From an optimization exercise on the open Yosys and OpenROAD flow, aimed at small area, a short achievable clock period and few clock cycles per item; shortcuts taken in it are not production practice.
Where RTL was checked, it was by simulation tests only, not by an equivalence proof against the original.
Not every run is shown, and edits may drop behaviour that the tests do not exercise.
The RTL of runs 3 to 12 was laid out without a check of its function.

$ cat design/flow/flow/run.sh
#!/bin/bash
# The standard layout (standard.sh, synthesis unchanged), with the
# port buffers made from the smallest plain buffer instead of a delay cell.
set -euo pipefail
bash standard.sh "BUFFER_PORTS_ARGS=-buffer_cell sky130_fd_sc_hd__buf_1" finish > standard.log 2>&1
$ cat design/flow/design.v
module sha_1_core(
    clk,
    rstn,
    din,
    din_vld,
    use_pre_cv,
    sha_1_end,
    busy,
    dout,
    dout_vld
);
input wire clk;
input wire rstn;
input wire [31:0] din;
input wire din_vld;
input wire use_pre_cv;
input wire sha_1_end;
output reg busy;
output wire [159:0] dout;
output reg dout_vld;
localparam [31:0] H0_INIT = 32'h67452301,
                  H1_INIT = 32'hEFCDAB89,
                  H2_INIT = 32'h98BADCFE,
                  H3_INIT = 32'h10325476,
                  H4_INIT = 32'hC3D2E1F0;
reg [6:0] cnt;       
reg hvld;            
reg ivm;             
reg st1;             
reg [1:0] ph;        
reg fch, fmaj;       
reg [4:0] fk;        
wire rot  = |fk;     
wire ffa  = fk[3] | fk[4];   
wire last = fk[4];   
wire start = din_vld & ~busy;
always @(posedge clk or negedge rstn) begin
    if (!rstn) begin
        cnt      <= 7'd0;
        busy     <= 1'b0;
        dout_vld <= 1'b0;
        hvld     <= 1'b0;
        st1      <= 1'b0;
        ph       <= 2'd0;
        fch      <= 1'b1;
        fmaj     <= 1'b0;
        fk       <= 5'd0;
    end
    else begin
        dout_vld <= last;
        st1      <= start;
        fk       <= {fk[3:0], (cnt == 7'd77)};
        if (start) begin
            ph   <= 2'd0;
            fch  <= 1'b1;
            fmaj <= 1'b0;
        end
        else if (cnt == 7'd20 || cnt == 7'd40 || cnt == 7'd60) begin
            ph   <= ph + 2'd1;
            fch  <= 1'b0;
            fmaj <= (ph == 2'd1);
        end
        if (start) begin
            cnt  <= 7'd1;
            busy <= 1'b1;
        end
        else if (last) begin
            cnt  <= 7'd0;
            busy <= 1'b0;
            hvld <= 1'b1;
        end
        else if (busy) begin
            cnt  <= cnt + 7'd1;
        end
    end
end
reg [31:0] w [0:15];
wire [31:0] w_xor = w[13] ^ w[8] ^ w[2] ^ w[0];
always @(posedge clk) begin
    w[15] <= din_vld ? din : {w_xor[30:0], w_xor[31]};
end
genvar i;
generate
    for (i = 0; i < 15; i = i + 1) begin: gen_w
        always @(posedge clk) w[i] <= w[i+1];
    end
endgenerate
reg [31:0] h0, h1, h2, h3, h4;
wire use_h = use_pre_cv & hvld;
wire [31:0] s1_ = use_h ? h1 : H1_INIT;
wire [31:0] s2_ = use_h ? h2 : H2_INIT;
wire [31:0] s3_ = use_h ? h3 : H3_INIT;
wire [31:0] s4_ = use_h ? h4 : H4_INIT;
wire [31:0] s0_ = ivm ? H0_INIT : h0;
always @(posedge clk) begin
    if (start)
        ivm <= ~use_h;
end
reg [31:0] a, b, c, d;
reg [31:0] pu, pv;
wire [31:0] cb = {b[1:0], b[31:2]};            
wire [31:0] f_ch  = (a & cb) | (~a & c);
wire [31:0] f_par = a ^ cb ^ c;
wire [31:0] f_maj = (a & cb) | (a & c) | (cb & c);
wire [31:0] f = fch ? f_ch : (fmaj ? f_maj : f_par);
reg  [31:0] k;
always @(*) begin
    case (ph)
        2'd0:    k = 32'h5A827999;
        2'd1:    k = 32'h6ED9EBA1;
        2'd2:    k = 32'h8F1BBCDC;
        default: k = 32'hCA62C1D6;
    endcase
end
wire [31:0] s1 = d ^ w[15] ^ k;
wire [31:0] c1 = (d & w[15]) | (d & k) | (w[15] & k);
wire [31:0] c1s = {c1[30:0], 1'b0};
wire [31:0] s2 = f ^ s1 ^ c1s;
wire [31:0] c2 = (f & s1) | (f & c1s) | (s1 & c1s);
wire [31:0] c2s = {c2[30:0], 1'b0};
always @(posedge clk) begin
    pu <= s2 ^ c2s;
    pv <= s2 & c2s;
end
wire [31:0] ra = {a[26:0], a[31:27]};
wire [31:0] s3 = ra ^ pu;
wire [31:0] c3 = pv | (ra & pu);
wire [31:0] a_next = s3 + {c3[30:0], 1'b0};
always @(posedge clk) begin
    if (start) begin
        a <= s1_;
        b <= {s2_[29:0], s2_[31:30]};
        c <= s3_;
        d <= s4_;
    end
    else begin
        if (st1)
            a <= s0_;
        else
            a <= a_next;
        b <= a;
        c <= cb;
        d <= c;
    end
end
wire [31:0] ff_x = ffa ? a : {a[1:0], a[31:2]};
reg se;
always @(posedge clk) se <= sha_1_end;
wire [31:0] ivk = ({32{fk[0]}} & H4_INIT) | ({32{fk[1]}} & H3_INIT) |
                  ({32{fk[2]}} & H2_INIT) | ({32{fk[3]}} & H1_INIT) |
                  ({32{fk[4]}} & H0_INIT);
wire [31:0] ff_h = ivm ? ivk : h4;
wire [31:0] ff_sum = (se ? ff_h : 32'd0) + ff_x;
always @(posedge clk) begin
    if (rot) begin
        h0 <= ff_sum;
        h1 <= h0;
        h2 <= h1;
        h3 <= h2;
        h4 <= h3;
    end
end
assign dout = {h0, h1, h2, h3, h4};
endmodule
$ cat design/flow/standard.sh
#!/bin/bash
# synth_recipe.tcl (not shown) runs the flow's synth.tcl, then flattens the netlist and writes it again
# the make line also repeats each setting of config.mk as NAME=value (left out here)
make -C /OpenROAD-flow-scripts/flow DESIGN_CONFIG=/design/flow/config.mk WORK_HOME=/design/flow/orfs CLKGATE_MAP_FILE= SYNTH_SCRIPT=/design/flow/synth_recipe.tcl "${@:-finish}"
$ cat design/flow/config.mk
export PLATFORM = sky130hd
export DESIGN_NAME = sha_1_core
export DESIGN_NICKNAME = sha_1_core
export VERILOG_FILES = /design/flow/design.v
export SDC_FILE = /design/flow/constraint.sdc
export NUM_CORES = 4
export LEC_CHECK = 0
export CAP_MARGIN = 20
export CORE_MARGIN = 2
export CORE_UTILIZATION = 40
export CTS_BUF_LIST = sky130_fd_sc_hd__clkbuf_8
export CTS_CLUSTER_DIAMETER = 50
export CTS_CLUSTER_SIZE = 20
export PLACE_DENSITY = 0.6
export SETUP_SLACK_MARGIN = 3.8
export SLEW_MARGIN = 20
$ cat design/flow/constraint.sdc
create_clock -name core_clock -period 7.0 [get_ports {clk}]
set_input_delay 1.4000 -clock core_clock [delete_from_list [all_inputs] [get_ports {clk}]]
set_output_delay 1.4000 -clock core_clock [all_outputs]
set_load 0.01 [all_outputs]
==> metrics.yaml, run 1 <==
critical_path:
  required_ns: 7.42
  rr_startpoint: "se"
  slowest_stage: "dfxtp_1"
  cp-start-kind: "flop"
  endpoint: "h0[30]"
  cp_data_arrival_time_ns: 3.77
cts:
  cts_hold_buf: 0
  clkLatencyLatePin_ns: 0.69
  cts_sinks: 884
  h-tree-depth: 3
  path_clk_slew_ns: 0.11
  clk_path_buf_depth: 3
layout:
  inv_count: 128
  layout_commonest_cell: "dfxtp_1"
  multiInputGateArea_sq_um: 11100
  top_register: "w"
  clock_cell_area_share_pct: 4.69
  clkbuf_count: 79
  finalNonFillerCells: 3642
  nets: 2874
  buffer_area_share_pct: 3.86
placement:
  dp_hpwl_mm: 54.8
  placedInstanceArea_sq_um: 32500
  gp_congestion: 0.899
  portBuffers: 198
global_routing:
  antenna_found_initial: 1
  gr-total-overflow: 0
  grt_first_pass_wirelength_mm: 117
  grt_max_degree: 103
  grt_pass1_vias: 18783
yosys:
  synth_top_cell_by_area: "dfxtp_1"
  synth_top_area_share_pct: 46.0
  yosysWarnings: 2
  ys.flop_type: "dfxtp_1"
  async_flop_share_pct: 2.26
  ys_seq_area_share_pct: 63.4
  synthTopCellsByCount: "703 x dfxtp_1, 161 x edfxtp_1, 143 x nor2_1"
  syn_area_per_cell_sq_um: 13.1
  synth_cells: 2338
sta:
  skew_ns: 0.0390
  finalCritPeriodShare_pct: 47.9
  worst_pin_slew_ns: 0.993
  drv_slew: 0
drt:
  ant_nets: 0
  wl_met3_mm: 4.71
  met1_length_mm: 35.9
  dr_wl_met2_mm: 34.7
  drc: 0
floorplanning:
  die_w_um: 281
  ios: 199
  die_h_um: 281
job:
  cap_violations: 0
outcome:
  status: "no timing/DRC/antenna violations"
min_path:
  hold_path_end: "w[0][16]"
Testbench counts for the RTL of run 1, summed over its fixed seeds: cycles 15,936, blocks 192.
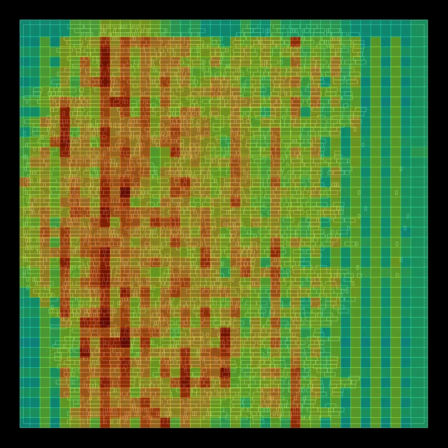
(run_1/final_congestion.png)
met1 Usage GRT: 28.0%
Avg WL per Cell: 21.5 um

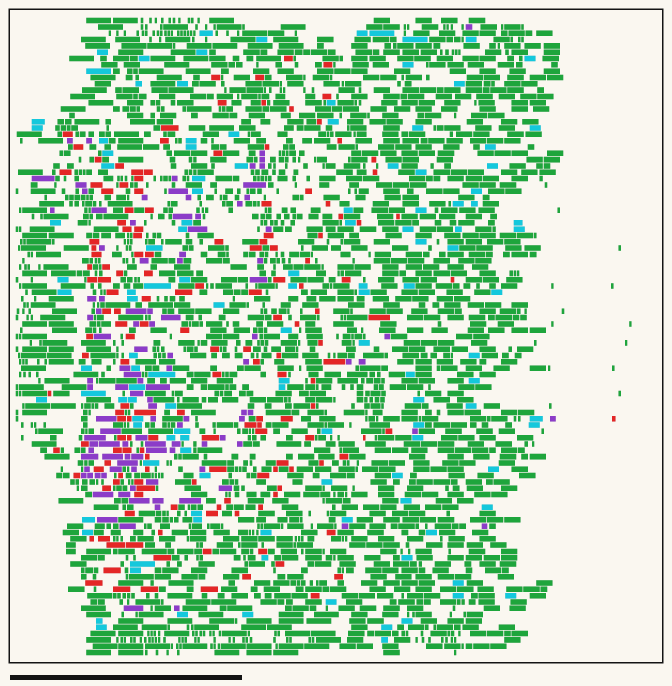
(run_1/drive_strength.png)
The bar under the picture is 100 um long.
- red: drive 2 (cells 161)
- purple: drive 3 to 4 (cells 109)
- green: drive 1 or less (cells 2,271)
- cyan: drive 6 and up (cells 122)
final worst slack: 3.65 ns
bufs w/o clock: 265
post-route cell area: 35,200 sq um
Area Growth Syn to Fin: 15.1%

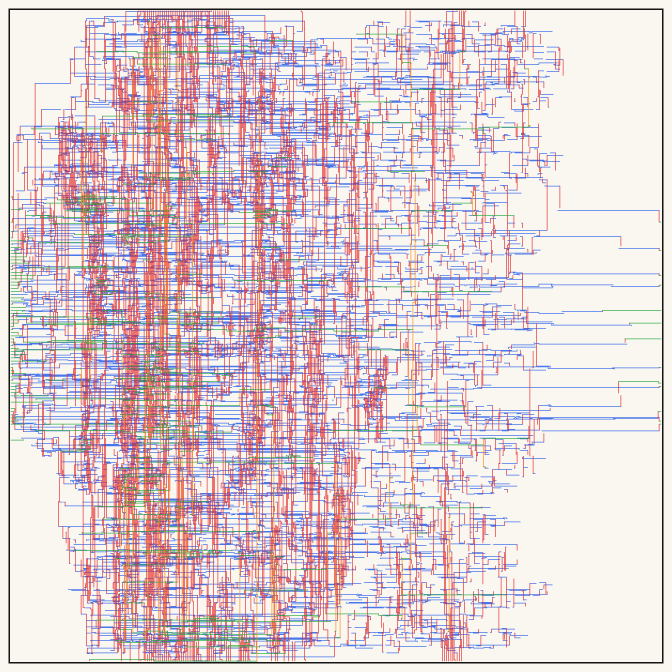
(run_1/metal_stack.png)
- green: met3 (wire length 4,710 um)
- orange: met4 (wire length 2,870 um)
- blue: met1 (wire length 35.9 mm)
- red: met2 (wire length 34.7 mm)

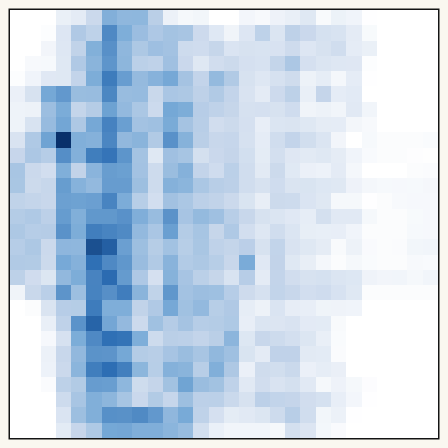
(run_1/wire_density.png)
28 x 28 tiles, from white (low) to dark blue (high), scaled to the fullest tile. Values are wire area over tile area, all layers added.
- nearly empty tiles: 16%
- tiles over half the peak: 10%
- densest ninth of the die: west
- mean over tiles: 0.16
final WL: 78.1 mm
All-Layer GR Usage: 19.8%
via count: 18,549

==> run_1/port_nets.png <==
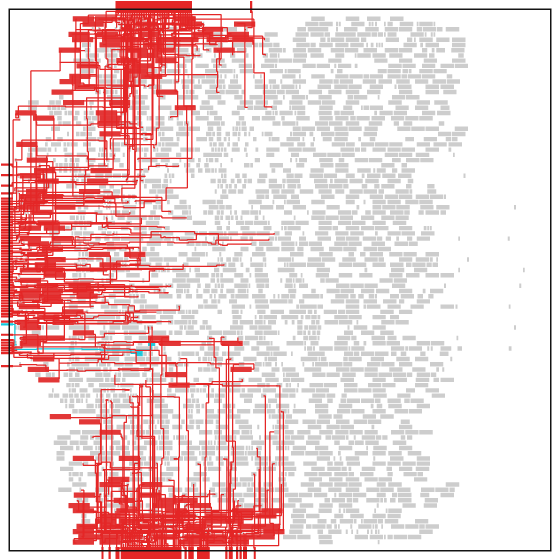

==> run 2: changes to the inputs <==
--- a/design/flow/config.mk
+++ b/design/flow/config.mk
@@ -8,9 +8,9 @@
 export CAP_MARGIN = 20
 export CORE_MARGIN = 2
-export CORE_UTILIZATION = 40
+export CORE_UTILIZATION = 55
 export CTS_BUF_LIST = sky130_fd_sc_hd__clkbuf_8
 export CTS_CLUSTER_DIAMETER = 50
 export CTS_CLUSTER_SIZE = 20
-export PLACE_DENSITY = 0.6
-export SETUP_SLACK_MARGIN = 3.8
+export PLACE_DENSITY = 0.7
+export SETUP_SLACK_MARGIN = 4.0
 export SLEW_MARGIN = 20
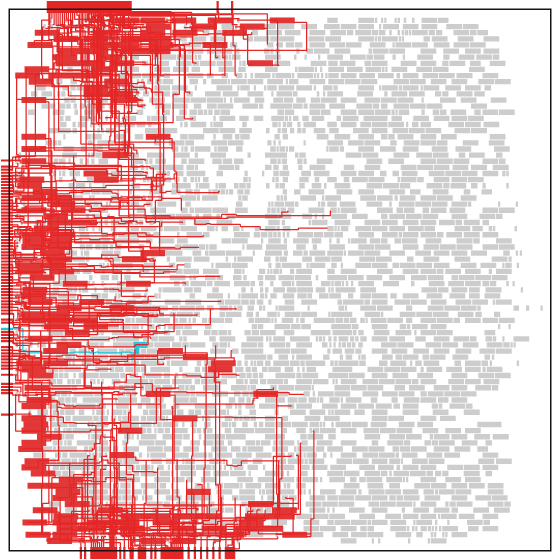
(run_2/port_nets.png)
- red: dout (bits 160; direction output; end cells 160; buffers 160; wire 15,200 um)
- cyan: use_pre_cv (bits 1; direction input; end cells 3; buffers 1; wire 78.0 um)
Port Buffers: 198
I/O Pins: 199

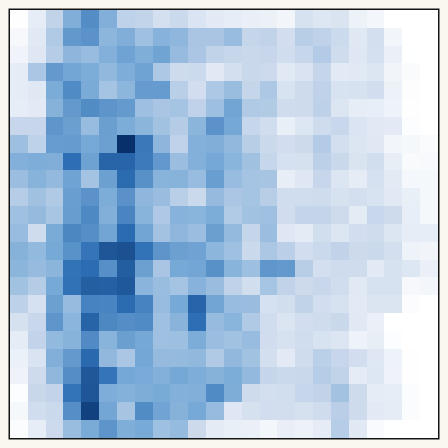
(run_2/wire_density.png)
24 x 24 tiles, from white (low) to dark blue (high), scaled to the fullest tile. Values are wire area over tile area, all layers added.
- nearly empty tiles: 6.1%
- densest ninth of the die: west
- mean over tiles: 0.21
All-Layer GR Usage: 26.2%
final WL: 74.7 mm
via count: 18,806
Avg WL per Cell: 21.8 um

==> run 2 against run 1 <==
  * Fmax decreased by 1.4%
  * Critical path type unchanged
  * Die area decreased by 27%
  * Cell count decreased by 6.0%
  * Critical path depth increased by 1
  * Via count increased by 1.4%
  * Non-clock buffer count increased by 15
  * First-iteration DRC count increased by 1.7%
  * Worst hold slack improved by 0.0026 ns
  * Area after synthesis unchanged
==> metrics.yaml, run 2 <==
outcome:
  status: "no timing/DRC/antenna violations"  # unchanged
cts:
  cts_buffers: 73  # was 72
  path_clk_slew_ns: 0.11  # about the same
  clk_path_buf_depth: 3  # unchanged
  cts_hold_buf: 0  # unchanged
  cts_sinks: 884  # unchanged
  h-tree-depth: 3  # unchanged
  clkLatencyLatePin_ns: 0.69  # about the same
yosys:
  synthTopCellsByCount: "703 x dfxtp_1, 161 x edfxtp_1, 143 x nor2_1"  # unchanged
  syn_area_per_cell_sq_um: 13.1  # unchanged
  async_flop_share_pct: 2.26  # unchanged
  ys.flop_type: "dfxtp_1"  # unchanged
  synth_top_cell_by_area: "dfxtp_1"  # unchanged
  synth_top_area_share_pct: 46.0  # unchanged
  yosysWarnings: 2  # unchanged
  ys_seq_area_share_pct: 63.4  # unchanged
  synth_cells: 2338  # unchanged
global_routing:
  grt_max_degree: 96  # was 103
  grt_pass1_vias: 18596  # was 18,783
  grt_first_pass_wirelength_mm: 113  # was 117 mm
  antenna_found_initial: 1  # unchanged
  met1_usage_pct: 38.8  # was 28.0%
  gr-total-overflow: 0  # unchanged
layout:
  inv_count: 128  # unchanged
  drive_gt1_share_pct: 16.6  # was 14.7%
  buffer_area_share_pct: 4.19  # was 3.86%
  nets: 2890  # was 2,874
  clock_cell_area_share_pct: 4.38  # was 4.69%
  top_register: "w"  # unchanged
  layout_commonest_cell: "dfxtp_1"  # unchanged
  fill_cells: 4156  # was 6,828
  multiInputGateArea_sq_um: 11400  # was 11,100 sq um
  clkbuf_count: 80  # was 79
critical_path:
  required_ns: 7.43  # was 7.42 ns
  cp-startpoint: "fk[4]"  # was se
  cp-start-kind: "flop"  # unchanged
  endpoint: "h0[30]"  # unchanged
  cp.depth: 13  # was 12
  rr_startpoint: "fk[4]"  # was se
  cp_data_arrival_time_ns: 3.83  # was 3.77 ns
sta:
  finalCritPeriodShare_pct: 48.6  # was 47.9%
  drv_slew: 0  # unchanged
  worst_pin_slew_ns: 0.903  # was 0.993 ns
  skew_ns: 0.0315  # was 0.0390 ns
drt:
  ant_nets: 0  # unchanged
  dr_wl_met2_mm: 32.5  # was 34.7 mm
  wl_met3_mm: 5.70  # was 4.71 mm
  met1_length_mm: 34.2  # was 35.9 mm
  drc: 0  # unchanged
placement:
  gp_congestion: 0.910  # was 0.899
  dp_hpwl_mm: 52.1  # was 54.8 mm
min_path:
  hold_path_end: "w[6][21]"  # was w[0][16]
  hold_path.class: "reg -> reg"  # unchanged
floorplanning:
  start_util_pct: 55.6  # was 40.4%
  die_w_um: 240  # was 281 um
job:
  cap_violations: 0  # unchanged
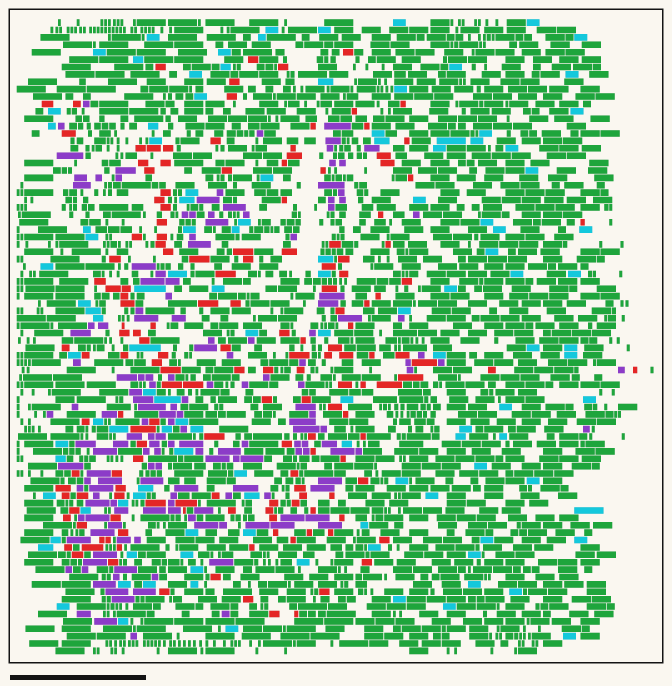
(run_2/drive_strength.png)
The bar under the picture is 50 um long.
- purple: drive 3 to 4 (cells 166)
- green: drive 1 or less (cells 2,232)
- cyan: drive 6 and up (cells 117)
- red: drive 2 (cells 160)
post-route cell area: 35,400 sq um
Area Growth Syn to Fin: 15.6%
final worst slack: 3.60 ns
bufs w/o clock: 280

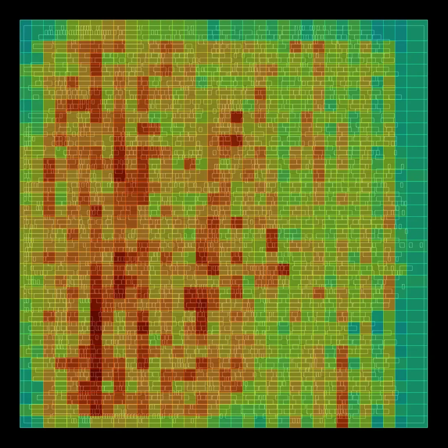
(run_2/final_congestion.png)
met3 GRT Util: 4.68%
global-route met2 utilization: 38.7%

==> run_2/metal_stack.png <==
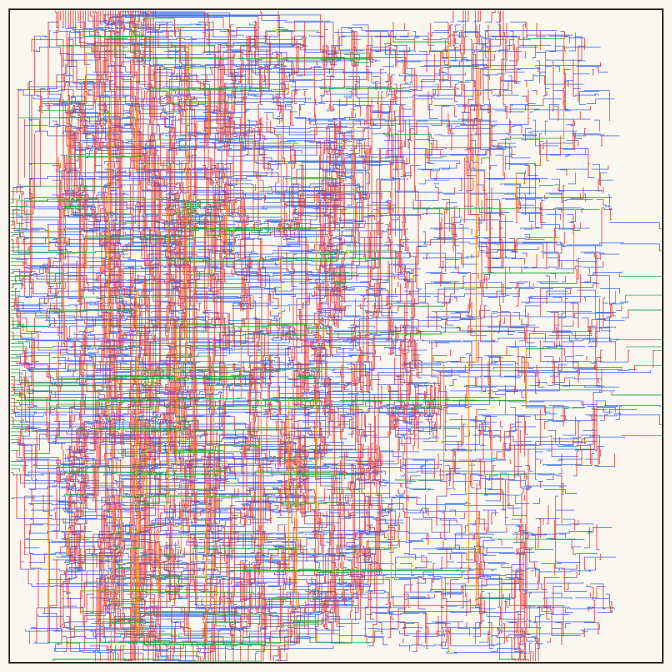

==> run 3: changes to the inputs <==
--- a/design/flow/design.v
+++ b/design/flow/design.v
@@ -145,11 +145,15 @@
 end
 wire [31:0] ff_x = ffa ? a : {a[1:0], a[31:2]};
-reg se;
-always @(posedge clk) se <= sha_1_end;
-wire [31:0] ivk = ({32{fk[0]}} & H4_INIT) | ({32{fk[1]}} & H3_INIT) |
-                  ({32{fk[2]}} & H2_INIT) | ({32{fk[3]}} & H1_INIT) |
-                  ({32{fk[4]}} & H0_INIT);
-wire [31:0] ff_h = ivm ? ivk : h4;
-wire [31:0] ff_sum = (se ? ff_h : 32'd0) + ff_x;
+reg [4:0] fv;
+reg mh;
+always @(posedge clk) begin
+    fv <= {fv[3:0], (cnt == 7'd77) & sha_1_end & ivm};
+    mh <= sha_1_end & ~ivm;
+end
+wire [31:0] ivk = ({32{fv[0]}} & H4_INIT) | ({32{fv[1]}} & H3_INIT) |
+                  ({32{fv[2]}} & H2_INIT) | ({32{fv[3]}} & H1_INIT) |
+                  ({32{fv[4]}} & H0_INIT);
+wire [31:0] ff_h = ({32{mh}} & h4) | ivk;
+wire [31:0] ff_sum = ff_h + ff_x;
 always @(posedge clk) begin
     if (rot) begin
--- a/design/flow/config.mk
+++ b/design/flow/config.mk
@@ -8,9 +8,9 @@
 export CAP_MARGIN = 20
 export CORE_MARGIN = 2
-export CORE_UTILIZATION = 55
+export CORE_UTILIZATION = 40
 export CTS_BUF_LIST = sky130_fd_sc_hd__clkbuf_8
 export CTS_CLUSTER_DIAMETER = 50
 export CTS_CLUSTER_SIZE = 20
-export PLACE_DENSITY = 0.7
-export SETUP_SLACK_MARGIN = 4.0
+export PLACE_DENSITY = 0.6
+export SETUP_SLACK_MARGIN = 3.8
 export SLEW_MARGIN = 20
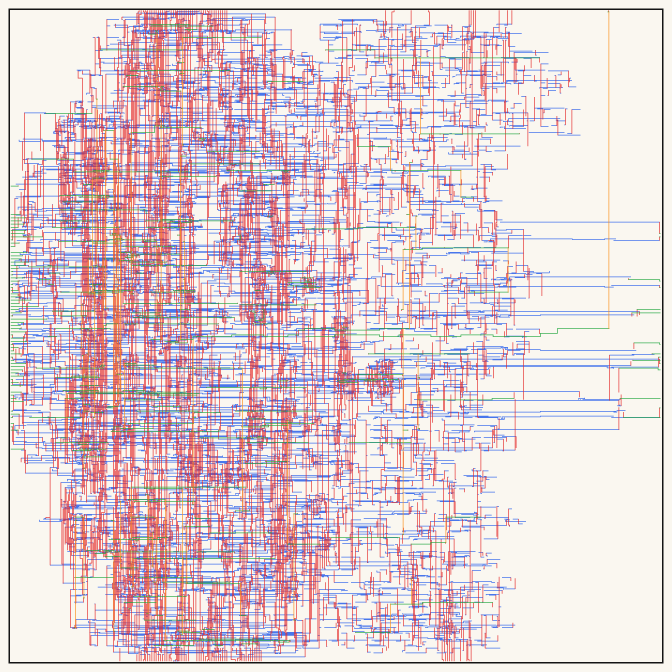
(run_3/metal_stack.png)
- orange: met4 (wire length 2,370 um)
- red: met2 (wire length 34.7 mm)
- green: met3 (wire length 4,030 um)
- blue: met1 (wire length 35.0 mm)
via count: 18,219
All-Layer GR Usage: 19.3%
final WL: 76.1 mm

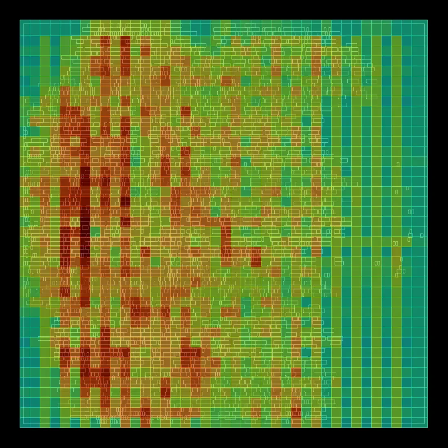
(run_3/final_congestion.png)
met3 GRT Util: 2.65%
Top Usage Layer GRT: met2
global-route met2 utilization: 30.4%
met1 Usage GRT: 27.4%
Post-Route Utilization: 46.9%

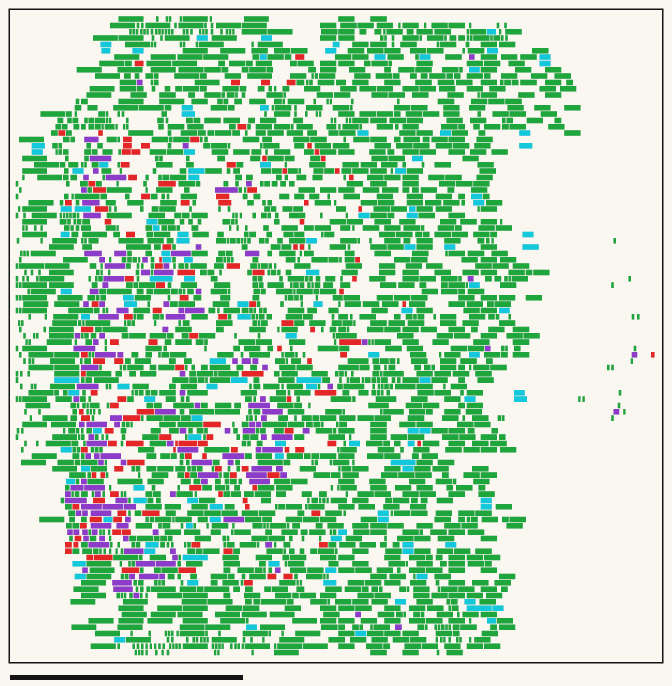
(run_3/drive_strength.png)
The bar under the picture is 100 um long.
- green: drive 1 or less (cells 2,241)
- cyan: drive 6 and up (cells 129)
- purple: drive 3 to 4 (cells 140)
- red: drive 2 (cells 143)

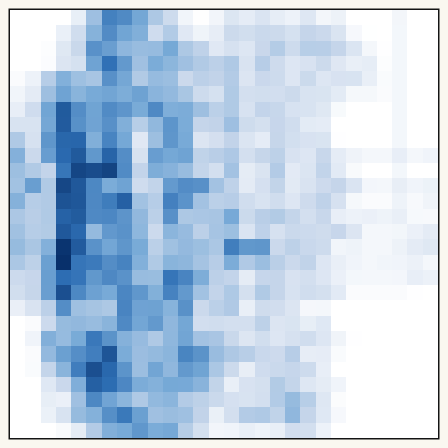
(run_3/wire_density.png)
28 x 28 tiles, from white (low) to dark blue (high), scaled to the fullest tile. Values are wire area over tile area, all layers added.
- nearly empty tiles: 16%
- mean over tiles: 0.15
- fullest tile: 0.57
- densest ninth of the die: west
- tiles over half the peak: 18%
- emptiest ninth of the die: south-east

==> run 3 against run 2 <==
  * Utilization decreased by 17 points
  * Area after synthesis decreased by 0.48%
  * Global-route usage decreased by 6.8 points
  * Sequential share of layout area increased by 0.065 points
  * Critical path type unchanged
  * Critical endpoint is now h0[25]
==> metrics.yaml, run 3 <==
critical_path:
  cp.depth: 15  # was 13
  cp_data_arrival_time_ns: 3.93  # was 3.83 ns
  endpoint: "h0[25]"  # was h0[30]
  cp-startpoint: "fk[3]"  # was fk[4]
  required_ns: 7.43  # about the same
layout:
  finalNonFillerCells: 3632  # was 3,424
  top_register: "w"  # unchanged
  nets: 2860  # was 2,890
  buffer_area_share_pct: 4.00  # was 4.19%
  clock_cell_area_share_pct: 5.01  # was 4.38%
  fill_cells: 6603  # was 4,156
  area_growth_pct: 16.4  # was 15.6%
  clkbuf_count: 80  # unchanged
  layout_commonest_cell: "dfxtp_1"  # unchanged
  multiInputGateArea_sq_um: 11000  # was 11,400 sq um
job:
  cap_violations: 0  # unchanged
global_routing:
  gr-total-overflow: 0  # unchanged
  grt_pass1_vias: 18492  # was 18,596
  grt_max_degree: 84  # was 96
cts:
  cts_buffers: 75  # was 73
  clk_path_buf_depth: 3  # unchanged
  path_clk_slew_ns: 0.11  # about the same
  cts_sinks: 889  # was 884
  h-tree-depth: 3  # unchanged
min_path:
  hold_path.class: "reg -> reg"  # unchanged
placement:
  portBuffers: 198  # unchanged
  dp_hpwl_mm: 53.5  # was 52.1 mm
floorplanning:
  die_w_um: 280  # was 240 um
  start_util_pct: 40.2  # was 55.6%
drt:
  met1_length_mm: 35.0  # was 34.2 mm
  dr_wl_met2_mm: 34.7  # was 32.5 mm
  ant_nets: 0  # unchanged
sta:
  skew_ns: 0.0528  # was 0.0315 ns
  drv_slew: 0  # unchanged
outcome:
  status: "no timing/DRC/antenna violations"  # unchanged
yosys:
  yosysWarnings: 2  # unchanged
  async_flop_share_pct: 2.25  # was 2.26%
  synthTopCellsByCount: "708 x dfxtp_1, 161 x edfxtp_1, 142 x nand2_1"  # was 703 x dfxtp_1, 161 x edfxtp_1, 143 x nor2_1
==> run_3/port_nets.png <==
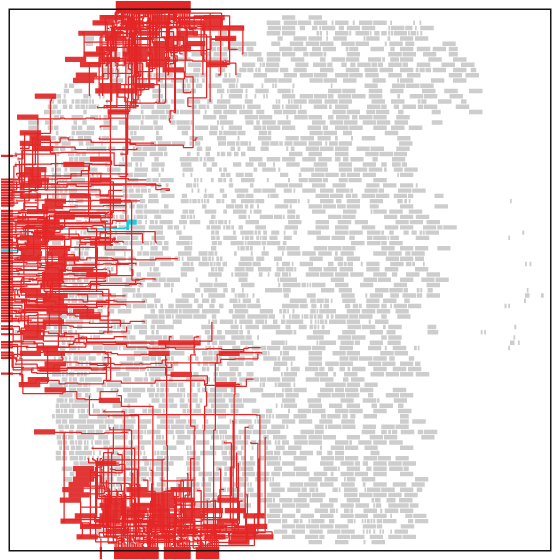

==> run 4: changes to the inputs <==
--- a/design/flow/design.v
+++ b/design/flow/design.v
@@ -30,8 +30,7 @@
 reg [1:0] ph;        
 reg fch, fmaj;       
-reg [4:0] fk;        
-wire rot  = |fk;     
-wire ffa  = fk[3] | fk[4];   
-wire last = fk[4];   
+reg rot;             
+reg ffa;             
+reg last;            
 wire start = din_vld & ~busy;
 always @(posedge clk or negedge rstn) begin
@@ -45,10 +44,14 @@
         fch      <= 1'b1;
         fmaj     <= 1'b0;
-        fk       <= 5'd0;
+        rot      <= 1'b0;
+        ffa      <= 1'b0;
+        last     <= 1'b0;
     end
     else begin
         dout_vld <= last;
         st1      <= start;
-        fk       <= {fk[3:0], (cnt == 7'd77)};
+        rot      <= (cnt == 7'd77) | (rot & ~last);
+        ffa      <= (cnt == 7'd80) | (ffa & ~last);
+        last     <= (cnt == 7'd81);
         if (start) begin
             ph   <= 2'd0;
@@ -145,15 +148,18 @@
 end
 wire [31:0] ff_x = ffa ? a : {a[1:0], a[31:2]};
-reg [4:0] fv;
-reg mh;
-always @(posedge clk) begin
-    fv <= {fv[3:0], (cnt == 7'd77) & sha_1_end & ivm};
-    mh <= sha_1_end & ~ivm;
+reg se;
+always @(posedge clk) se <= sha_1_end;
+reg [31:0] ivk;
+always @(*) begin
+    case ({cnt[4], cnt[1], cnt[0]})
+        3'b010:  ivk = H4_INIT;      
+        3'b011:  ivk = H3_INIT;      
+        3'b100:  ivk = H2_INIT;      
+        3'b101:  ivk = H1_INIT;      
+        default: ivk = H0_INIT;      
+    endcase
 end
-wire [31:0] ivk = ({32{fv[0]}} & H4_INIT) | ({32{fv[1]}} & H3_INIT) |
-                  ({32{fv[2]}} & H2_INIT) | ({32{fv[3]}} & H1_INIT) |
-                  ({32{fv[4]}} & H0_INIT);
-wire [31:0] ff_h = ({32{mh}} & h4) | ivk;
-wire [31:0] ff_sum = ff_h + ff_x;
+wire [31:0] ff_h = ivm ? ivk : h4;
+wire [31:0] ff_sum = (se ? ff_h : 32'd0) + ff_x;
 always @(posedge clk) begin
     if (rot) begin
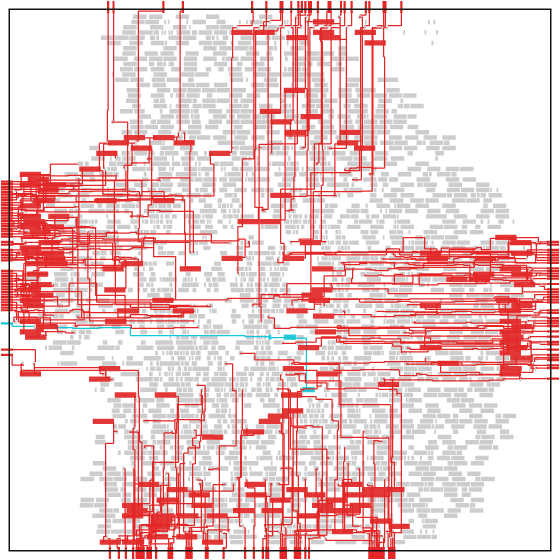
(run_4/port_nets.png)
- cyan: use_pre_cv (bits 1; direction input; end cells 3; buffers 1; wire 188 um)
- red: dout (bits 160; direction output; end cells 160; buffers 160; wire 16,000 um)

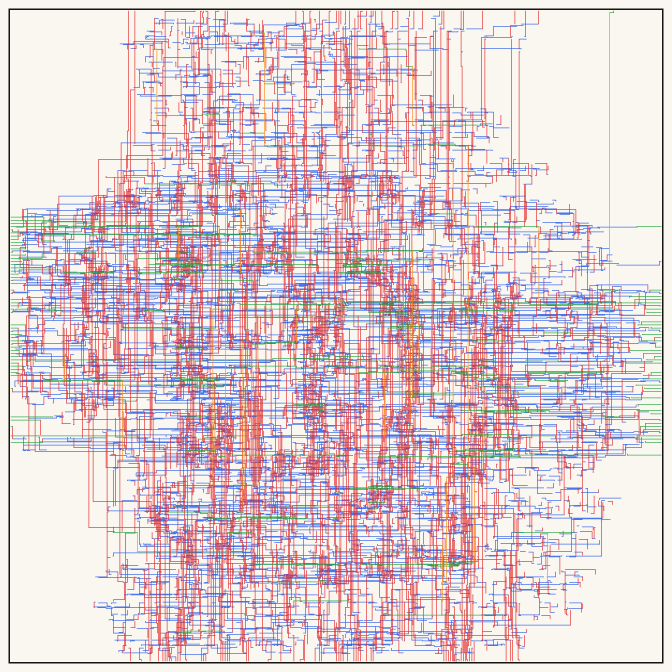
(run_4/metal_stack.png)
Avg WL per Cell: 21.1 um
final WL: 76.9 mm
via count: 18,231
All-Layer GR Usage: 19.5%

==> run 4 against run 3 <==
  * Largest cell class unchanged
  * Critical path depth grew 2
  * Wire length up 1.1%
  * Register-to-register slack got worse by 0.25 ns
  * Worst hold slack got worse by 0.0062 ns
  * Utilization increased by 0.40 points
==> metrics.yaml, run 4 <==
yosys:
  synth_cells: 2310  # was 2,303
  synth_top_cell_by_area: "dfxtp_1"  # unchanged
  syn_area_per_cell_sq_um: 13.1  # was 13.2 sq um
  synthTopCellsByCount: "703 x dfxtp_1, 161 x edfxtp_1, 138 x ha_1"  # was 708 x dfxtp_1, 161 x edfxtp_1, 142 x nand2_1
  ys_seq_area_share_pct: 63.7  # was 64.0%
  ys.flop_type: "dfxtp_1"  # unchanged
  synth_top_area_share_pct: 46.3  # was 46.5%
critical_path:
  rr_startpoint: "cnt[1]"  # was fk[3]
  required_ns: 7.44  # was 7.43 ns
  cp-startpoint: "cnt[1]"  # was fk[3]
  slowest_stage: "dfrtp_2"  # was dfrtp_1
  cp_data_arrival_time_ns: 4.19  # was 3.93 ns
  endpoint: "h0[30]"  # was h0[25]
floorplanning:
  start_util_pct: 40.2  # about the same
  die_w_um: 280  # about the same
  ios: 199  # unchanged
  die_h_um: 280  # about the same
job:
  cap_violations: 0  # unchanged
min_path:
  hold_path_end: "w[5][18]"  # was w[6][9]
global_routing:
  grt_first_pass_wirelength_mm: 115  # about the same
  grt_pass1_vias: 18527  # was 18,492
  met1_usage_pct: 27.3  # was 27.4%
  antenna_found_initial: 2  # unchanged
  grt_max_degree: 77  # was 84
  use_met2_pct: 30.6  # was 30.4%
layout:
  inv_count: 134  # was 129
  clkbuf_count: 85  # was 80
  finalNonFillerCells: 3652  # was 3,632
  multiInputGateArea_sq_um: 11100  # was 11,000 sq um
  fill_cells: 6781  # was 6,603
  top_register: "w"  # unchanged
  clock_cell_area_share_pct: 5.67  # was 5.01%
  postLayoutCoreUtil_pct: 47.3  # was 46.9%
  buffer_area_share_pct: 4.12  # was 4.00%
sta:
  skew_ns: 0.0437  # was 0.0528 ns
  drv_slew: 0  # unchanged
cts:
  path_clk_slew_ns: 0.10  # was 0.11 ns
  clkLatencyLatePin_ns: 0.72  # was 0.71 ns
  clk_path_buf_depth: 3  # unchanged
  cts_sinks: 882  # was 889
outcome:
  status: "no timing/DRC/antenna violations"  # unchanged
drt:
  dr_wl_met2_mm: 34.7  # about the same
  met1_length_mm: 35.5  # was 35.0 mm
  wl_met3_mm: 4.81  # was 4.03 mm
  drc: 0  # unchanged
placement:
  portBuffers: 198  # unchanged
  gp_congestion: 0.857  # was 0.897
  placedInstanceArea_sq_um: 32300  # was 32,500 sq um
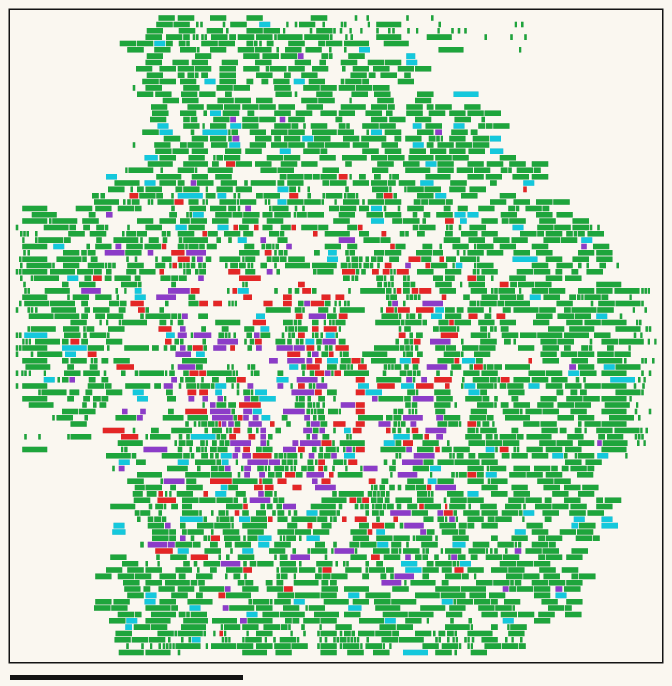
(run_4/drive_strength.png)
The bar under the picture is 100 um long.
bufs w/o clock: 278
final worst slack: 3.25 ns
Area Growth Syn to Fin: 17.6%
post-route cell area: 35,700 sq um

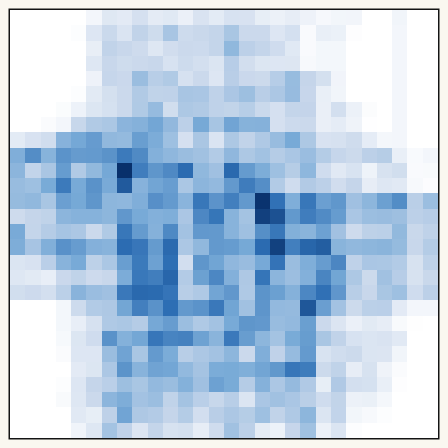
(run_4/wire_density.png)
28 x 28 tiles, from white (low) to dark blue (high), scaled to the fullest tile. Values are wire area over tile area, all layers added.

==> run_4/final_congestion.png <==
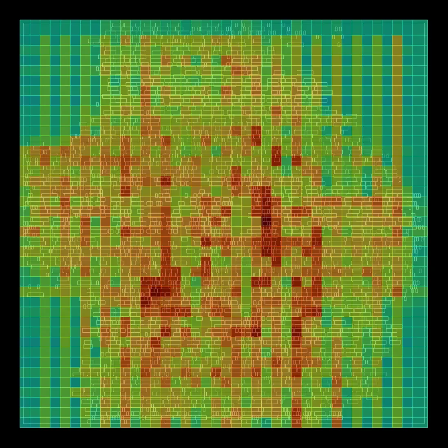

==> run 5: changes to the inputs <==
==> design/flow/run.sh (new file) <==
#!/bin/bash
# synth_recipe.tcl (not shown) runs the flow's synth.tcl, then flattens the netlist and writes it again
# the make line also repeats each setting of config.mk as NAME=value (left out here)
make -C /OpenROAD-flow-scripts/flow DESIGN_CONFIG=/design/flow/config.mk WORK_HOME=/design/flow/orfs CLKGATE_MAP_FILE= SYNTH_SCRIPT=/design/flow/synth_recipe.tcl finish
removed: design/flow/flow/run.sh
removed: design/flow/standard.sh
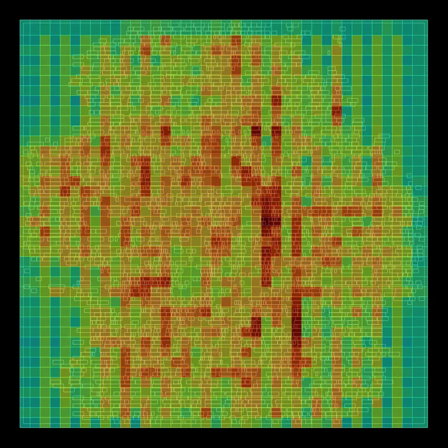
(run_5/final_congestion.png)
global-route met2 utilization: 30.5%
Post-Route Utilization: 49.0%
met1 Usage GRT: 28.1%

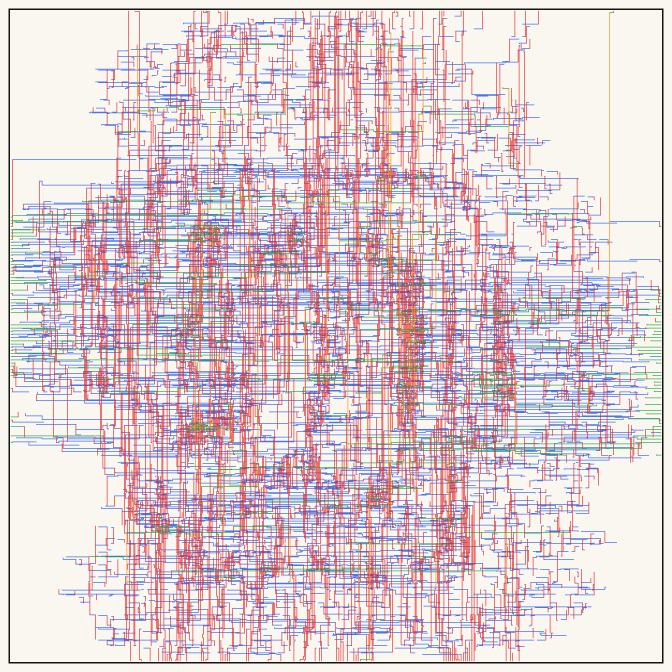
(run_5/metal_stack.png)
- blue: met1 (wire length 36.5 mm)
- orange: met4 (wire length 2,090 um)
- red: met2 (wire length 34.8 mm)
- green: met3 (wire length 4,520 um)

==> run 5 against run 4 <==
  * Clock skew rose by 0.014 ns
  * Global-route usage rose by 0.30 points
  * Wire length rose by 1.3%
==> metrics.yaml, run 5 <==
cts:
  path_clk_slew_ns: 0.12  # was 0.10 ns
  clk_path_buf_depth: 3  # unchanged
  cts_buffers: 79  # was 82
  cts_sinks: 882  # unchanged
  h-tree-depth: 3  # unchanged
  clkLatencyLatePin_ns: 0.72  # about the same
  cts_hold_buf: 0  # unchanged
yosys:
  synth_top_cell_by_area: "dfxtp_1"  # unchanged
  synth_top_area_share_pct: 46.3  # unchanged
  async_flop_share_pct: 2.04  # unchanged
  ys_seq_area_share_pct: 63.7  # unchanged
  ys.flop_type: "dfxtp_1"  # unchanged
drt:
  met1_length_mm: 36.5  # was 35.5 mm
  wire_per_inst_um: 21.0  # was 21.1 um
  dr_wl_met2_mm: 34.8  # was 34.7 mm
  wl_mm: 77.9  # was 76.9 mm
  ant_nets: 0  # unchanged
  wl_met3_mm: 4.52  # was 4.81 mm
  via_count: 18463  # was 18,231
sta:
  worst_pin_slew_ns: 1.35  # was 1.03 ns
  drv_slew: 0  # unchanged
  skew_ns: 0.0576  # was 0.0437 ns
global_routing:
  gr-total-overflow: 0  # unchanged
  antenna_found_initial: 2  # unchanged
  grt_usage_pct: 19.8  # was 19.5%
  grt_first_pass_wirelength_mm: 117  # was 115 mm
  grt_max_degree: 76  # was 77
  busiest_layer: "met2"  # unchanged
min_path:
  hold_path_end: "w[2][20]"  # was w[5][18]
layout:
  buffer_area_share_pct: 8.38  # was 4.12%
  fill_cells: 6636  # was 6,781
  clkbuf_count: 84  # was 85
  multiInputGateArea_sq_um: 10900  # was 11,100 sq um
  inv_count: 134  # unchanged
  finalNonFillerCells: 3713  # was 3,652
  layout_commonest_cell: "dfxtp_1"  # unchanged
  drive_gt1_share_pct: 18.8  # was 17.4%
  nets: 2934  # was 2,871
  n_all_buffers: 345  # was 278
placement:
  portBuffers: 198  # unchanged
  placedInstanceArea_sq_um: 33500  # was 32,300 sq um
  gp_congestion: 0.851  # was 0.857
  dp_hpwl_mm: 52.6  # was 53.1 mm
critical_path:
  rr_startpoint: "cnt[1]"  # unchanged
  cp-start-kind: "flop"  # unchanged
  required_ns: 7.42  # was 7.44 ns
  endpoint: "h0[30]"  # unchanged
  cp-startpoint: "cnt[1]"  # unchanged
  cp.depth: 17  # unchanged
  slowest_stage: "dfrtp_2"  # unchanged
  cp_data_arrival_time_ns: 4.17  # was 4.19 ns
outcome:
  status: "no timing/DRC/antenna violations"  # unchanged
job:
  cap_violations: 0  # unchanged
floorplanning:
  start_util_pct: 40.2  # unchanged
  die_h_um: 280  # unchanged
  die_w_um: 280  # unchanged
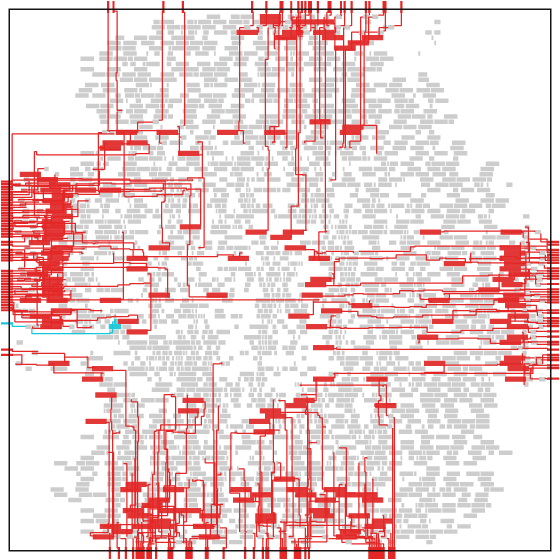
(run_5/port_nets.png)
- red: dout (bits 160; direction output; end cells 160; buffers 163; wire 11,000 um)
- cyan: use_pre_cv (bits 1; direction input; end cells 2; buffers 1; wire 60.7 um)

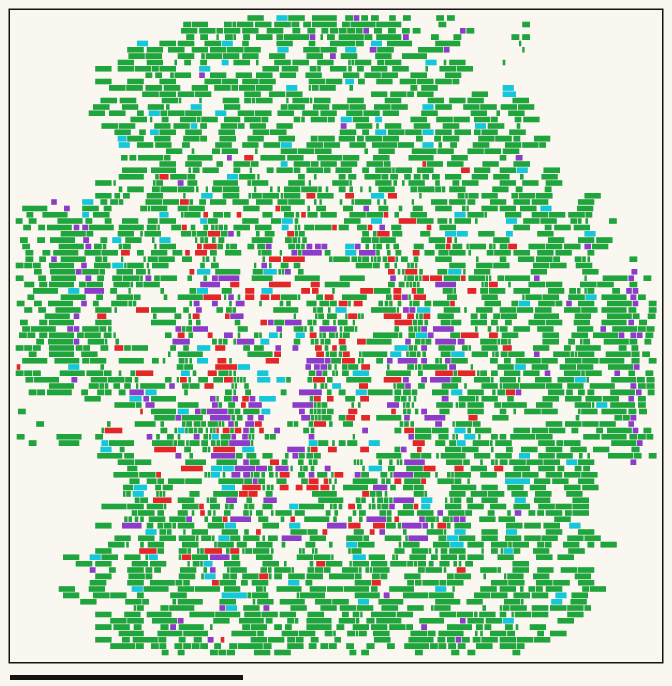
(run_5/drive_strength.png)
The bar under the picture is 100 um long.
- green: drive 1 or less (cells 2,219)
- purple: drive 3 to 4 (cells 204)
- cyan: drive 6 and up (cells 138)
- red: drive 2 (cells 172)
post-route cell area: 37,000 sq um
Area Growth Syn to Fin: 21.9%
final worst slack: 3.25 ns

==> run_5/wire_density.png <==
28 x 28 tiles, from white (low) to dark blue (high), scaled to the fullest tile. Values are wire area over tile area, all layers added.
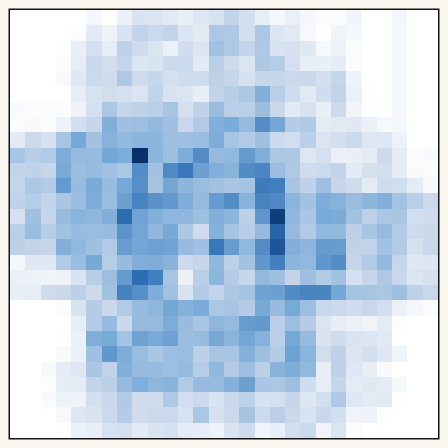

==> run 6: changes to the inputs <==
--- a/design/flow/design.v
+++ b/design/flow/design.v
@@ -26,5 +26,4 @@
 reg [6:0] cnt;       
 reg hvld;            
-reg ivm;             
 reg st1;             
 reg [1:0] ph;        
@@ -67,9 +66,9 @@
             cnt  <= 7'd1;
             busy <= 1'b1;
+            hvld <= 1'b1;
         end
         else if (last) begin
             cnt  <= 7'd0;
             busy <= 1'b0;
-            hvld <= 1'b1;
         end
         else if (busy) begin
@@ -91,15 +90,11 @@
 reg [31:0] h0, h1, h2, h3, h4;
 wire use_h = use_pre_cv & hvld;
+wire [31:0] s0_ = use_h ? h0 : H0_INIT;
 wire [31:0] s1_ = use_h ? h1 : H1_INIT;
 wire [31:0] s2_ = use_h ? h2 : H2_INIT;
 wire [31:0] s3_ = use_h ? h3 : H3_INIT;
 wire [31:0] s4_ = use_h ? h4 : H4_INIT;
-wire [31:0] s0_ = ivm ? H0_INIT : h0;
-always @(posedge clk) begin
-    if (start)
-        ivm <= ~use_h;
-end
 reg [31:0] a, b, c, d;
-reg [31:0] pu, pv;
+reg [31:0] ps, pc;
 wire [31:0] cb = {b[1:0], b[31:2]};            
 wire [31:0] f_ch  = (a & cb) | (~a & c);
@@ -121,12 +116,11 @@
 wire [31:0] s2 = f ^ s1 ^ c1s;
 wire [31:0] c2 = (f & s1) | (f & c1s) | (s1 & c1s);
-wire [31:0] c2s = {c2[30:0], 1'b0};
 always @(posedge clk) begin
-    pu <= s2 ^ c2s;
-    pv <= s2 & c2s;
+    ps <= s2;
+    pc <= {c2[30:0], 1'b0};
 end
 wire [31:0] ra = {a[26:0], a[31:27]};
-wire [31:0] s3 = ra ^ pu;
-wire [31:0] c3 = pv | (ra & pu);
+wire [31:0] s3 = ra ^ ps ^ pc;
+wire [31:0] c3 = (ra & ps) | (ra & pc) | (ps & pc);
 wire [31:0] a_next = s3 + {c3[30:0], 1'b0};
 always @(posedge clk) begin
@@ -139,5 +133,5 @@
     else begin
         if (st1)
-            a <= s0_;
+            a <= h0;
         else
             a <= a_next;
@@ -148,20 +142,14 @@
 end
 wire [31:0] ff_x = ffa ? a : {a[1:0], a[31:2]};
-reg se;
-always @(posedge clk) se <= sha_1_end;
-reg [31:0] ivk;
-always @(*) begin
-    case ({cnt[4], cnt[1], cnt[0]})
-        3'b010:  ivk = H4_INIT;      
-        3'b011:  ivk = H3_INIT;      
-        3'b100:  ivk = H2_INIT;      
-        3'b101:  ivk = H1_INIT;      
-        default: ivk = H0_INIT;      
-    endcase
-end
-wire [31:0] ff_h = ivm ? ivk : h4;
-wire [31:0] ff_sum = (se ? ff_h : 32'd0) + ff_x;
+wire [31:0] ff_sum = (sha_1_end ? h4 : 32'd0) + ff_x;
 always @(posedge clk) begin
-    if (rot) begin
+    if (start) begin
+        h0 <= s0_;
+        h1 <= s1_;
+        h2 <= s2_;
+        h3 <= s3_;
+        h4 <= s4_;
+    end
+    else if (rot) begin
         h0 <= ff_sum;
         h1 <= h0;
--- a/design/flow/config.mk
+++ b/design/flow/config.mk
@@ -9,8 +9,5 @@
 export CORE_MARGIN = 2
 export CORE_UTILIZATION = 40
-export CTS_BUF_LIST = sky130_fd_sc_hd__clkbuf_8
-export CTS_CLUSTER_DIAMETER = 50
-export CTS_CLUSTER_SIZE = 20
 export PLACE_DENSITY = 0.6
-export SETUP_SLACK_MARGIN = 3.8
+export SETUP_SLACK_MARGIN = 3.5
 export SLEW_MARGIN = 20
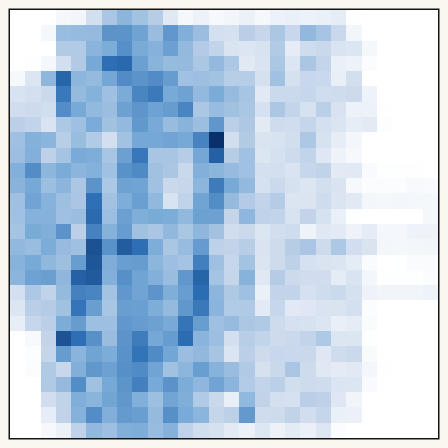
(run_6/wire_density.png)
28 x 28 tiles, from white (low) to dark blue (high), scaled to the fullest tile. Values are wire area over tile area, all layers added.
Avg WL per Cell: 22.1 um
final WL: 83.1 mm
via count: 19,566
All-Layer GR Usage: 20.3%

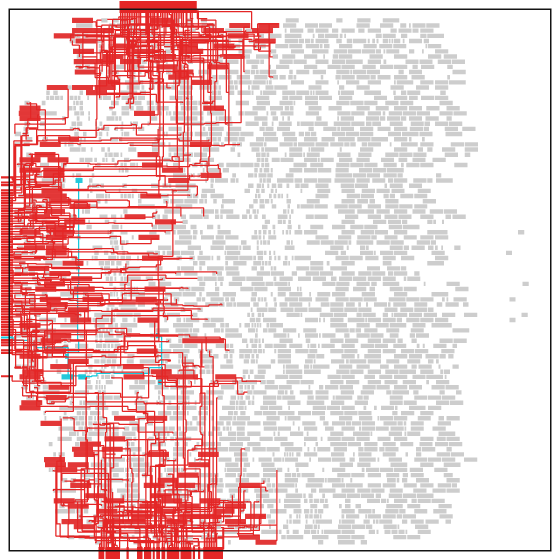
(run_6/port_nets.png)
- red: dout (bits 160; direction output; end cells 160; buffers 160; wire 16,600 um)
- cyan: use_pre_cv (bits 1; direction input; end cells 6; buffers 1; wire 226 um)

==> run 6 against run 5 <==
  * Via count up 6.0%
  * Clock skew decreased by 0.019 ns
  * Sequential share of layout area shrank 1.3 points
  * Utilization decreased by 0.21 points
  * Global-route usage up 0.43 points
  * Area after synthesis rose by 3.4%
  * Final area grew 2.2%
  * Worst hold slack worse by 0.0046 ns
  * Die area is 3.4% higher
  * Largest cell class unchanged
  * Still clean on timing, DRC and antenna
  * Critical endpoint is now h0[28]
==> metrics.yaml, run 6 <==
outcome:
  status: "no timing/DRC/antenna violations"  # unchanged
critical_path:
  slowest_stage: "o41a_1"  # was dfrtp_2
  rr_startpoint: "a[0]"  # was cnt[1]
  cp-startpoint: "sha_1_end"  # was cnt[1]
  endpoint: "h0[28]"  # was h0[30]
sta:
  worst_pin_slew_ns: 0.957  # was 1.35 ns
  setup_ws_ns: 3.48  # was 3.25 ns
  finalCritPeriodShare_pct: 50.3  # was 53.6%
layout:
  layout_commonest_cell: "dfxtp_1"  # unchanged
  top_register: "w"  # unchanged
  area_growth_pct: 20.4  # was 21.9%
  inv_count: 95  # was 134
  multiInputGateArea_sq_um: 11700  # was 10,900 sq um
  drive_gt1_share_pct: 10.2  # was 18.8%
  fill_cells: 6909  # was 6,636
  finalNonFillerCells: 3765  # was 3,713
  fin_area_sq_um: 37800  # was 37,000 sq um
  clock_cell_area_share_pct: 7.68  # was 4.96%
cts:
  cts_buffers: 85  # was 79
  clk_path_buf_depth: 3  # unchanged
  cts_sinks: 881  # was 882
  path_clk_slew_ns: 0.06  # was 0.12 ns
  h-tree-depth: 3  # unchanged
yosys:
  async_flop_share_pct: 2.04  # about the same
  synthTopCellsByCount: "703 x dfxtp_1, 160 x edfxtp_1, 134 x a21oi_1"  # was 703 x dfxtp_1, 161 x edfxtp_1, 138 x ha_1
  synth_cells: 2454  # was 2,310
  synth_top_area_share_pct: 44.8  # was 46.3%
  ys_seq_area_share_pct: 61.5  # was 63.7%
  yosysWarnings: 2  # unchanged
floorplanning:
  die_h_um: 284  # was 280 um
  ios: 199  # unchanged
  start_util_pct: 40.5  # was 40.2%
  die_w_um: 284  # was 280 um
drt:
  wl_met3_mm: 4.35  # was 4.52 mm
  dr_wl_met2_mm: 37.5  # was 34.8 mm
global_routing:
  busiest_layer: "met2"  # unchanged
  antenna_found_initial: 2  # unchanged
  grt_max_degree: 76  # unchanged
  grt_first_pass_wirelength_mm: 126  # was 117 mm
job:
  cap_violations: 0  # unchanged
min_path:
  hold_path_end: "w[11][8]"  # was w[2][20]
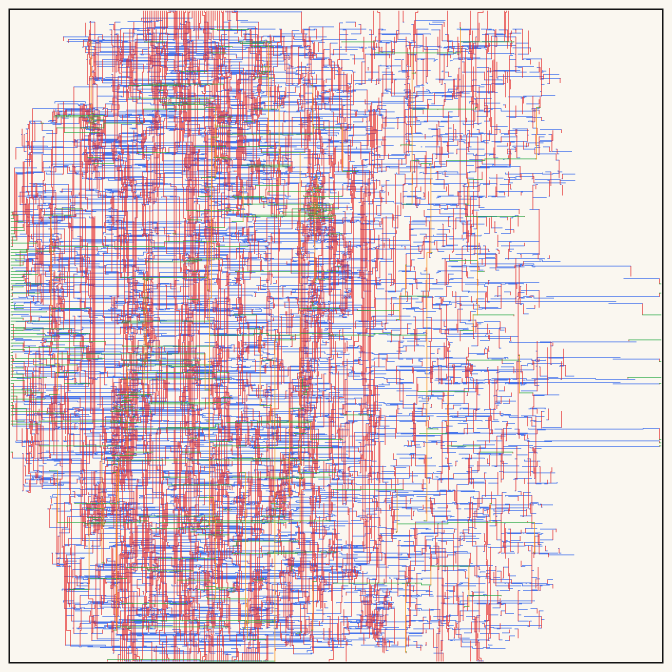
(run_6/metal_stack.png)
- orange: met4 (wire length 1,850 um)
- blue: met1 (wire length 39.4 mm)
- red: met2 (wire length 37.5 mm)
- green: met3 (wire length 4,350 um)

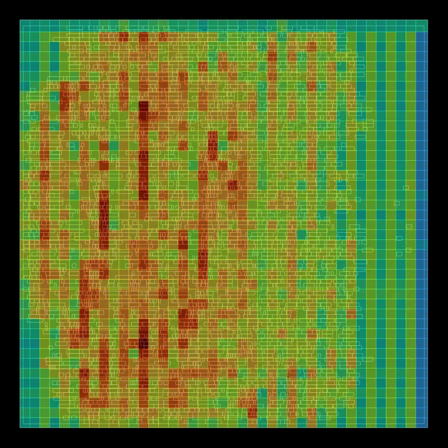
(run_6/final_congestion.png)
met1 Usage GRT: 29.8%
met3 GRT Util: 2.65%
global-route met2 utilization: 31.3%

==> run_6/drive_strength.png <==
The bar under the picture is 100 um long.
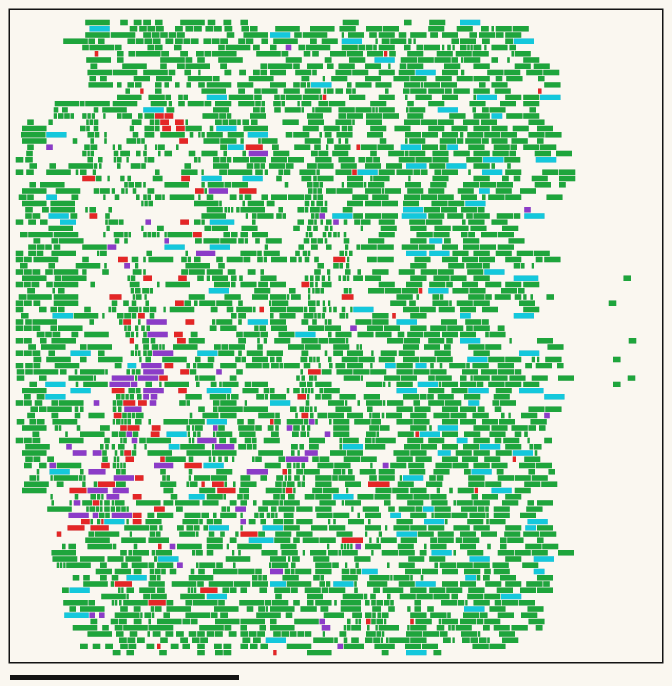

==> run 7: changes to the inputs <==
--- a/design/flow/config.mk
+++ b/design/flow/config.mk
@@ -9,4 +9,5 @@
 export CORE_MARGIN = 2
 export CORE_UTILIZATION = 40
+export CTS_BUF_LIST = sky130_fd_sc_hd__clkbuf_8
 export PLACE_DENSITY = 0.6
 export SETUP_SLACK_MARGIN = 3.5
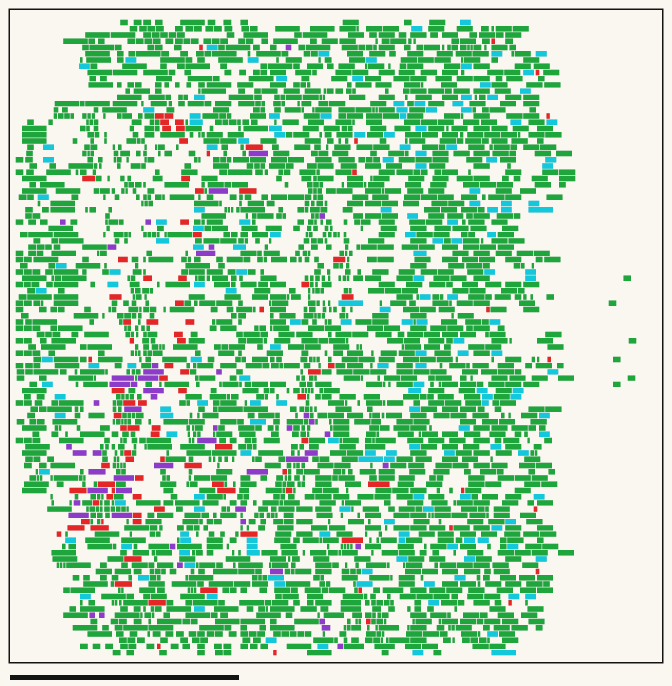
(run_7/drive_strength.png)
The bar under the picture is 100 um long.
- cyan: drive 6 and up (cells 187)
- green: drive 1 or less (cells 2,480)
- purple: drive 3 to 4 (cells 52)
- red: drive 2 (cells 96)
final worst slack: 3.54 ns
post-route cell area: 37,700 sq um
Area Growth Syn to Fin: 20.0%
bufs w/o clock: 220

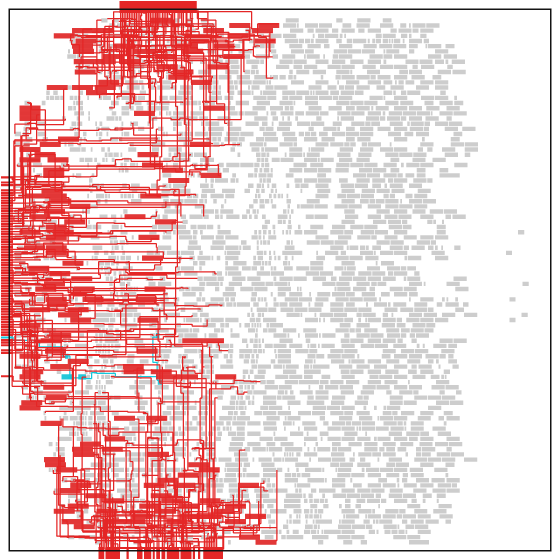
(run_7/port_nets.png)
- cyan: use_pre_cv (bits 1; direction input; end cells 5; buffers 1; wire 132 um)
- red: dout (bits 160; direction output; end cells 160; buffers 160; wire 16,700 um)

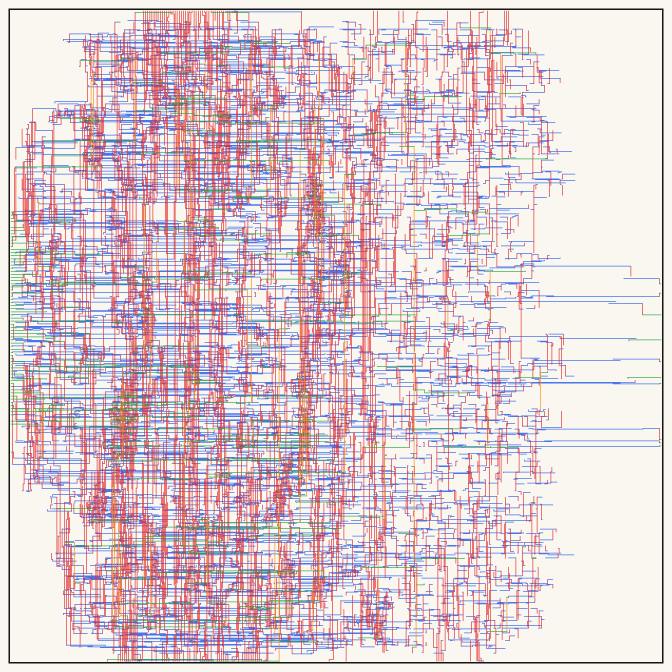
(run_7/metal_stack.png)
- orange: met4 (wire length 2,360 um)
- blue: met1 (wire length 39.3 mm)
- red: met2 (wire length 36.7 mm)
- green: met3 (wire length 4,680 um)
via count: 19,757
Avg WL per Cell: 21.5 um
All-Layer GR Usage: 20.5%
final WL: 83.0 mm

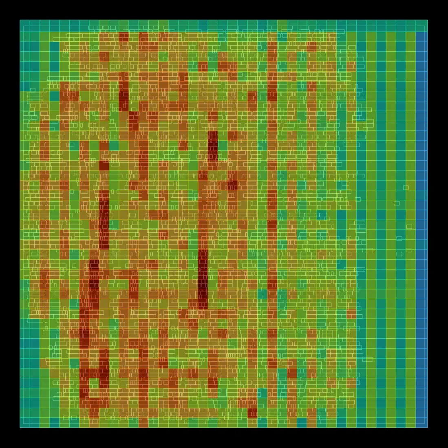
(run_7/final_congestion.png)
met1 Usage GRT: 29.3%
Post-Route Utilization: 48.6%
global-route met2 utilization: 30.7%
met3 GRT Util: 4.18%

==> run 7 against run 6 <==
  * Utilization down 0.16 points
  * Largest cell class unchanged
  * Die area unchanged
  * Critical path depth unchanged
  * Still clean on timing, DRC and antenna
  * Sequential share of layout area up 0.16 points
  * Synthesized cell count unchanged
==> metrics.yaml, run 7 <==
cts:
  path_clk_slew_ns: 0.06  # about the same
  cts_hold_buf: 0  # unchanged
  cts_sinks: 881  # unchanged
  h-tree-depth: 4  # was 3
  clk_path_buf_depth: 3  # unchanged
placement:
  gp_congestion: 0.912  # unchanged
  placedInstanceArea_sq_um: 34600  # unchanged
  dp_hpwl_mm: 57.8  # unchanged
layout:
  clock_cell_area_share_pct: 7.63  # was 7.68%
  nets: 2936  # was 2,885
  clkbuf_count: 166  # was 118
  inv_count: 95  # unchanged
job:
  cap_violations: 0  # unchanged
outcome:
  status: "no timing/DRC/antenna violations"  # unchanged
critical_path:
  cp-start-kind: "input pin"  # unchanged
  cp-startpoint: "sha_1_end"  # unchanged
  required_ns: 7.52  # was 7.35 ns
  cp_data_arrival_time_ns: 3.97  # was 3.87 ns
floorplanning:
  die_h_um: 284  # unchanged
  die_w_um: 284  # unchanged
global_routing:
  gr-total-overflow: 0  # unchanged
  busiest_layer: "met2"  # unchanged
  grt_max_degree: 76  # unchanged
sta:
  finalCritPeriodShare_pct: 49.4  # was 50.3%
  skew_ns: 0.0409  # was 0.0387 ns
  drv_slew: 0  # unchanged
yosys:
  syn_area_per_cell_sq_um: 12.8  # unchanged
  synth_top_cell_by_area: "dfxtp_1"  # unchanged
  yosysWarnings: 2  # unchanged
  synthTopCellsByCount: "703 x dfxtp_1, 160 x edfxtp_1, 134 x a21oi_1"  # unchanged
  ys_seq_area_share_pct: 61.5  # unchanged
drt:
  drc: 0  # unchanged
  dr_wl_met2_mm: 36.7  # was 37.5 mm
  wl_met3_mm: 4.67  # was 4.35 mm
==> run_7/wire_density.png <==
28 x 28 tiles, from white (low) to dark blue (high), scaled to the fullest tile. Values are wire area over tile area, all layers added.
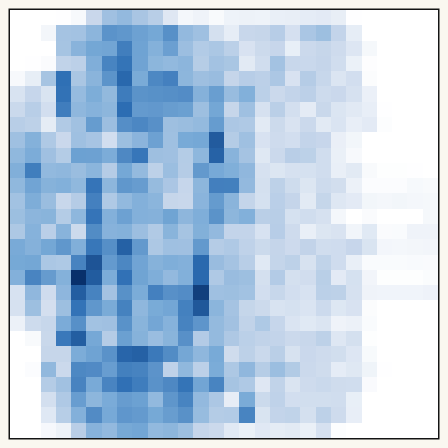

==> run 8: changes to the inputs <==
--- a/design/flow/design.v
+++ b/design/flow/design.v
@@ -90,5 +90,4 @@
 reg [31:0] h0, h1, h2, h3, h4;
 wire use_h = use_pre_cv & hvld;
-wire [31:0] s0_ = use_h ? h0 : H0_INIT;
 wire [31:0] s1_ = use_h ? h1 : H1_INIT;
 wire [31:0] s2_ = use_h ? h2 : H2_INIT;
@@ -142,14 +141,10 @@
 end
 wire [31:0] ff_x = ffa ? a : {a[1:0], a[31:2]};
-wire [31:0] ff_sum = (sha_1_end ? h4 : 32'd0) + ff_x;
+reg se;
+always @(posedge clk) se <= sha_1_end;
+wire [31:0] ff_sum = (se ? h4 : 32'd0) + ff_x;
+wire ld_iv = start & ~use_h;    
 always @(posedge clk) begin
-    if (start) begin
-        h0 <= s0_;
-        h1 <= s1_;
-        h2 <= s2_;
-        h3 <= s3_;
-        h4 <= s4_;
-    end
-    else if (rot) begin
+    if (rot) begin
         h0 <= ff_sum;
         h1 <= h0;
@@ -158,4 +153,11 @@
         h4 <= h3;
     end
+    else if (ld_iv) begin
+        h0 <= H0_INIT;
+        h1 <= H1_INIT;
+        h2 <= H2_INIT;
+        h3 <= H3_INIT;
+        h4 <= H4_INIT;
+    end
 end
 assign dout = {h0, h1, h2, h3, h4};
--- a/design/flow/config.mk
+++ b/design/flow/config.mk
@@ -10,5 +10,7 @@
 export CORE_UTILIZATION = 40
 export CTS_BUF_LIST = sky130_fd_sc_hd__clkbuf_8
+export CTS_CLUSTER_DIAMETER = 50
+export CTS_CLUSTER_SIZE = 20
 export PLACE_DENSITY = 0.6
-export SETUP_SLACK_MARGIN = 3.5
+export SETUP_SLACK_MARGIN = 4.2
 export SLEW_MARGIN = 20
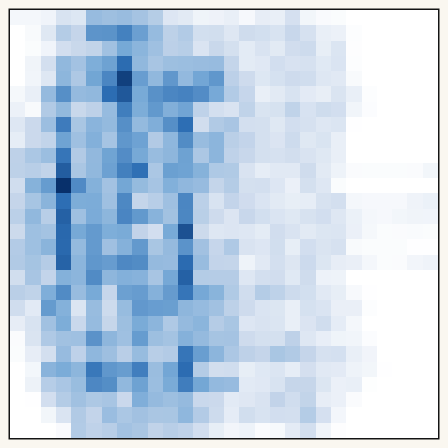
(run_8/wire_density.png)
28 x 28 tiles, from white (low) to dark blue (high), scaled to the fullest tile. Values are wire area over tile area, all layers added.
via count: 19,696
All-Layer GR Usage: 20.5%
final WL: 82.1 mm

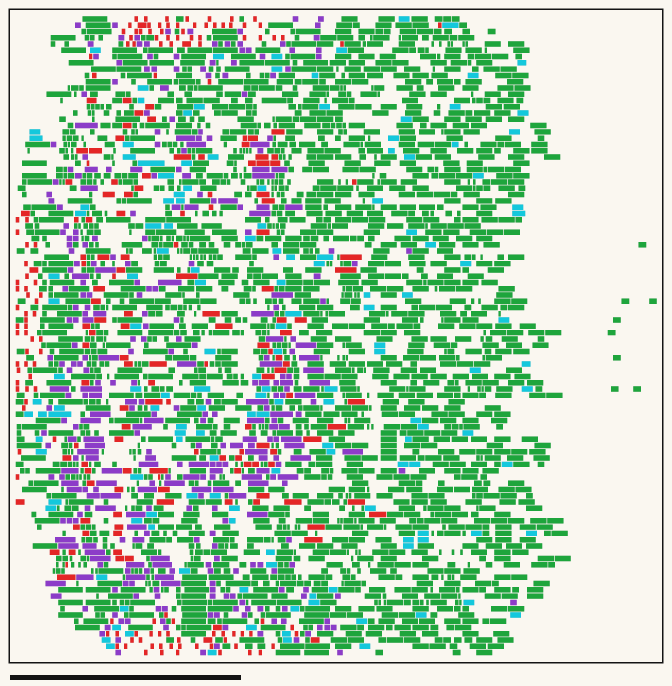
(run_8/drive_strength.png)
The bar under the picture is 100 um long.
- cyan: drive 6 and up (cells 150)
- green: drive 1 or less (cells 2,136)
- purple: drive 3 to 4 (cells 356)
- red: drive 2 (cells 257)
final worst slack: 3.80 ns
Area Growth Syn to Fin: 24.1%

==> run 8 against run 7 <==
  * Worst hold slack lost 0.0019 ns
  * Synthesized cell count shrank 2.8%
  * Count of clock-buffer cells in the layout shrank 83
  * Still clean
  * Critical endpoint is now h0[31]
  * Register-to-register slack gained 0.21 ns
  * First-iteration DRC count grew 0.19%
  * Wire length shrank 1.1%
==> metrics.yaml, run 8 <==
layout:
  clkbuf_count: 83  # was 166
  clock_cell_area_share_pct: 4.06  # was 7.63%
  inv_count: 89  # was 95
  multiInputGateArea_sq_um: 12300  # was 11,700 sq um
  nets: 3079  # was 2,936
  fill_cells: 6633  # was 6,953
cts:
  cts_hold_buf: 0  # unchanged
  path_clk_slew_ns: 0.11  # was 0.06 ns
  cts_sinks: 882  # was 881
  clk_path_buf_depth: 3  # unchanged
drt:
  wl_met3_mm: 5.83  # was 4.67 mm
  ant_nets: 0  # unchanged
  drc: 0  # unchanged
sta:
  drv_slew: 0  # unchanged
  finalCritPeriodShare_pct: 45.8  # was 49.4%
  worst_pin_slew_ns: 1.01  # was 0.968 ns
  skew_ns: 0.0239  # was 0.0409 ns
yosys:
  synth_cells: 2386  # was 2,454
  synthTopCellsByCount: "704 x dfxtp_1, 160 x edfxtp_1, 129 x xnor2_1"  # was 703 x dfxtp_1, 160 x edfxtp_1, 134 x a21oi_1
  yosysWarnings: 2  # unchanged
floorplanning:
  start_util_pct: 40.2  # was 40.5%
  die_h_um: 283  # was 284 um
critical_path:
  required_ns: 7.44  # was 7.52 ns
  cp-start-kind: "flop"  # was input pin
  rr_startpoint: "ffa"  # was a[0]
  cp.depth: 11  # was 13
placement:
  placedInstanceArea_sq_um: 34400  # was 34,600 sq um
  portBuffers: 198  # unchanged
min_path:
  hold_path_end: "w[3][20]"  # was w[9][12]
outcome:
  status: "no timing/DRC/antenna violations"  # unchanged
global_routing:
  gr-total-overflow: 0  # unchanged
  grt_pass1_vias: 19635  # was 20,733
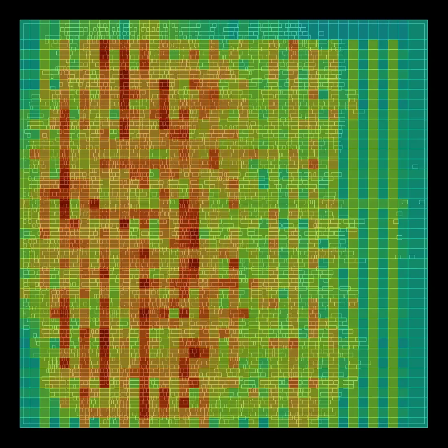
(run_8/final_congestion.png)
met3 GRT Util: 3.30%
met1 Usage GRT: 30.6%
global-route met2 utilization: 30.3%
Top Usage Layer GRT: met1
Post-Route Utilization: 49.9%

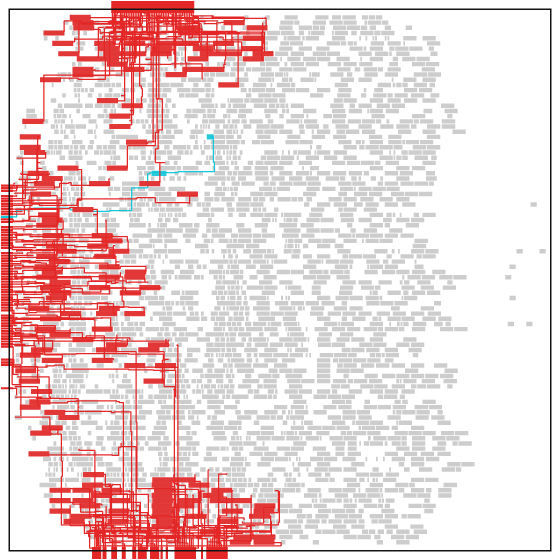
(run_8/port_nets.png)
- cyan: use_pre_cv (bits 1; direction input; end cells 3; buffers 1; wire 149 um)
- red: dout (bits 160; direction output; end cells 160; buffers 169; wire 9,550 um)

==> run_8/metal_stack.png <==
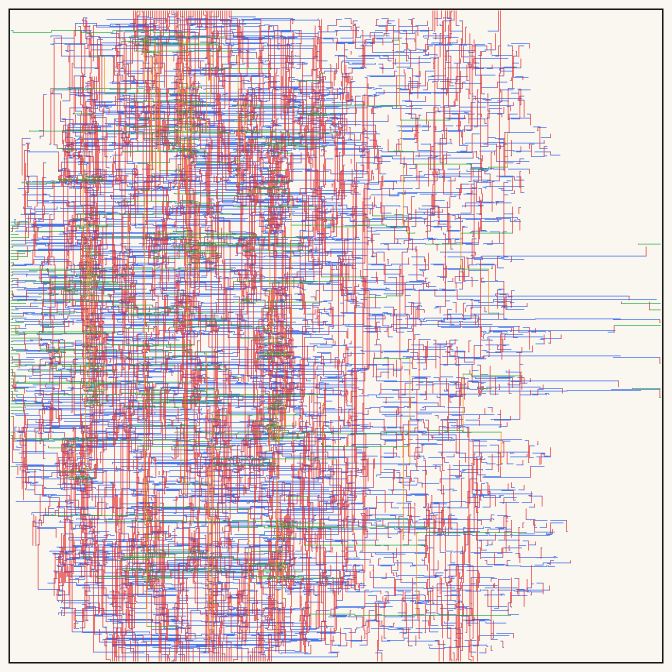

==> run 9: changes to the inputs <==
--- a/design/flow/config.mk
+++ b/design/flow/config.mk
@@ -9,8 +9,8 @@
 export CORE_MARGIN = 2
 export CORE_UTILIZATION = 40
-export CTS_BUF_LIST = sky130_fd_sc_hd__clkbuf_8
+export CTS_BUF_LIST = sky130_fd_sc_hd__clkbuf_4 sky130_fd_sc_hd__clkbuf_8
 export CTS_CLUSTER_DIAMETER = 50
 export CTS_CLUSTER_SIZE = 20
 export PLACE_DENSITY = 0.6
-export SETUP_SLACK_MARGIN = 4.2
+export SETUP_SLACK_MARGIN = 3.8
 export SLEW_MARGIN = 20
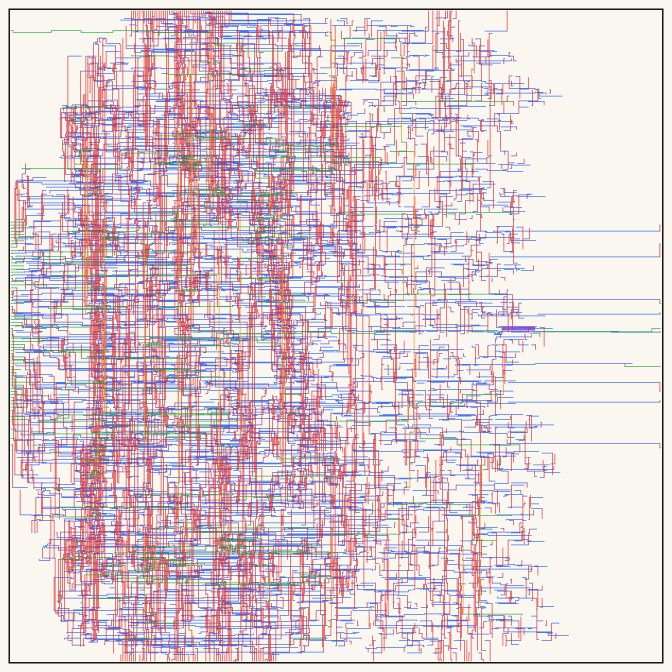
(run_9/metal_stack.png)
- blue: met1 (wire length 37.5 mm)
- red: met2 (wire length 34.8 mm)
- orange: met4 (wire length 1,860 um)
- green: met3 (wire length 4,460 um)
- purple: met5 (wire length 12.9 um)

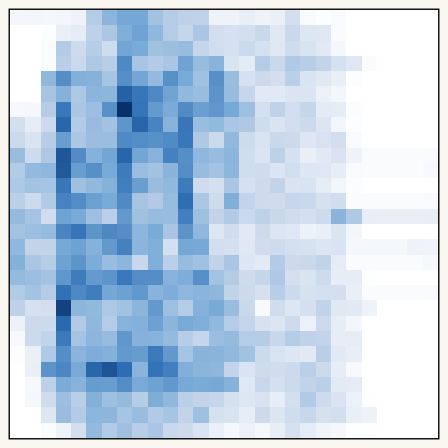
(run_9/wire_density.png)
28 x 28 tiles, from white (low) to dark blue (high), scaled to the fullest tile. Values are wire area over tile area, all layers added.
- emptiest ninth of the die: north-east
- fullest tile: 0.59
- densest ninth of the die: west
Avg WL per Cell: 20.9 um
via count: 18,703

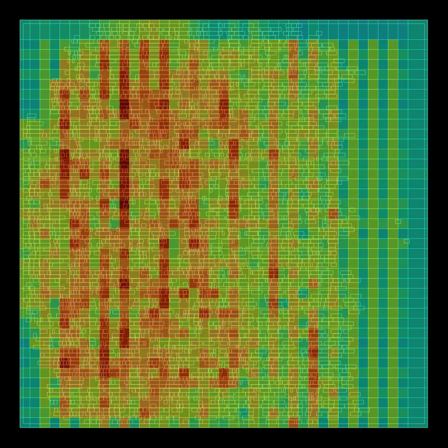
(run_9/final_congestion.png)
Top Usage Layer GRT: met2
met3 GRT Util: 2.73%
All-Layer GR Usage: 19.8%
global-route met2 utilization: 30.0%

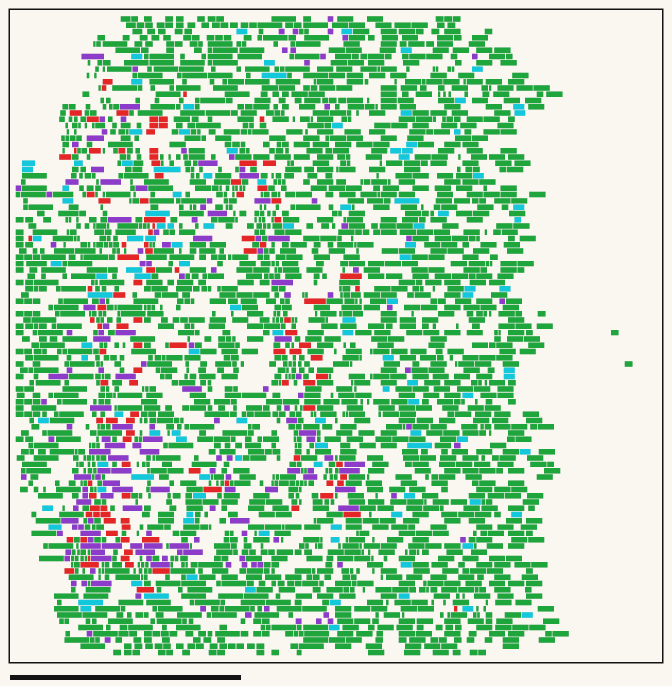
(run_9/drive_strength.png)
The bar under the picture is 100 um long.
- red: drive 2 (cells 113)
- purple: drive 3 to 4 (cells 174)
- cyan: drive 6 and up (cells 117)
- green: drive 1 or less (cells 2,316)

==> run 9 against run 8 <==
  * Still clean
  * Die area did not move
  * Final area fell by 3.2%
  * Area after synthesis is the same
  * Synthesized cell count stayed put
  * Utilization down 1.6 points
  * Global-route usage down 0.68 points
  * Worst hold slack lost 0.0013 ns
  * Critical endpoint unchanged
==> metrics.yaml, run 9 <==
sta:
  drv_slew: 0  # unchanged
  worst_pin_slew_ns: 1.06  # was 1.01 ns
  skew_ns: 0.0345  # was 0.0239 ns
  finalCritPeriodShare_pct: 47.3  # was 45.8%
layout:
  finalNonFillerCells: 3762  # was 3,940
  nets: 2898  # was 3,079
  buffer_area_share_pct: 7.52  # was 9.44%
floorplanning:
  die_h_um: 283  # unchanged
  die_w_um: 283  # unchanged
  ios: 199  # unchanged
critical_path:
  cp-start-kind: "flop"  # unchanged
  slowest_stage: "a311o_2"  # was dfrtp_1
  rr_startpoint: "ffa"  # unchanged
cts:
  cts_hold_buf: 0  # unchanged
  clk_path_buf_depth: 3  # unchanged
  cts_sinks: 882  # unchanged
yosys:
  synth_top_area_share_pct: 45.4  # unchanged
  ys_seq_area_share_pct: 62.3  # unchanged
  synth_top_cell_by_area: "dfxtp_1"  # unchanged
drt:
  wl_met3_mm: 4.46  # was 5.83 mm
  drc: 0  # unchanged
outcome:
  status: "no timing/DRC/antenna violations"  # unchanged
placement:
  dp_hpwl_mm: 54.1  # about the same
  gp_congestion: 0.879  # was 0.912
==> run_9/port_nets.png <==
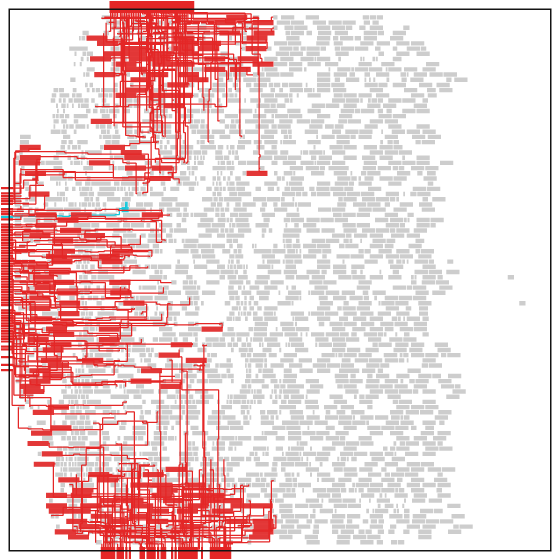

==> run 10: changes to the inputs <==
==> design/flow/design.v (replaced) <==
module sha_1_core(
    clk,
    rstn,
    din,
    din_vld,
    use_pre_cv,
    sha_1_end,
    busy,
    dout,
    dout_vld
);
input wire clk;
input wire rstn;
input wire [31:0] din;
input wire din_vld;
input wire use_pre_cv;
input wire sha_1_end;
output reg busy;
output wire [159:0] dout;
output reg dout_vld;
localparam [31:0] H0_INIT = 32'h67452301,
                  H1_INIT = 32'hEFCDAB89,
                  H2_INIT = 32'h98BADCFE,
                  H3_INIT = 32'h10325476,
                  H4_INIT = 32'hC3D2E1F0;
reg [6:0] cnt;       
reg hvld;            
reg st1;             
reg [1:0] ph;        
reg rot;             
reg ffa;             
reg last;            
wire start = din_vld & ~busy;
always @(posedge clk or negedge rstn) begin
    if (!rstn) begin
        cnt      <= 7'd0;
        busy     <= 1'b0;
        dout_vld <= 1'b0;
        hvld     <= 1'b0;
        st1      <= 1'b0;
        ph       <= 2'd0;
        rot      <= 1'b0;
        ffa      <= 1'b0;
        last     <= 1'b0;
    end
    else begin
        dout_vld <= last;
        st1      <= start;
        rot      <= (cnt == 7'd77) | (rot & ~last);
        ffa      <= (cnt == 7'd80) | (ffa & ~last);
        last     <= (cnt == 7'd81);
        if (start)
            ph <= 2'd0;
        else if (cnt == 7'd20 || cnt == 7'd40 || cnt == 7'd60)
            ph <= ph + 2'd1;
        if (start) begin
            cnt  <= 7'd1;
            busy <= 1'b1;
            hvld <= 1'b1;
        end
        else if (last) begin
            cnt  <= 7'd0;
            busy <= 1'b0;
        end
        else if (busy) begin
            cnt  <= cnt + 7'd1;
        end
    end
end
reg [31:0] w [0:15];
wire [31:0] w_xor = w[13] ^ w[8] ^ w[2] ^ w[0];
always @(posedge clk) begin
    w[15] <= din_vld ? din : {w_xor[30:0], w_xor[31]};
end
genvar i;
generate
    for (i = 0; i < 15; i = i + 1) begin: gen_w
        always @(posedge clk) w[i] <= w[i+1];
    end
endgenerate
reg [31:0] h0, h1, h2, h3, h4;
wire use_h = use_pre_cv & hvld;
wire [31:0] s0 = use_h ? h0 : H0_INIT;
wire [31:0] s1 = use_h ? h1 : H1_INIT;
wire [31:0] s2 = use_h ? h2 : H2_INIT;
wire [31:0] s3 = use_h ? h3 : H3_INIT;
wire [31:0] s4 = use_h ? h4 : H4_INIT;
reg [31:0] a, b, c, d, p;
wire [31:0] cb = {b[1:0], b[31:2]};            
reg  [31:0] f;
reg  [31:0] k;
always @(*) begin
    case (ph)
        2'd0: begin
            f = (a & cb) | (~a & c);
            k = 32'h5A827999;
        end
        2'd1: begin
            f = a ^ cb ^ c;
            k = 32'h6ED9EBA1;
        end
        2'd2: begin
            f = (a & cb) | (a & c) | (cb & c);
            k = 32'h8F1BBCDC;
        end
        default: begin
            f = a ^ cb ^ c;
            k = 32'hCA62C1D6;
        end
    endcase
end
always @(posedge clk) begin
    p <= f + d + k + w[15];
end
always @(posedge clk) begin
    if (start) begin
        a <= s1;
        b <= {s2[29:0], s2[31:30]};
        c <= s3;
        d <= s4;
    end
    else begin
        if (st1)
            a <= h0;
        else
            a <= {a[26:0], a[31:27]} + p;
        b <= a;
        c <= cb;
        d <= c;
    end
end
wire [31:0] ff_x = ffa ? a : {a[1:0], a[31:2]};
wire [31:0] ff_sum = (sha_1_end ? h4 : 32'd0) + ff_x;
always @(posedge clk) begin
    if (start) begin
        h0 <= s0;
        h1 <= s1;
        h2 <= s2;
        h3 <= s3;
        h4 <= s4;
    end
    else if (rot) begin
        h0 <= ff_sum;
        h1 <= h0;
        h2 <= h1;
        h3 <= h2;
        h4 <= h3;
    end
end
assign dout = {h0, h1, h2, h3, h4};
endmodule
--- a/design/flow/config.mk
+++ b/design/flow/config.mk
@@ -9,8 +9,5 @@
 export CORE_MARGIN = 2
 export CORE_UTILIZATION = 40
-export CTS_BUF_LIST = sky130_fd_sc_hd__clkbuf_4 sky130_fd_sc_hd__clkbuf_8
-export CTS_CLUSTER_DIAMETER = 50
-export CTS_CLUSTER_SIZE = 20
 export PLACE_DENSITY = 0.6
-export SETUP_SLACK_MARGIN = 3.8
+export SETUP_SLACK_MARGIN = 3
 export SLEW_MARGIN = 20
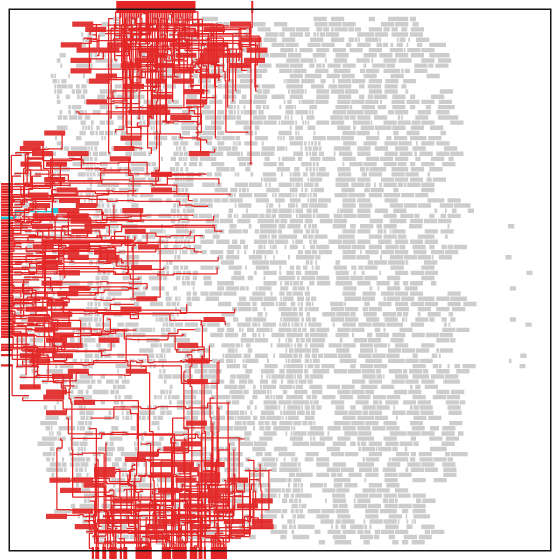
(run_10/port_nets.png)
- red: dout (bits 160; direction output; end cells 160; buffers 160; wire 15,800 um)
- cyan: use_pre_cv (bits 1; direction input; end cells 2; buffers 1; wire 25.1 um)

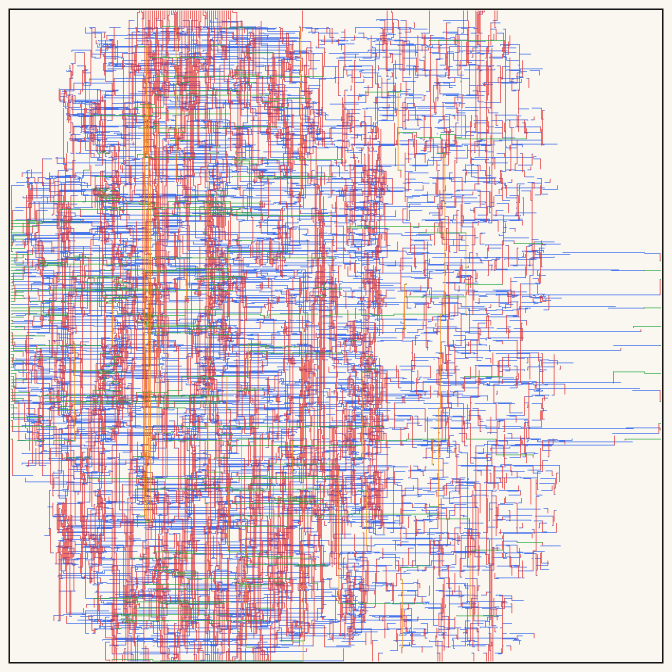
(run_10/metal_stack.png)
- green: met3 (wire length 4,740 um)
- blue: met1 (wire length 37.8 mm)
- orange: met4 (wire length 2,420 um)
- red: met2 (wire length 36.6 mm)

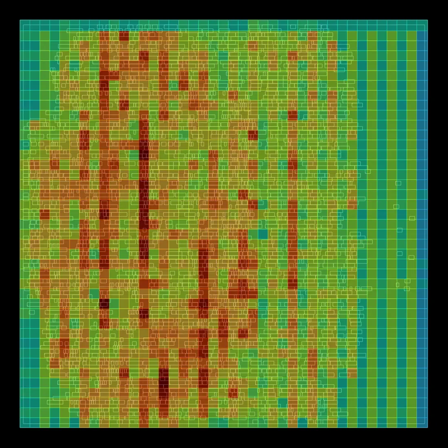
(run_10/final_congestion.png)
All-Layer GR Usage: 19.9%
Avg WL per Cell: 20.8 um
global-route met2 utilization: 30.7%

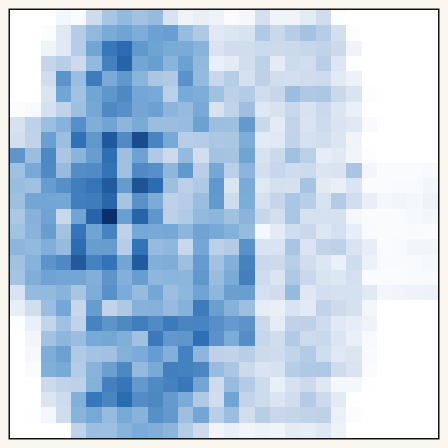
(run_10/wire_density.png)
28 x 28 tiles, from white (low) to dark blue (high), scaled to the fullest tile. Values are wire area over tile area, all layers added.
- densest ninth of the die: west
- mean over tiles: 0.16
- nearly empty tiles: 16%
- tiles over half the peak: 21%
- fullest tile: 0.56

==> run 10 against run 9 <==
  * Worst hold slack improved by 0.0068 ns
  * Critical path type unchanged
  * Setup slack lost 1.2 ns
  * Register-to-register slack lost 1.2 ns
  * Sequential share of layout area fell by 3.6 points
  * Final area up 3.3%
  * Die area increased by 0.61%
  * Still clean on timing, DRC and antenna
  * Non-clock buffer count shrank 25
  * Clock skew is 0.0056 ns lower
  * Global-route usage grew 0.090 points
  * First-iteration DRC count fell by 1.1%
==> metrics.yaml, run 10 <==
critical_path:
  cp-startpoint: "a[2]"  # was ffa
  cp.depth: 17  # was 12
  required_ns: 7.51  # was 7.44 ns
  rr_startpoint: "a[2]"  # was ffa
  cp_data_arrival_time_ns: 4.99  # was 3.75 ns
  slowest_stage: "fa_1"  # was a311o_2
global_routing:
  grt_max_degree: 137  # was 100
  busiest_layer: "met2"  # unchanged
  grt_pass1_vias: 20360  # was 19,144
  use_met3_pct: 2.81  # was 2.73%
  gr-total-overflow: 0  # unchanged
  antenna_found_initial: 1  # was 7
floorplanning:
  start_util_pct: 40.3  # was 40.2%
placement:
  gp_congestion: 0.905  # was 0.879
  placedInstanceArea_sq_um: 34600  # was 34,100 sq um
  dp_hpwl_mm: 55.4  # was 54.1 mm
layout:
  top_register: "w"  # unchanged
  area_growth_pct: 23.4  # was 20.1%
  postLayoutCoreUtil_pct: 49.8  # was 48.3%
  nets: 3037  # was 2,898
  layout_commonest_cell: "dfxtp_1"  # unchanged
  n_all_buffers: 270  # was 295
  multiInputGateArea_sq_um: 12400  # was 11,800 sq um
  fin_area_sq_um: 38600  # was 37,300 sq um
sta:
  finalCritPeriodShare_pct: 63.9  # was 47.3%
  drv_slew: 0  # unchanged
  worst_pin_slew_ns: 0.956  # was 1.06 ns
  setup_ws_ns: 2.53  # was 3.69 ns
job:
  cap_violations: 0  # unchanged
cts:
  clk_path_buf_depth: 3  # unchanged
  cts_hold_buf: 0  # unchanged
  cts_buffers: 82  # was 72
  cts_sinks: 848  # was 882
drt:
  wl_met3_mm: 4.74  # was 4.46 mm
  via_count: 20045  # was 18,703
  met1_length_mm: 37.8  # was 37.5 mm
  dr_wl_met2_mm: 36.6  # was 34.8 mm
  drc: 0  # unchanged
min_path:
  hold_path.class: "reg -> reg"  # unchanged
  hold_path_end: "w[10][22]"  # was w[13][10]
yosys:
  synthTopCellsByCount: "672 x dfxtp_1, 160 x edfxtp_1, 152 x inv_1"  # was 704 x dfxtp_1, 160 x edfxtp_1, 129 x xnor2_1
  ys_seq_area_share_pct: 59.7  # was 62.3%
  synth_cells: 2544  # was 2,386
outcome:
  status: "no timing/DRC/antenna violations"  # unchanged
==> run_10/drive_strength.png <==
The bar under the picture is 100 um long.
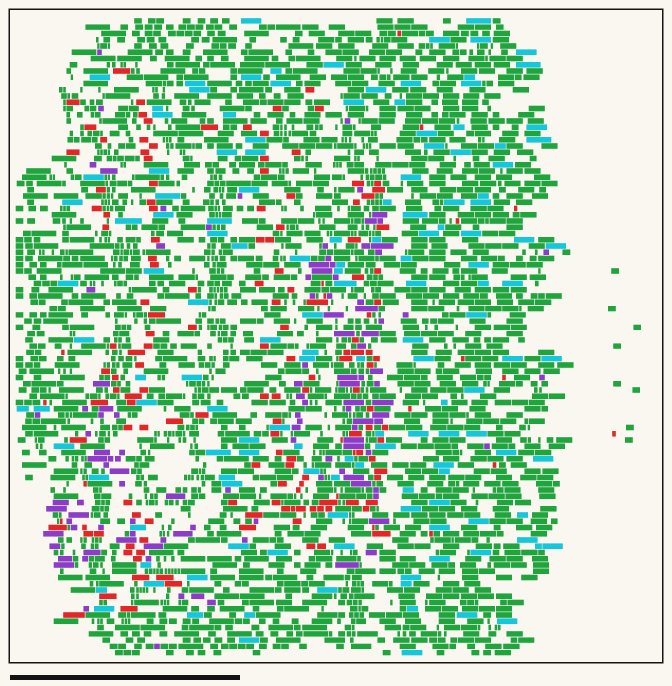

==> run 11: changes to the inputs <==
--- a/design/flow/config.mk
+++ b/design/flow/config.mk
@@ -10,4 +10,4 @@
 export CORE_UTILIZATION = 40
 export PLACE_DENSITY = 0.6
-export SETUP_SLACK_MARGIN = 3
+export SETUP_SLACK_MARGIN = 4.5
 export SLEW_MARGIN = 20
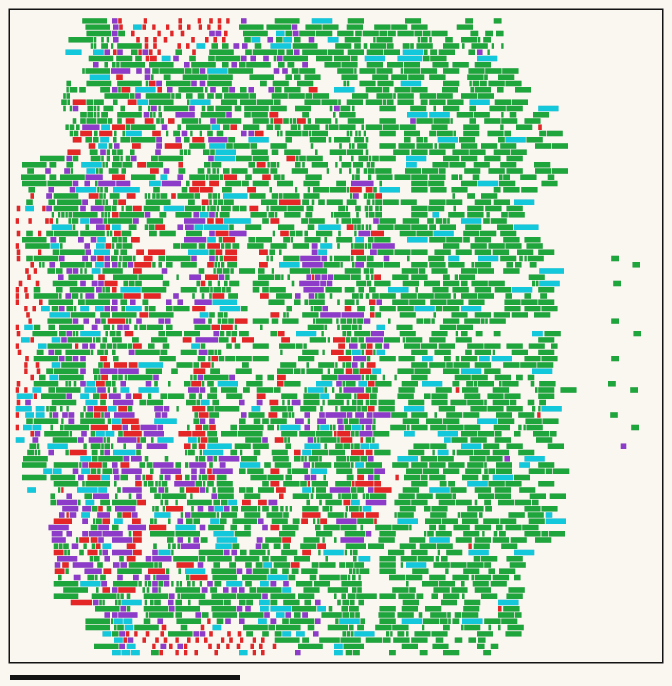
(run_11/drive_strength.png)
The bar under the picture is 100 um long.
- green: drive 1 or less (cells 2,181)
- cyan: drive 6 and up (cells 238)
- purple: drive 3 to 4 (cells 399)
- red: drive 2 (cells 358)
bufs w/o clock: 571
final worst slack: 2.45 ns
Area Growth Syn to Fin: 32.4%

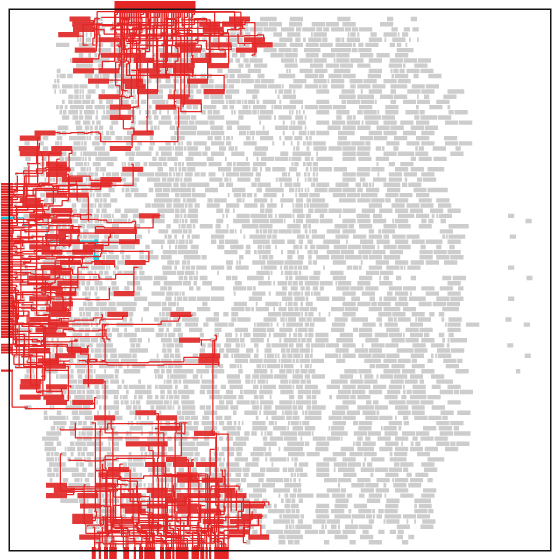
(run_11/port_nets.png)

==> run 11 against run 10 <==
  * Still clean on timing, DRC and antenna
  * First-iteration DRC count up 40%
  * Wire length is 9.5% higher
  * Cell count grew 7.7%
  * Setup slack got worse by 0.080 ns
  * Critical path type unchanged
  * Critical endpoint is now p[30]
==> metrics.yaml, run 11 <==
placement:
  portBuffers: 198  # unchanged
  dp_hpwl_mm: 55.7  # was 55.4 mm
  gp_congestion: 0.902  # was 0.905
  placedInstanceArea_sq_um: 34800  # was 34,600 sq um
yosys:
  synthTopCellsByCount: "672 x dfxtp_1, 160 x edfxtp_1, 152 x inv_1"  # unchanged
  async_flop_share_pct: 1.89  # unchanged
  synth_top_area_share_pct: 43.0  # unchanged
  yosysWarnings: 2  # unchanged
  synth_top_cell_by_area: "dfxtp_1"  # unchanged
  ys_seq_area_share_pct: 59.7  # unchanged
  synth_cells: 2544  # unchanged
  ys.flop_type: "dfxtp_1"  # unchanged
  syn_area_per_cell_sq_um: 12.3  # unchanged
cts:
  path_clk_slew_ns: 0.06  # was 0.07 ns
  clkLatencyLatePin_ns: 0.65  # was 0.63 ns
  cts_buffers: 83  # was 82
  h-tree-depth: 3  # unchanged
  cts_hold_buf: 0  # unchanged
  clk_path_buf_depth: 3  # unchanged
layout:
  clkbuf_count: 125  # was 120
  layout_commonest_cell: "dfxtp_1"  # unchanged
  fill_cells: 6522  # was 6,804
  finalNonFillerCells: 4217  # was 3,914
  top_register: "w"  # unchanged
  inv_count: 154  # was 153
  drive_gt1_share_pct: 31.3  # was 14.5%
  buffer_area_share_pct: 11.4  # was 7.03%
  nets: 3343  # was 3,037
sta:
  drv_slew: 0  # unchanged
  skew_ns: 0.0394  # was 0.0289 ns
  worst_pin_slew_ns: 0.834  # was 0.956 ns
critical_path:
  slowest_stage: "fa_1"  # unchanged
  rr_startpoint: "ph[1]"  # was a[2]
  cp-startpoint: "ph[1]"  # was a[2]
  cp.depth: 18  # was 17
  cp_data_arrival_time_ns: 5.07  # was 4.99 ns
  endpoint: "p[30]"  # was p[31]
  required_ns: 7.52  # was 7.51 ns
global_routing:
  grt_pass1_vias: 21527  # was 20,360
  antenna_found_initial: 2  # was 1
  busiest_layer: "met2"  # unchanged
  grt_max_degree: 83  # was 137
  gr-total-overflow: 0  # unchanged
floorplanning:
  ios: 199  # unchanged
  die_w_um: 284  # unchanged
  die_h_um: 284  # unchanged
drt:
  ant_nets: 0  # unchanged
  via_count: 21922  # was 20,045
  met1_length_mm: 40.2  # was 37.8 mm
  wl_met3_mm: 6.31  # was 4.74 mm
min_path:
  hold_path_end: "w[5][7]"  # was w[10][22]
  hold_path.class: "reg -> reg"  # unchanged
outcome:
  status: "no timing/DRC/antenna violations"  # unchanged
job:
  cap_violations: 0  # unchanged
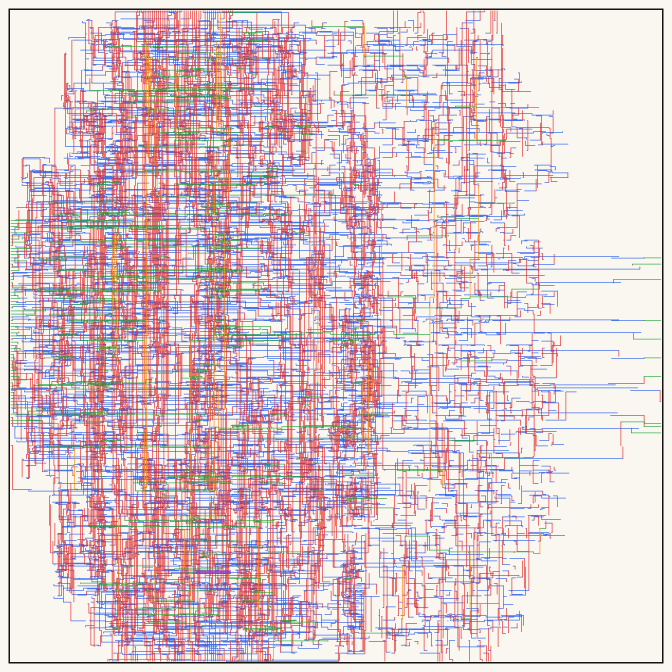
(run_11/metal_stack.png)
- purple: met5 (wire length 13.8 um)
- orange: met4 (wire length 2,470 um)
- blue: met1 (wire length 40.2 mm)
- red: met2 (wire length 40.3 mm)
- green: met3 (wire length 6,310 um)
All-Layer GR Usage: 21.5%
final WL: 89.3 mm
Avg WL per Cell: 21.2 um

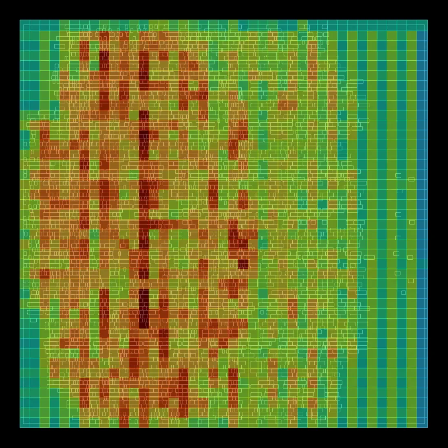
(run_11/final_congestion.png)
Post-Route Utilization: 53.4%
met3 GRT Util: 3.55%
met1 Usage GRT: 30.5%
global-route met2 utilization: 33.9%

==> run_11/wire_density.png <==
28 x 28 tiles, from white (low) to dark blue (high), scaled to the fullest tile. Values are wire area over tile area, all layers added.
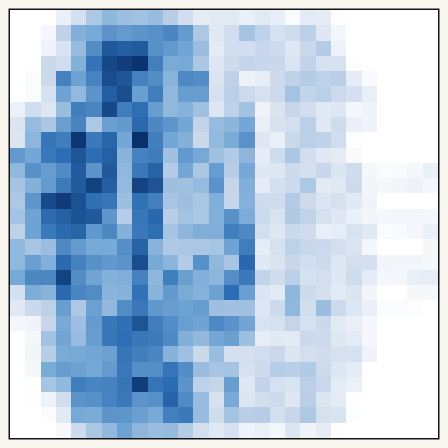

==> run 12: changes to the inputs <==
--- a/design/flow/design.v
+++ b/design/flow/design.v
@@ -26,10 +26,6 @@
 reg [6:0] cnt;       
 reg hvld;            
-reg st1;             
-reg [1:0] ph;        
-reg rot;             
-reg ffa;             
-reg last;            
 wire start = din_vld & ~busy;
+wire last  = (cnt == 7'd82);
 always @(posedge clk or negedge rstn) begin
     if (!rstn) begin
@@ -38,20 +34,7 @@
         dout_vld <= 1'b0;
         hvld     <= 1'b0;
-        st1      <= 1'b0;
-        ph       <= 2'd0;
-        rot      <= 1'b0;
-        ffa      <= 1'b0;
-        last     <= 1'b0;
     end
     else begin
-        dout_vld <= last;
-        st1      <= start;
-        rot      <= (cnt == 7'd77) | (rot & ~last);
-        ffa      <= (cnt == 7'd80) | (ffa & ~last);
-        last     <= (cnt == 7'd81);
-        if (start)
-            ph <= 2'd0;
-        else if (cnt == 7'd20 || cnt == 7'd40 || cnt == 7'd60)
-            ph <= ph + 2'd1;
+        dout_vld <= busy & last;
         if (start) begin
             cnt  <= 7'd1;
@@ -91,22 +74,20 @@
 reg  [31:0] k;
 always @(*) begin
-    case (ph)
-        2'd0: begin
-            f = (a & cb) | (~a & c);
-            k = 32'h5A827999;
-        end
-        2'd1: begin
-            f = a ^ cb ^ c;
-            k = 32'h6ED9EBA1;
-        end
-        2'd2: begin
-            f = (a & cb) | (a & c) | (cb & c);
-            k = 32'h8F1BBCDC;
-        end
-        default: begin
-            f = a ^ cb ^ c;
-            k = 32'hCA62C1D6;
-        end
-    endcase
+    if (cnt <= 7'd20) begin
+        f = (a & cb) | (~a & c);
+        k = 32'h5A827999;
+    end
+    else if (cnt <= 7'd40) begin
+        f = a ^ cb ^ c;
+        k = 32'h6ED9EBA1;
+    end
+    else if (cnt <= 7'd60) begin
+        f = (a & cb) | (a & c) | (cb & c);
+        k = 32'h8F1BBCDC;
+    end
+    else begin
+        f = a ^ cb ^ c;
+        k = 32'hCA62C1D6;
+    end
 end
 always @(posedge clk) begin
@@ -121,5 +102,5 @@
     end
     else begin
-        if (st1)
+        if (cnt == 7'd1)
             a <= h0;
         else
@@ -130,5 +111,6 @@
     end
 end
-wire [31:0] ff_x = ffa ? a : {a[1:0], a[31:2]};
+wire rot = busy & (cnt >= 7'd78);
+wire [31:0] ff_x = (cnt <= 7'd80) ? {a[1:0], a[31:2]} : a;
 wire [31:0] ff_sum = (sha_1_end ? h4 : 32'd0) + ff_x;
 always @(posedge clk) begin
--- a/design/flow/config.mk
+++ b/design/flow/config.mk
@@ -10,4 +10,3 @@
 export CORE_UTILIZATION = 40
 export PLACE_DENSITY = 0.6
-export SETUP_SLACK_MARGIN = 4.5
 export SLEW_MARGIN = 20
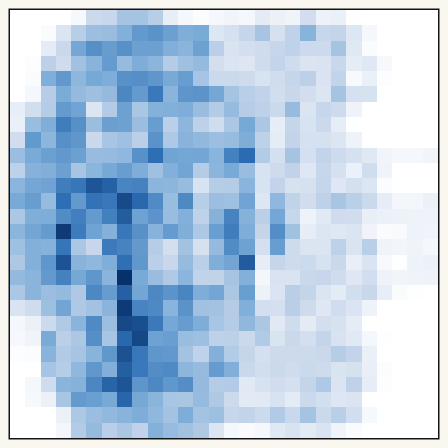
(run_12/wire_density.png)
28 x 28 tiles, from white (low) to dark blue (high), scaled to the fullest tile. Values are wire area over tile area, all layers added.
- nearly empty tiles: 14%
- tiles over half the peak: 20%
- mean over tiles: 0.16
- densest ninth of the die: west

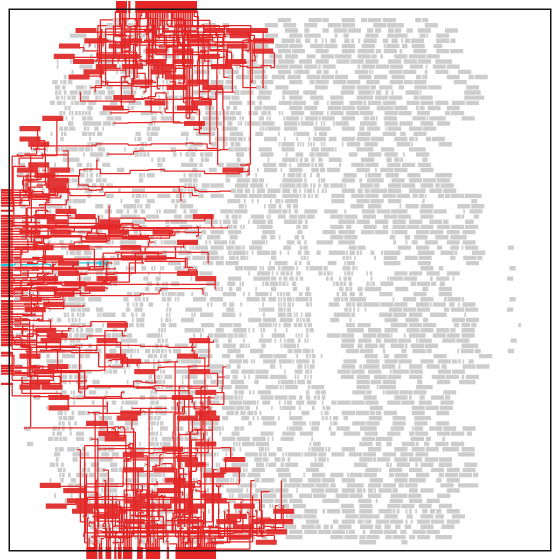
(run_12/port_nets.png)

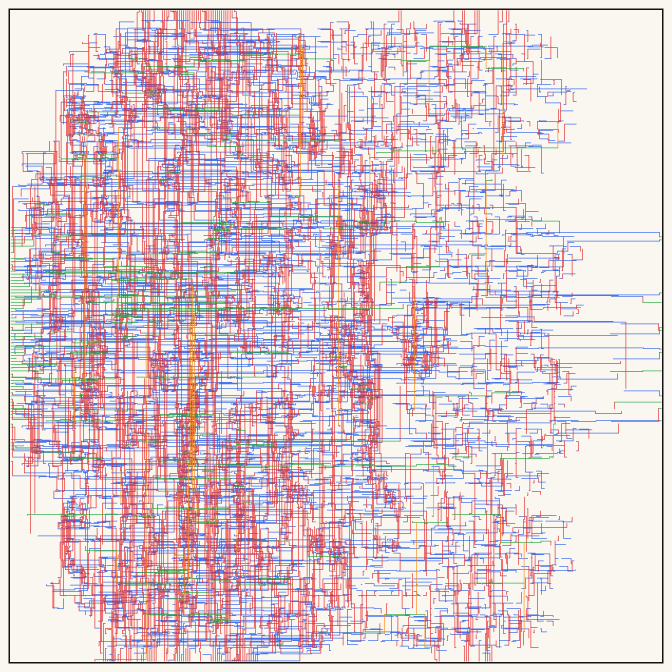
(run_12/metal_stack.png)
- red: met2 (wire length 36.3 mm)
- orange: met4 (wire length 2,010 um)
- green: met3 (wire length 4,640 um)
- blue: met1 (wire length 39.1 mm)

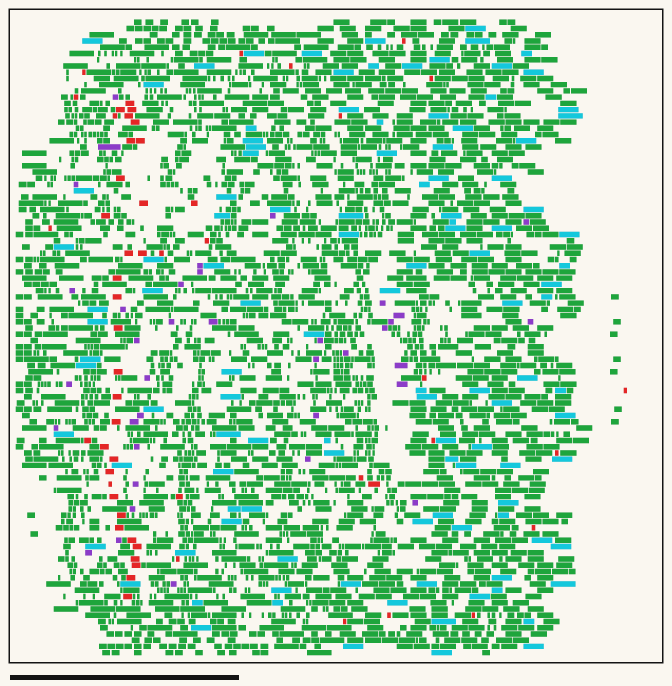
(run_12/drive_strength.png)
The bar under the picture is 100 um long.
- cyan: drive 6 and up (cells 114)
- green: drive 1 or less (cells 2,824)
- purple: drive 3 to 4 (cells 37)
- red: drive 2 (cells 56)
final worst slack: 0.910 ns
bufs w/o clock: 220
Area Growth Syn to Fin: 19.0%
post-route cell area: 37,400 sq um

==> run 12 against run 11 <==
  * Still clean on timing, DRC and antenna
  * Flip-flop and latch count is 6 lower
  * Critical path type unchanged
  * Count of clock-buffer cells in the layout is 10 lower
  * Clock skew hardly changed
  * Global-route usage is 1.4 points lower
==> metrics.yaml, run 12 <==
cts:
  cts_hold_buf: 0  # unchanged
  clk_path_buf_depth: 3  # unchanged
  path_clk_slew_ns: 0.06  # about the same
  cts_buffers: 83  # unchanged
critical_path:
  cp_data_arrival_time_ns: 6.63  # was 5.07 ns
  rr_startpoint: "cnt[0]"  # was ph[1]
  endpoint: "p[17]"  # was p[30]
  required_ns: 7.54  # was 7.52 ns
  cp-start-kind: "flop"  # unchanged
  cp-startpoint: "cnt[0]"  # was ph[1]
  slowest_stage: "a2111oi_2"  # was fa_1
  cp.depth: 23  # was 18
layout:
  postLayoutCoreUtil_pct: 48.2  # was 53.4%
  finalNonFillerCells: 4071  # was 4,217
  layout_commonest_cell: "dfxtp_1"  # unchanged
  top_register: "w"  # unchanged
  inv_count: 147  # was 154
  buffer_area_share_pct: 5.73  # was 11.4%
  clock_cell_area_share_pct: 7.62  # was 6.74%
  fill_cells: 7090  # was 6,522
  drive_gt1_share_pct: 6.83  # was 31.3%
  nets: 3222  # was 3,343
yosys:
  synth_top_area_share_pct: 42.9  # was 43.0%
  async_flop_share_pct: 1.19  # was 1.89%
  ys_seq_area_share_pct: 59.0  # was 59.7%
  yosysWarnings: 2  # unchanged
  synth_cells: 2752  # was 2,544
  syn_area_per_cell_sq_um: 11.4  # was 12.3 sq um
  ys.flop_type: "dfxtp_1"  # unchanged
  synth_top_cell_by_area: "dfxtp_1"  # unchanged
  synthTopCellsByCount: "672 x dfxtp_1, 351 x nand2_1, 186 x nor2_1"  # was 672 x dfxtp_1, 160 x edfxtp_1, 152 x inv_1
drt:
  met1_length_mm: 39.1  # was 40.2 mm
  wl_met3_mm: 4.64  # was 6.31 mm
  wire_per_inst_um: 20.2  # was 21.2 um
  via_count: 20496  # was 21,922
  drc: 0  # unchanged
  wl_mm: 82.0  # was 89.3 mm
  dr_wl_met2_mm: 36.3  # was 40.3 mm
global_routing:
  grt_first_pass_wirelength_mm: 126  # was 134 mm
  busiest_layer: "met2"  # unchanged
  grt_usage_pct: 20.2  # was 21.5%
  gr-total-overflow: 0  # unchanged
  met1_usage_pct: 29.4  # was 30.5%
  use_met2_pct: 31.0  # was 33.9%
  antenna_found_initial: 0  # was 2
placement:
  portBuffers: 198  # unchanged
  dp_hpwl_mm: 58.9  # was 55.7 mm
  gp_congestion: 0.873  # was 0.902
  placedInstanceArea_sq_um: 34500  # was 34,800 sq um
outcome:
  status: "no timing/DRC/antenna violations"  # unchanged
floorplanning:
  ios: 199  # unchanged
  die_w_um: 284  # about the same
  start_util_pct: 40.5  # was 40.3%
job:
  cap_violations: 0  # unchanged
sta:
  drv_slew: 0  # unchanged
  finalCritPeriodShare_pct: 87.0  # was 65.0%
min_path:
  hold_path_end: "w[4][9]"  # was w[5][7]

## afterwards: timing with drivers on the ports
How much do the figures lean on ideal ports? The routed layouts below were timed once more, with nothing changed but the port constraints. Step 1: set_driving_cell puts a clkbuf_16 on clk and a buf_2 on each other input, an assumption about the parent block. Step 2 also shifts input and output timing later by t, the mid clock arrival at the registers, as if the neighbouring blocks saw the same clock. Slacks: ideal ports / drivers / drivers and shift; pairs: ideal ports / drivers.
| run | t (ns) | setup slack, ns | worst setup path at the end | clock arrival spread, ns | worst register clock-pin slew, ns |
|---|---|---|---|---|---|
| run 1 | 0.722 | 3.650 / 3.650 / 3.392 | input to register | 0.039 / 0.039 | 0.12 / 0.12 |
| run 2 | 0.728 | 3.601 / 3.601 / 3.371 | input to register | 0.033 / 0.033 | 0.12 / 0.12 |
| run 3 | 0.738 | 3.500 / 3.500 / 3.278 | input to register | 0.070 / 0.070 | 0.12 / 0.12 |
| run 4 | 0.756 | 3.249 / 3.249 / 3.067 | input to register | 0.053 / 0.053 | 0.12 / 0.12 |
| run 5 | 0.752 | 3.245 / 3.245 / 3.137 | input to register | 0.058 / 0.059 | 0.12 / 0.12 |
| run 6 | 0.695 | 3.482 / 3.460 / 2.765 | input to register | 0.039 / 0.040 | 0.07 / 0.07 |
| run 7 | 0.825 | 3.542 / 3.537 / 2.727 | input to register | 0.044 / 0.043 | 0.07 / 0.07 |
| run 8 | 0.742 | 3.797 / 3.797 / 3.335 | input to register | 0.027 / 0.027 | 0.11 / 0.11 |
| run 9 | 0.744 | 3.691 / 3.691 / 3.127 | input to register | 0.035 / 0.035 | 0.12 / 0.12 |
| run 10 | 0.681 | 2.528 / 2.528 / 2.439 | input to register | 0.032 / 0.032 | 0.07 / 0.07 |
| run 11 | 0.694 | 2.448 / 2.448 / 2.436 | input to register | 0.042 / 0.042 | 0.07 / 0.07 |
| run 12 | 0.688 | 0.910 / 0.910 / 0.910 | register to register | 0.044 / 0.044 | 0.07 / 0.07 |
After both steps every run listed still meets setup and hold. For run 7, which loses most, drivers alone change the setup slack by -0.005 ns; drivers and shift together by -0.815 ns.
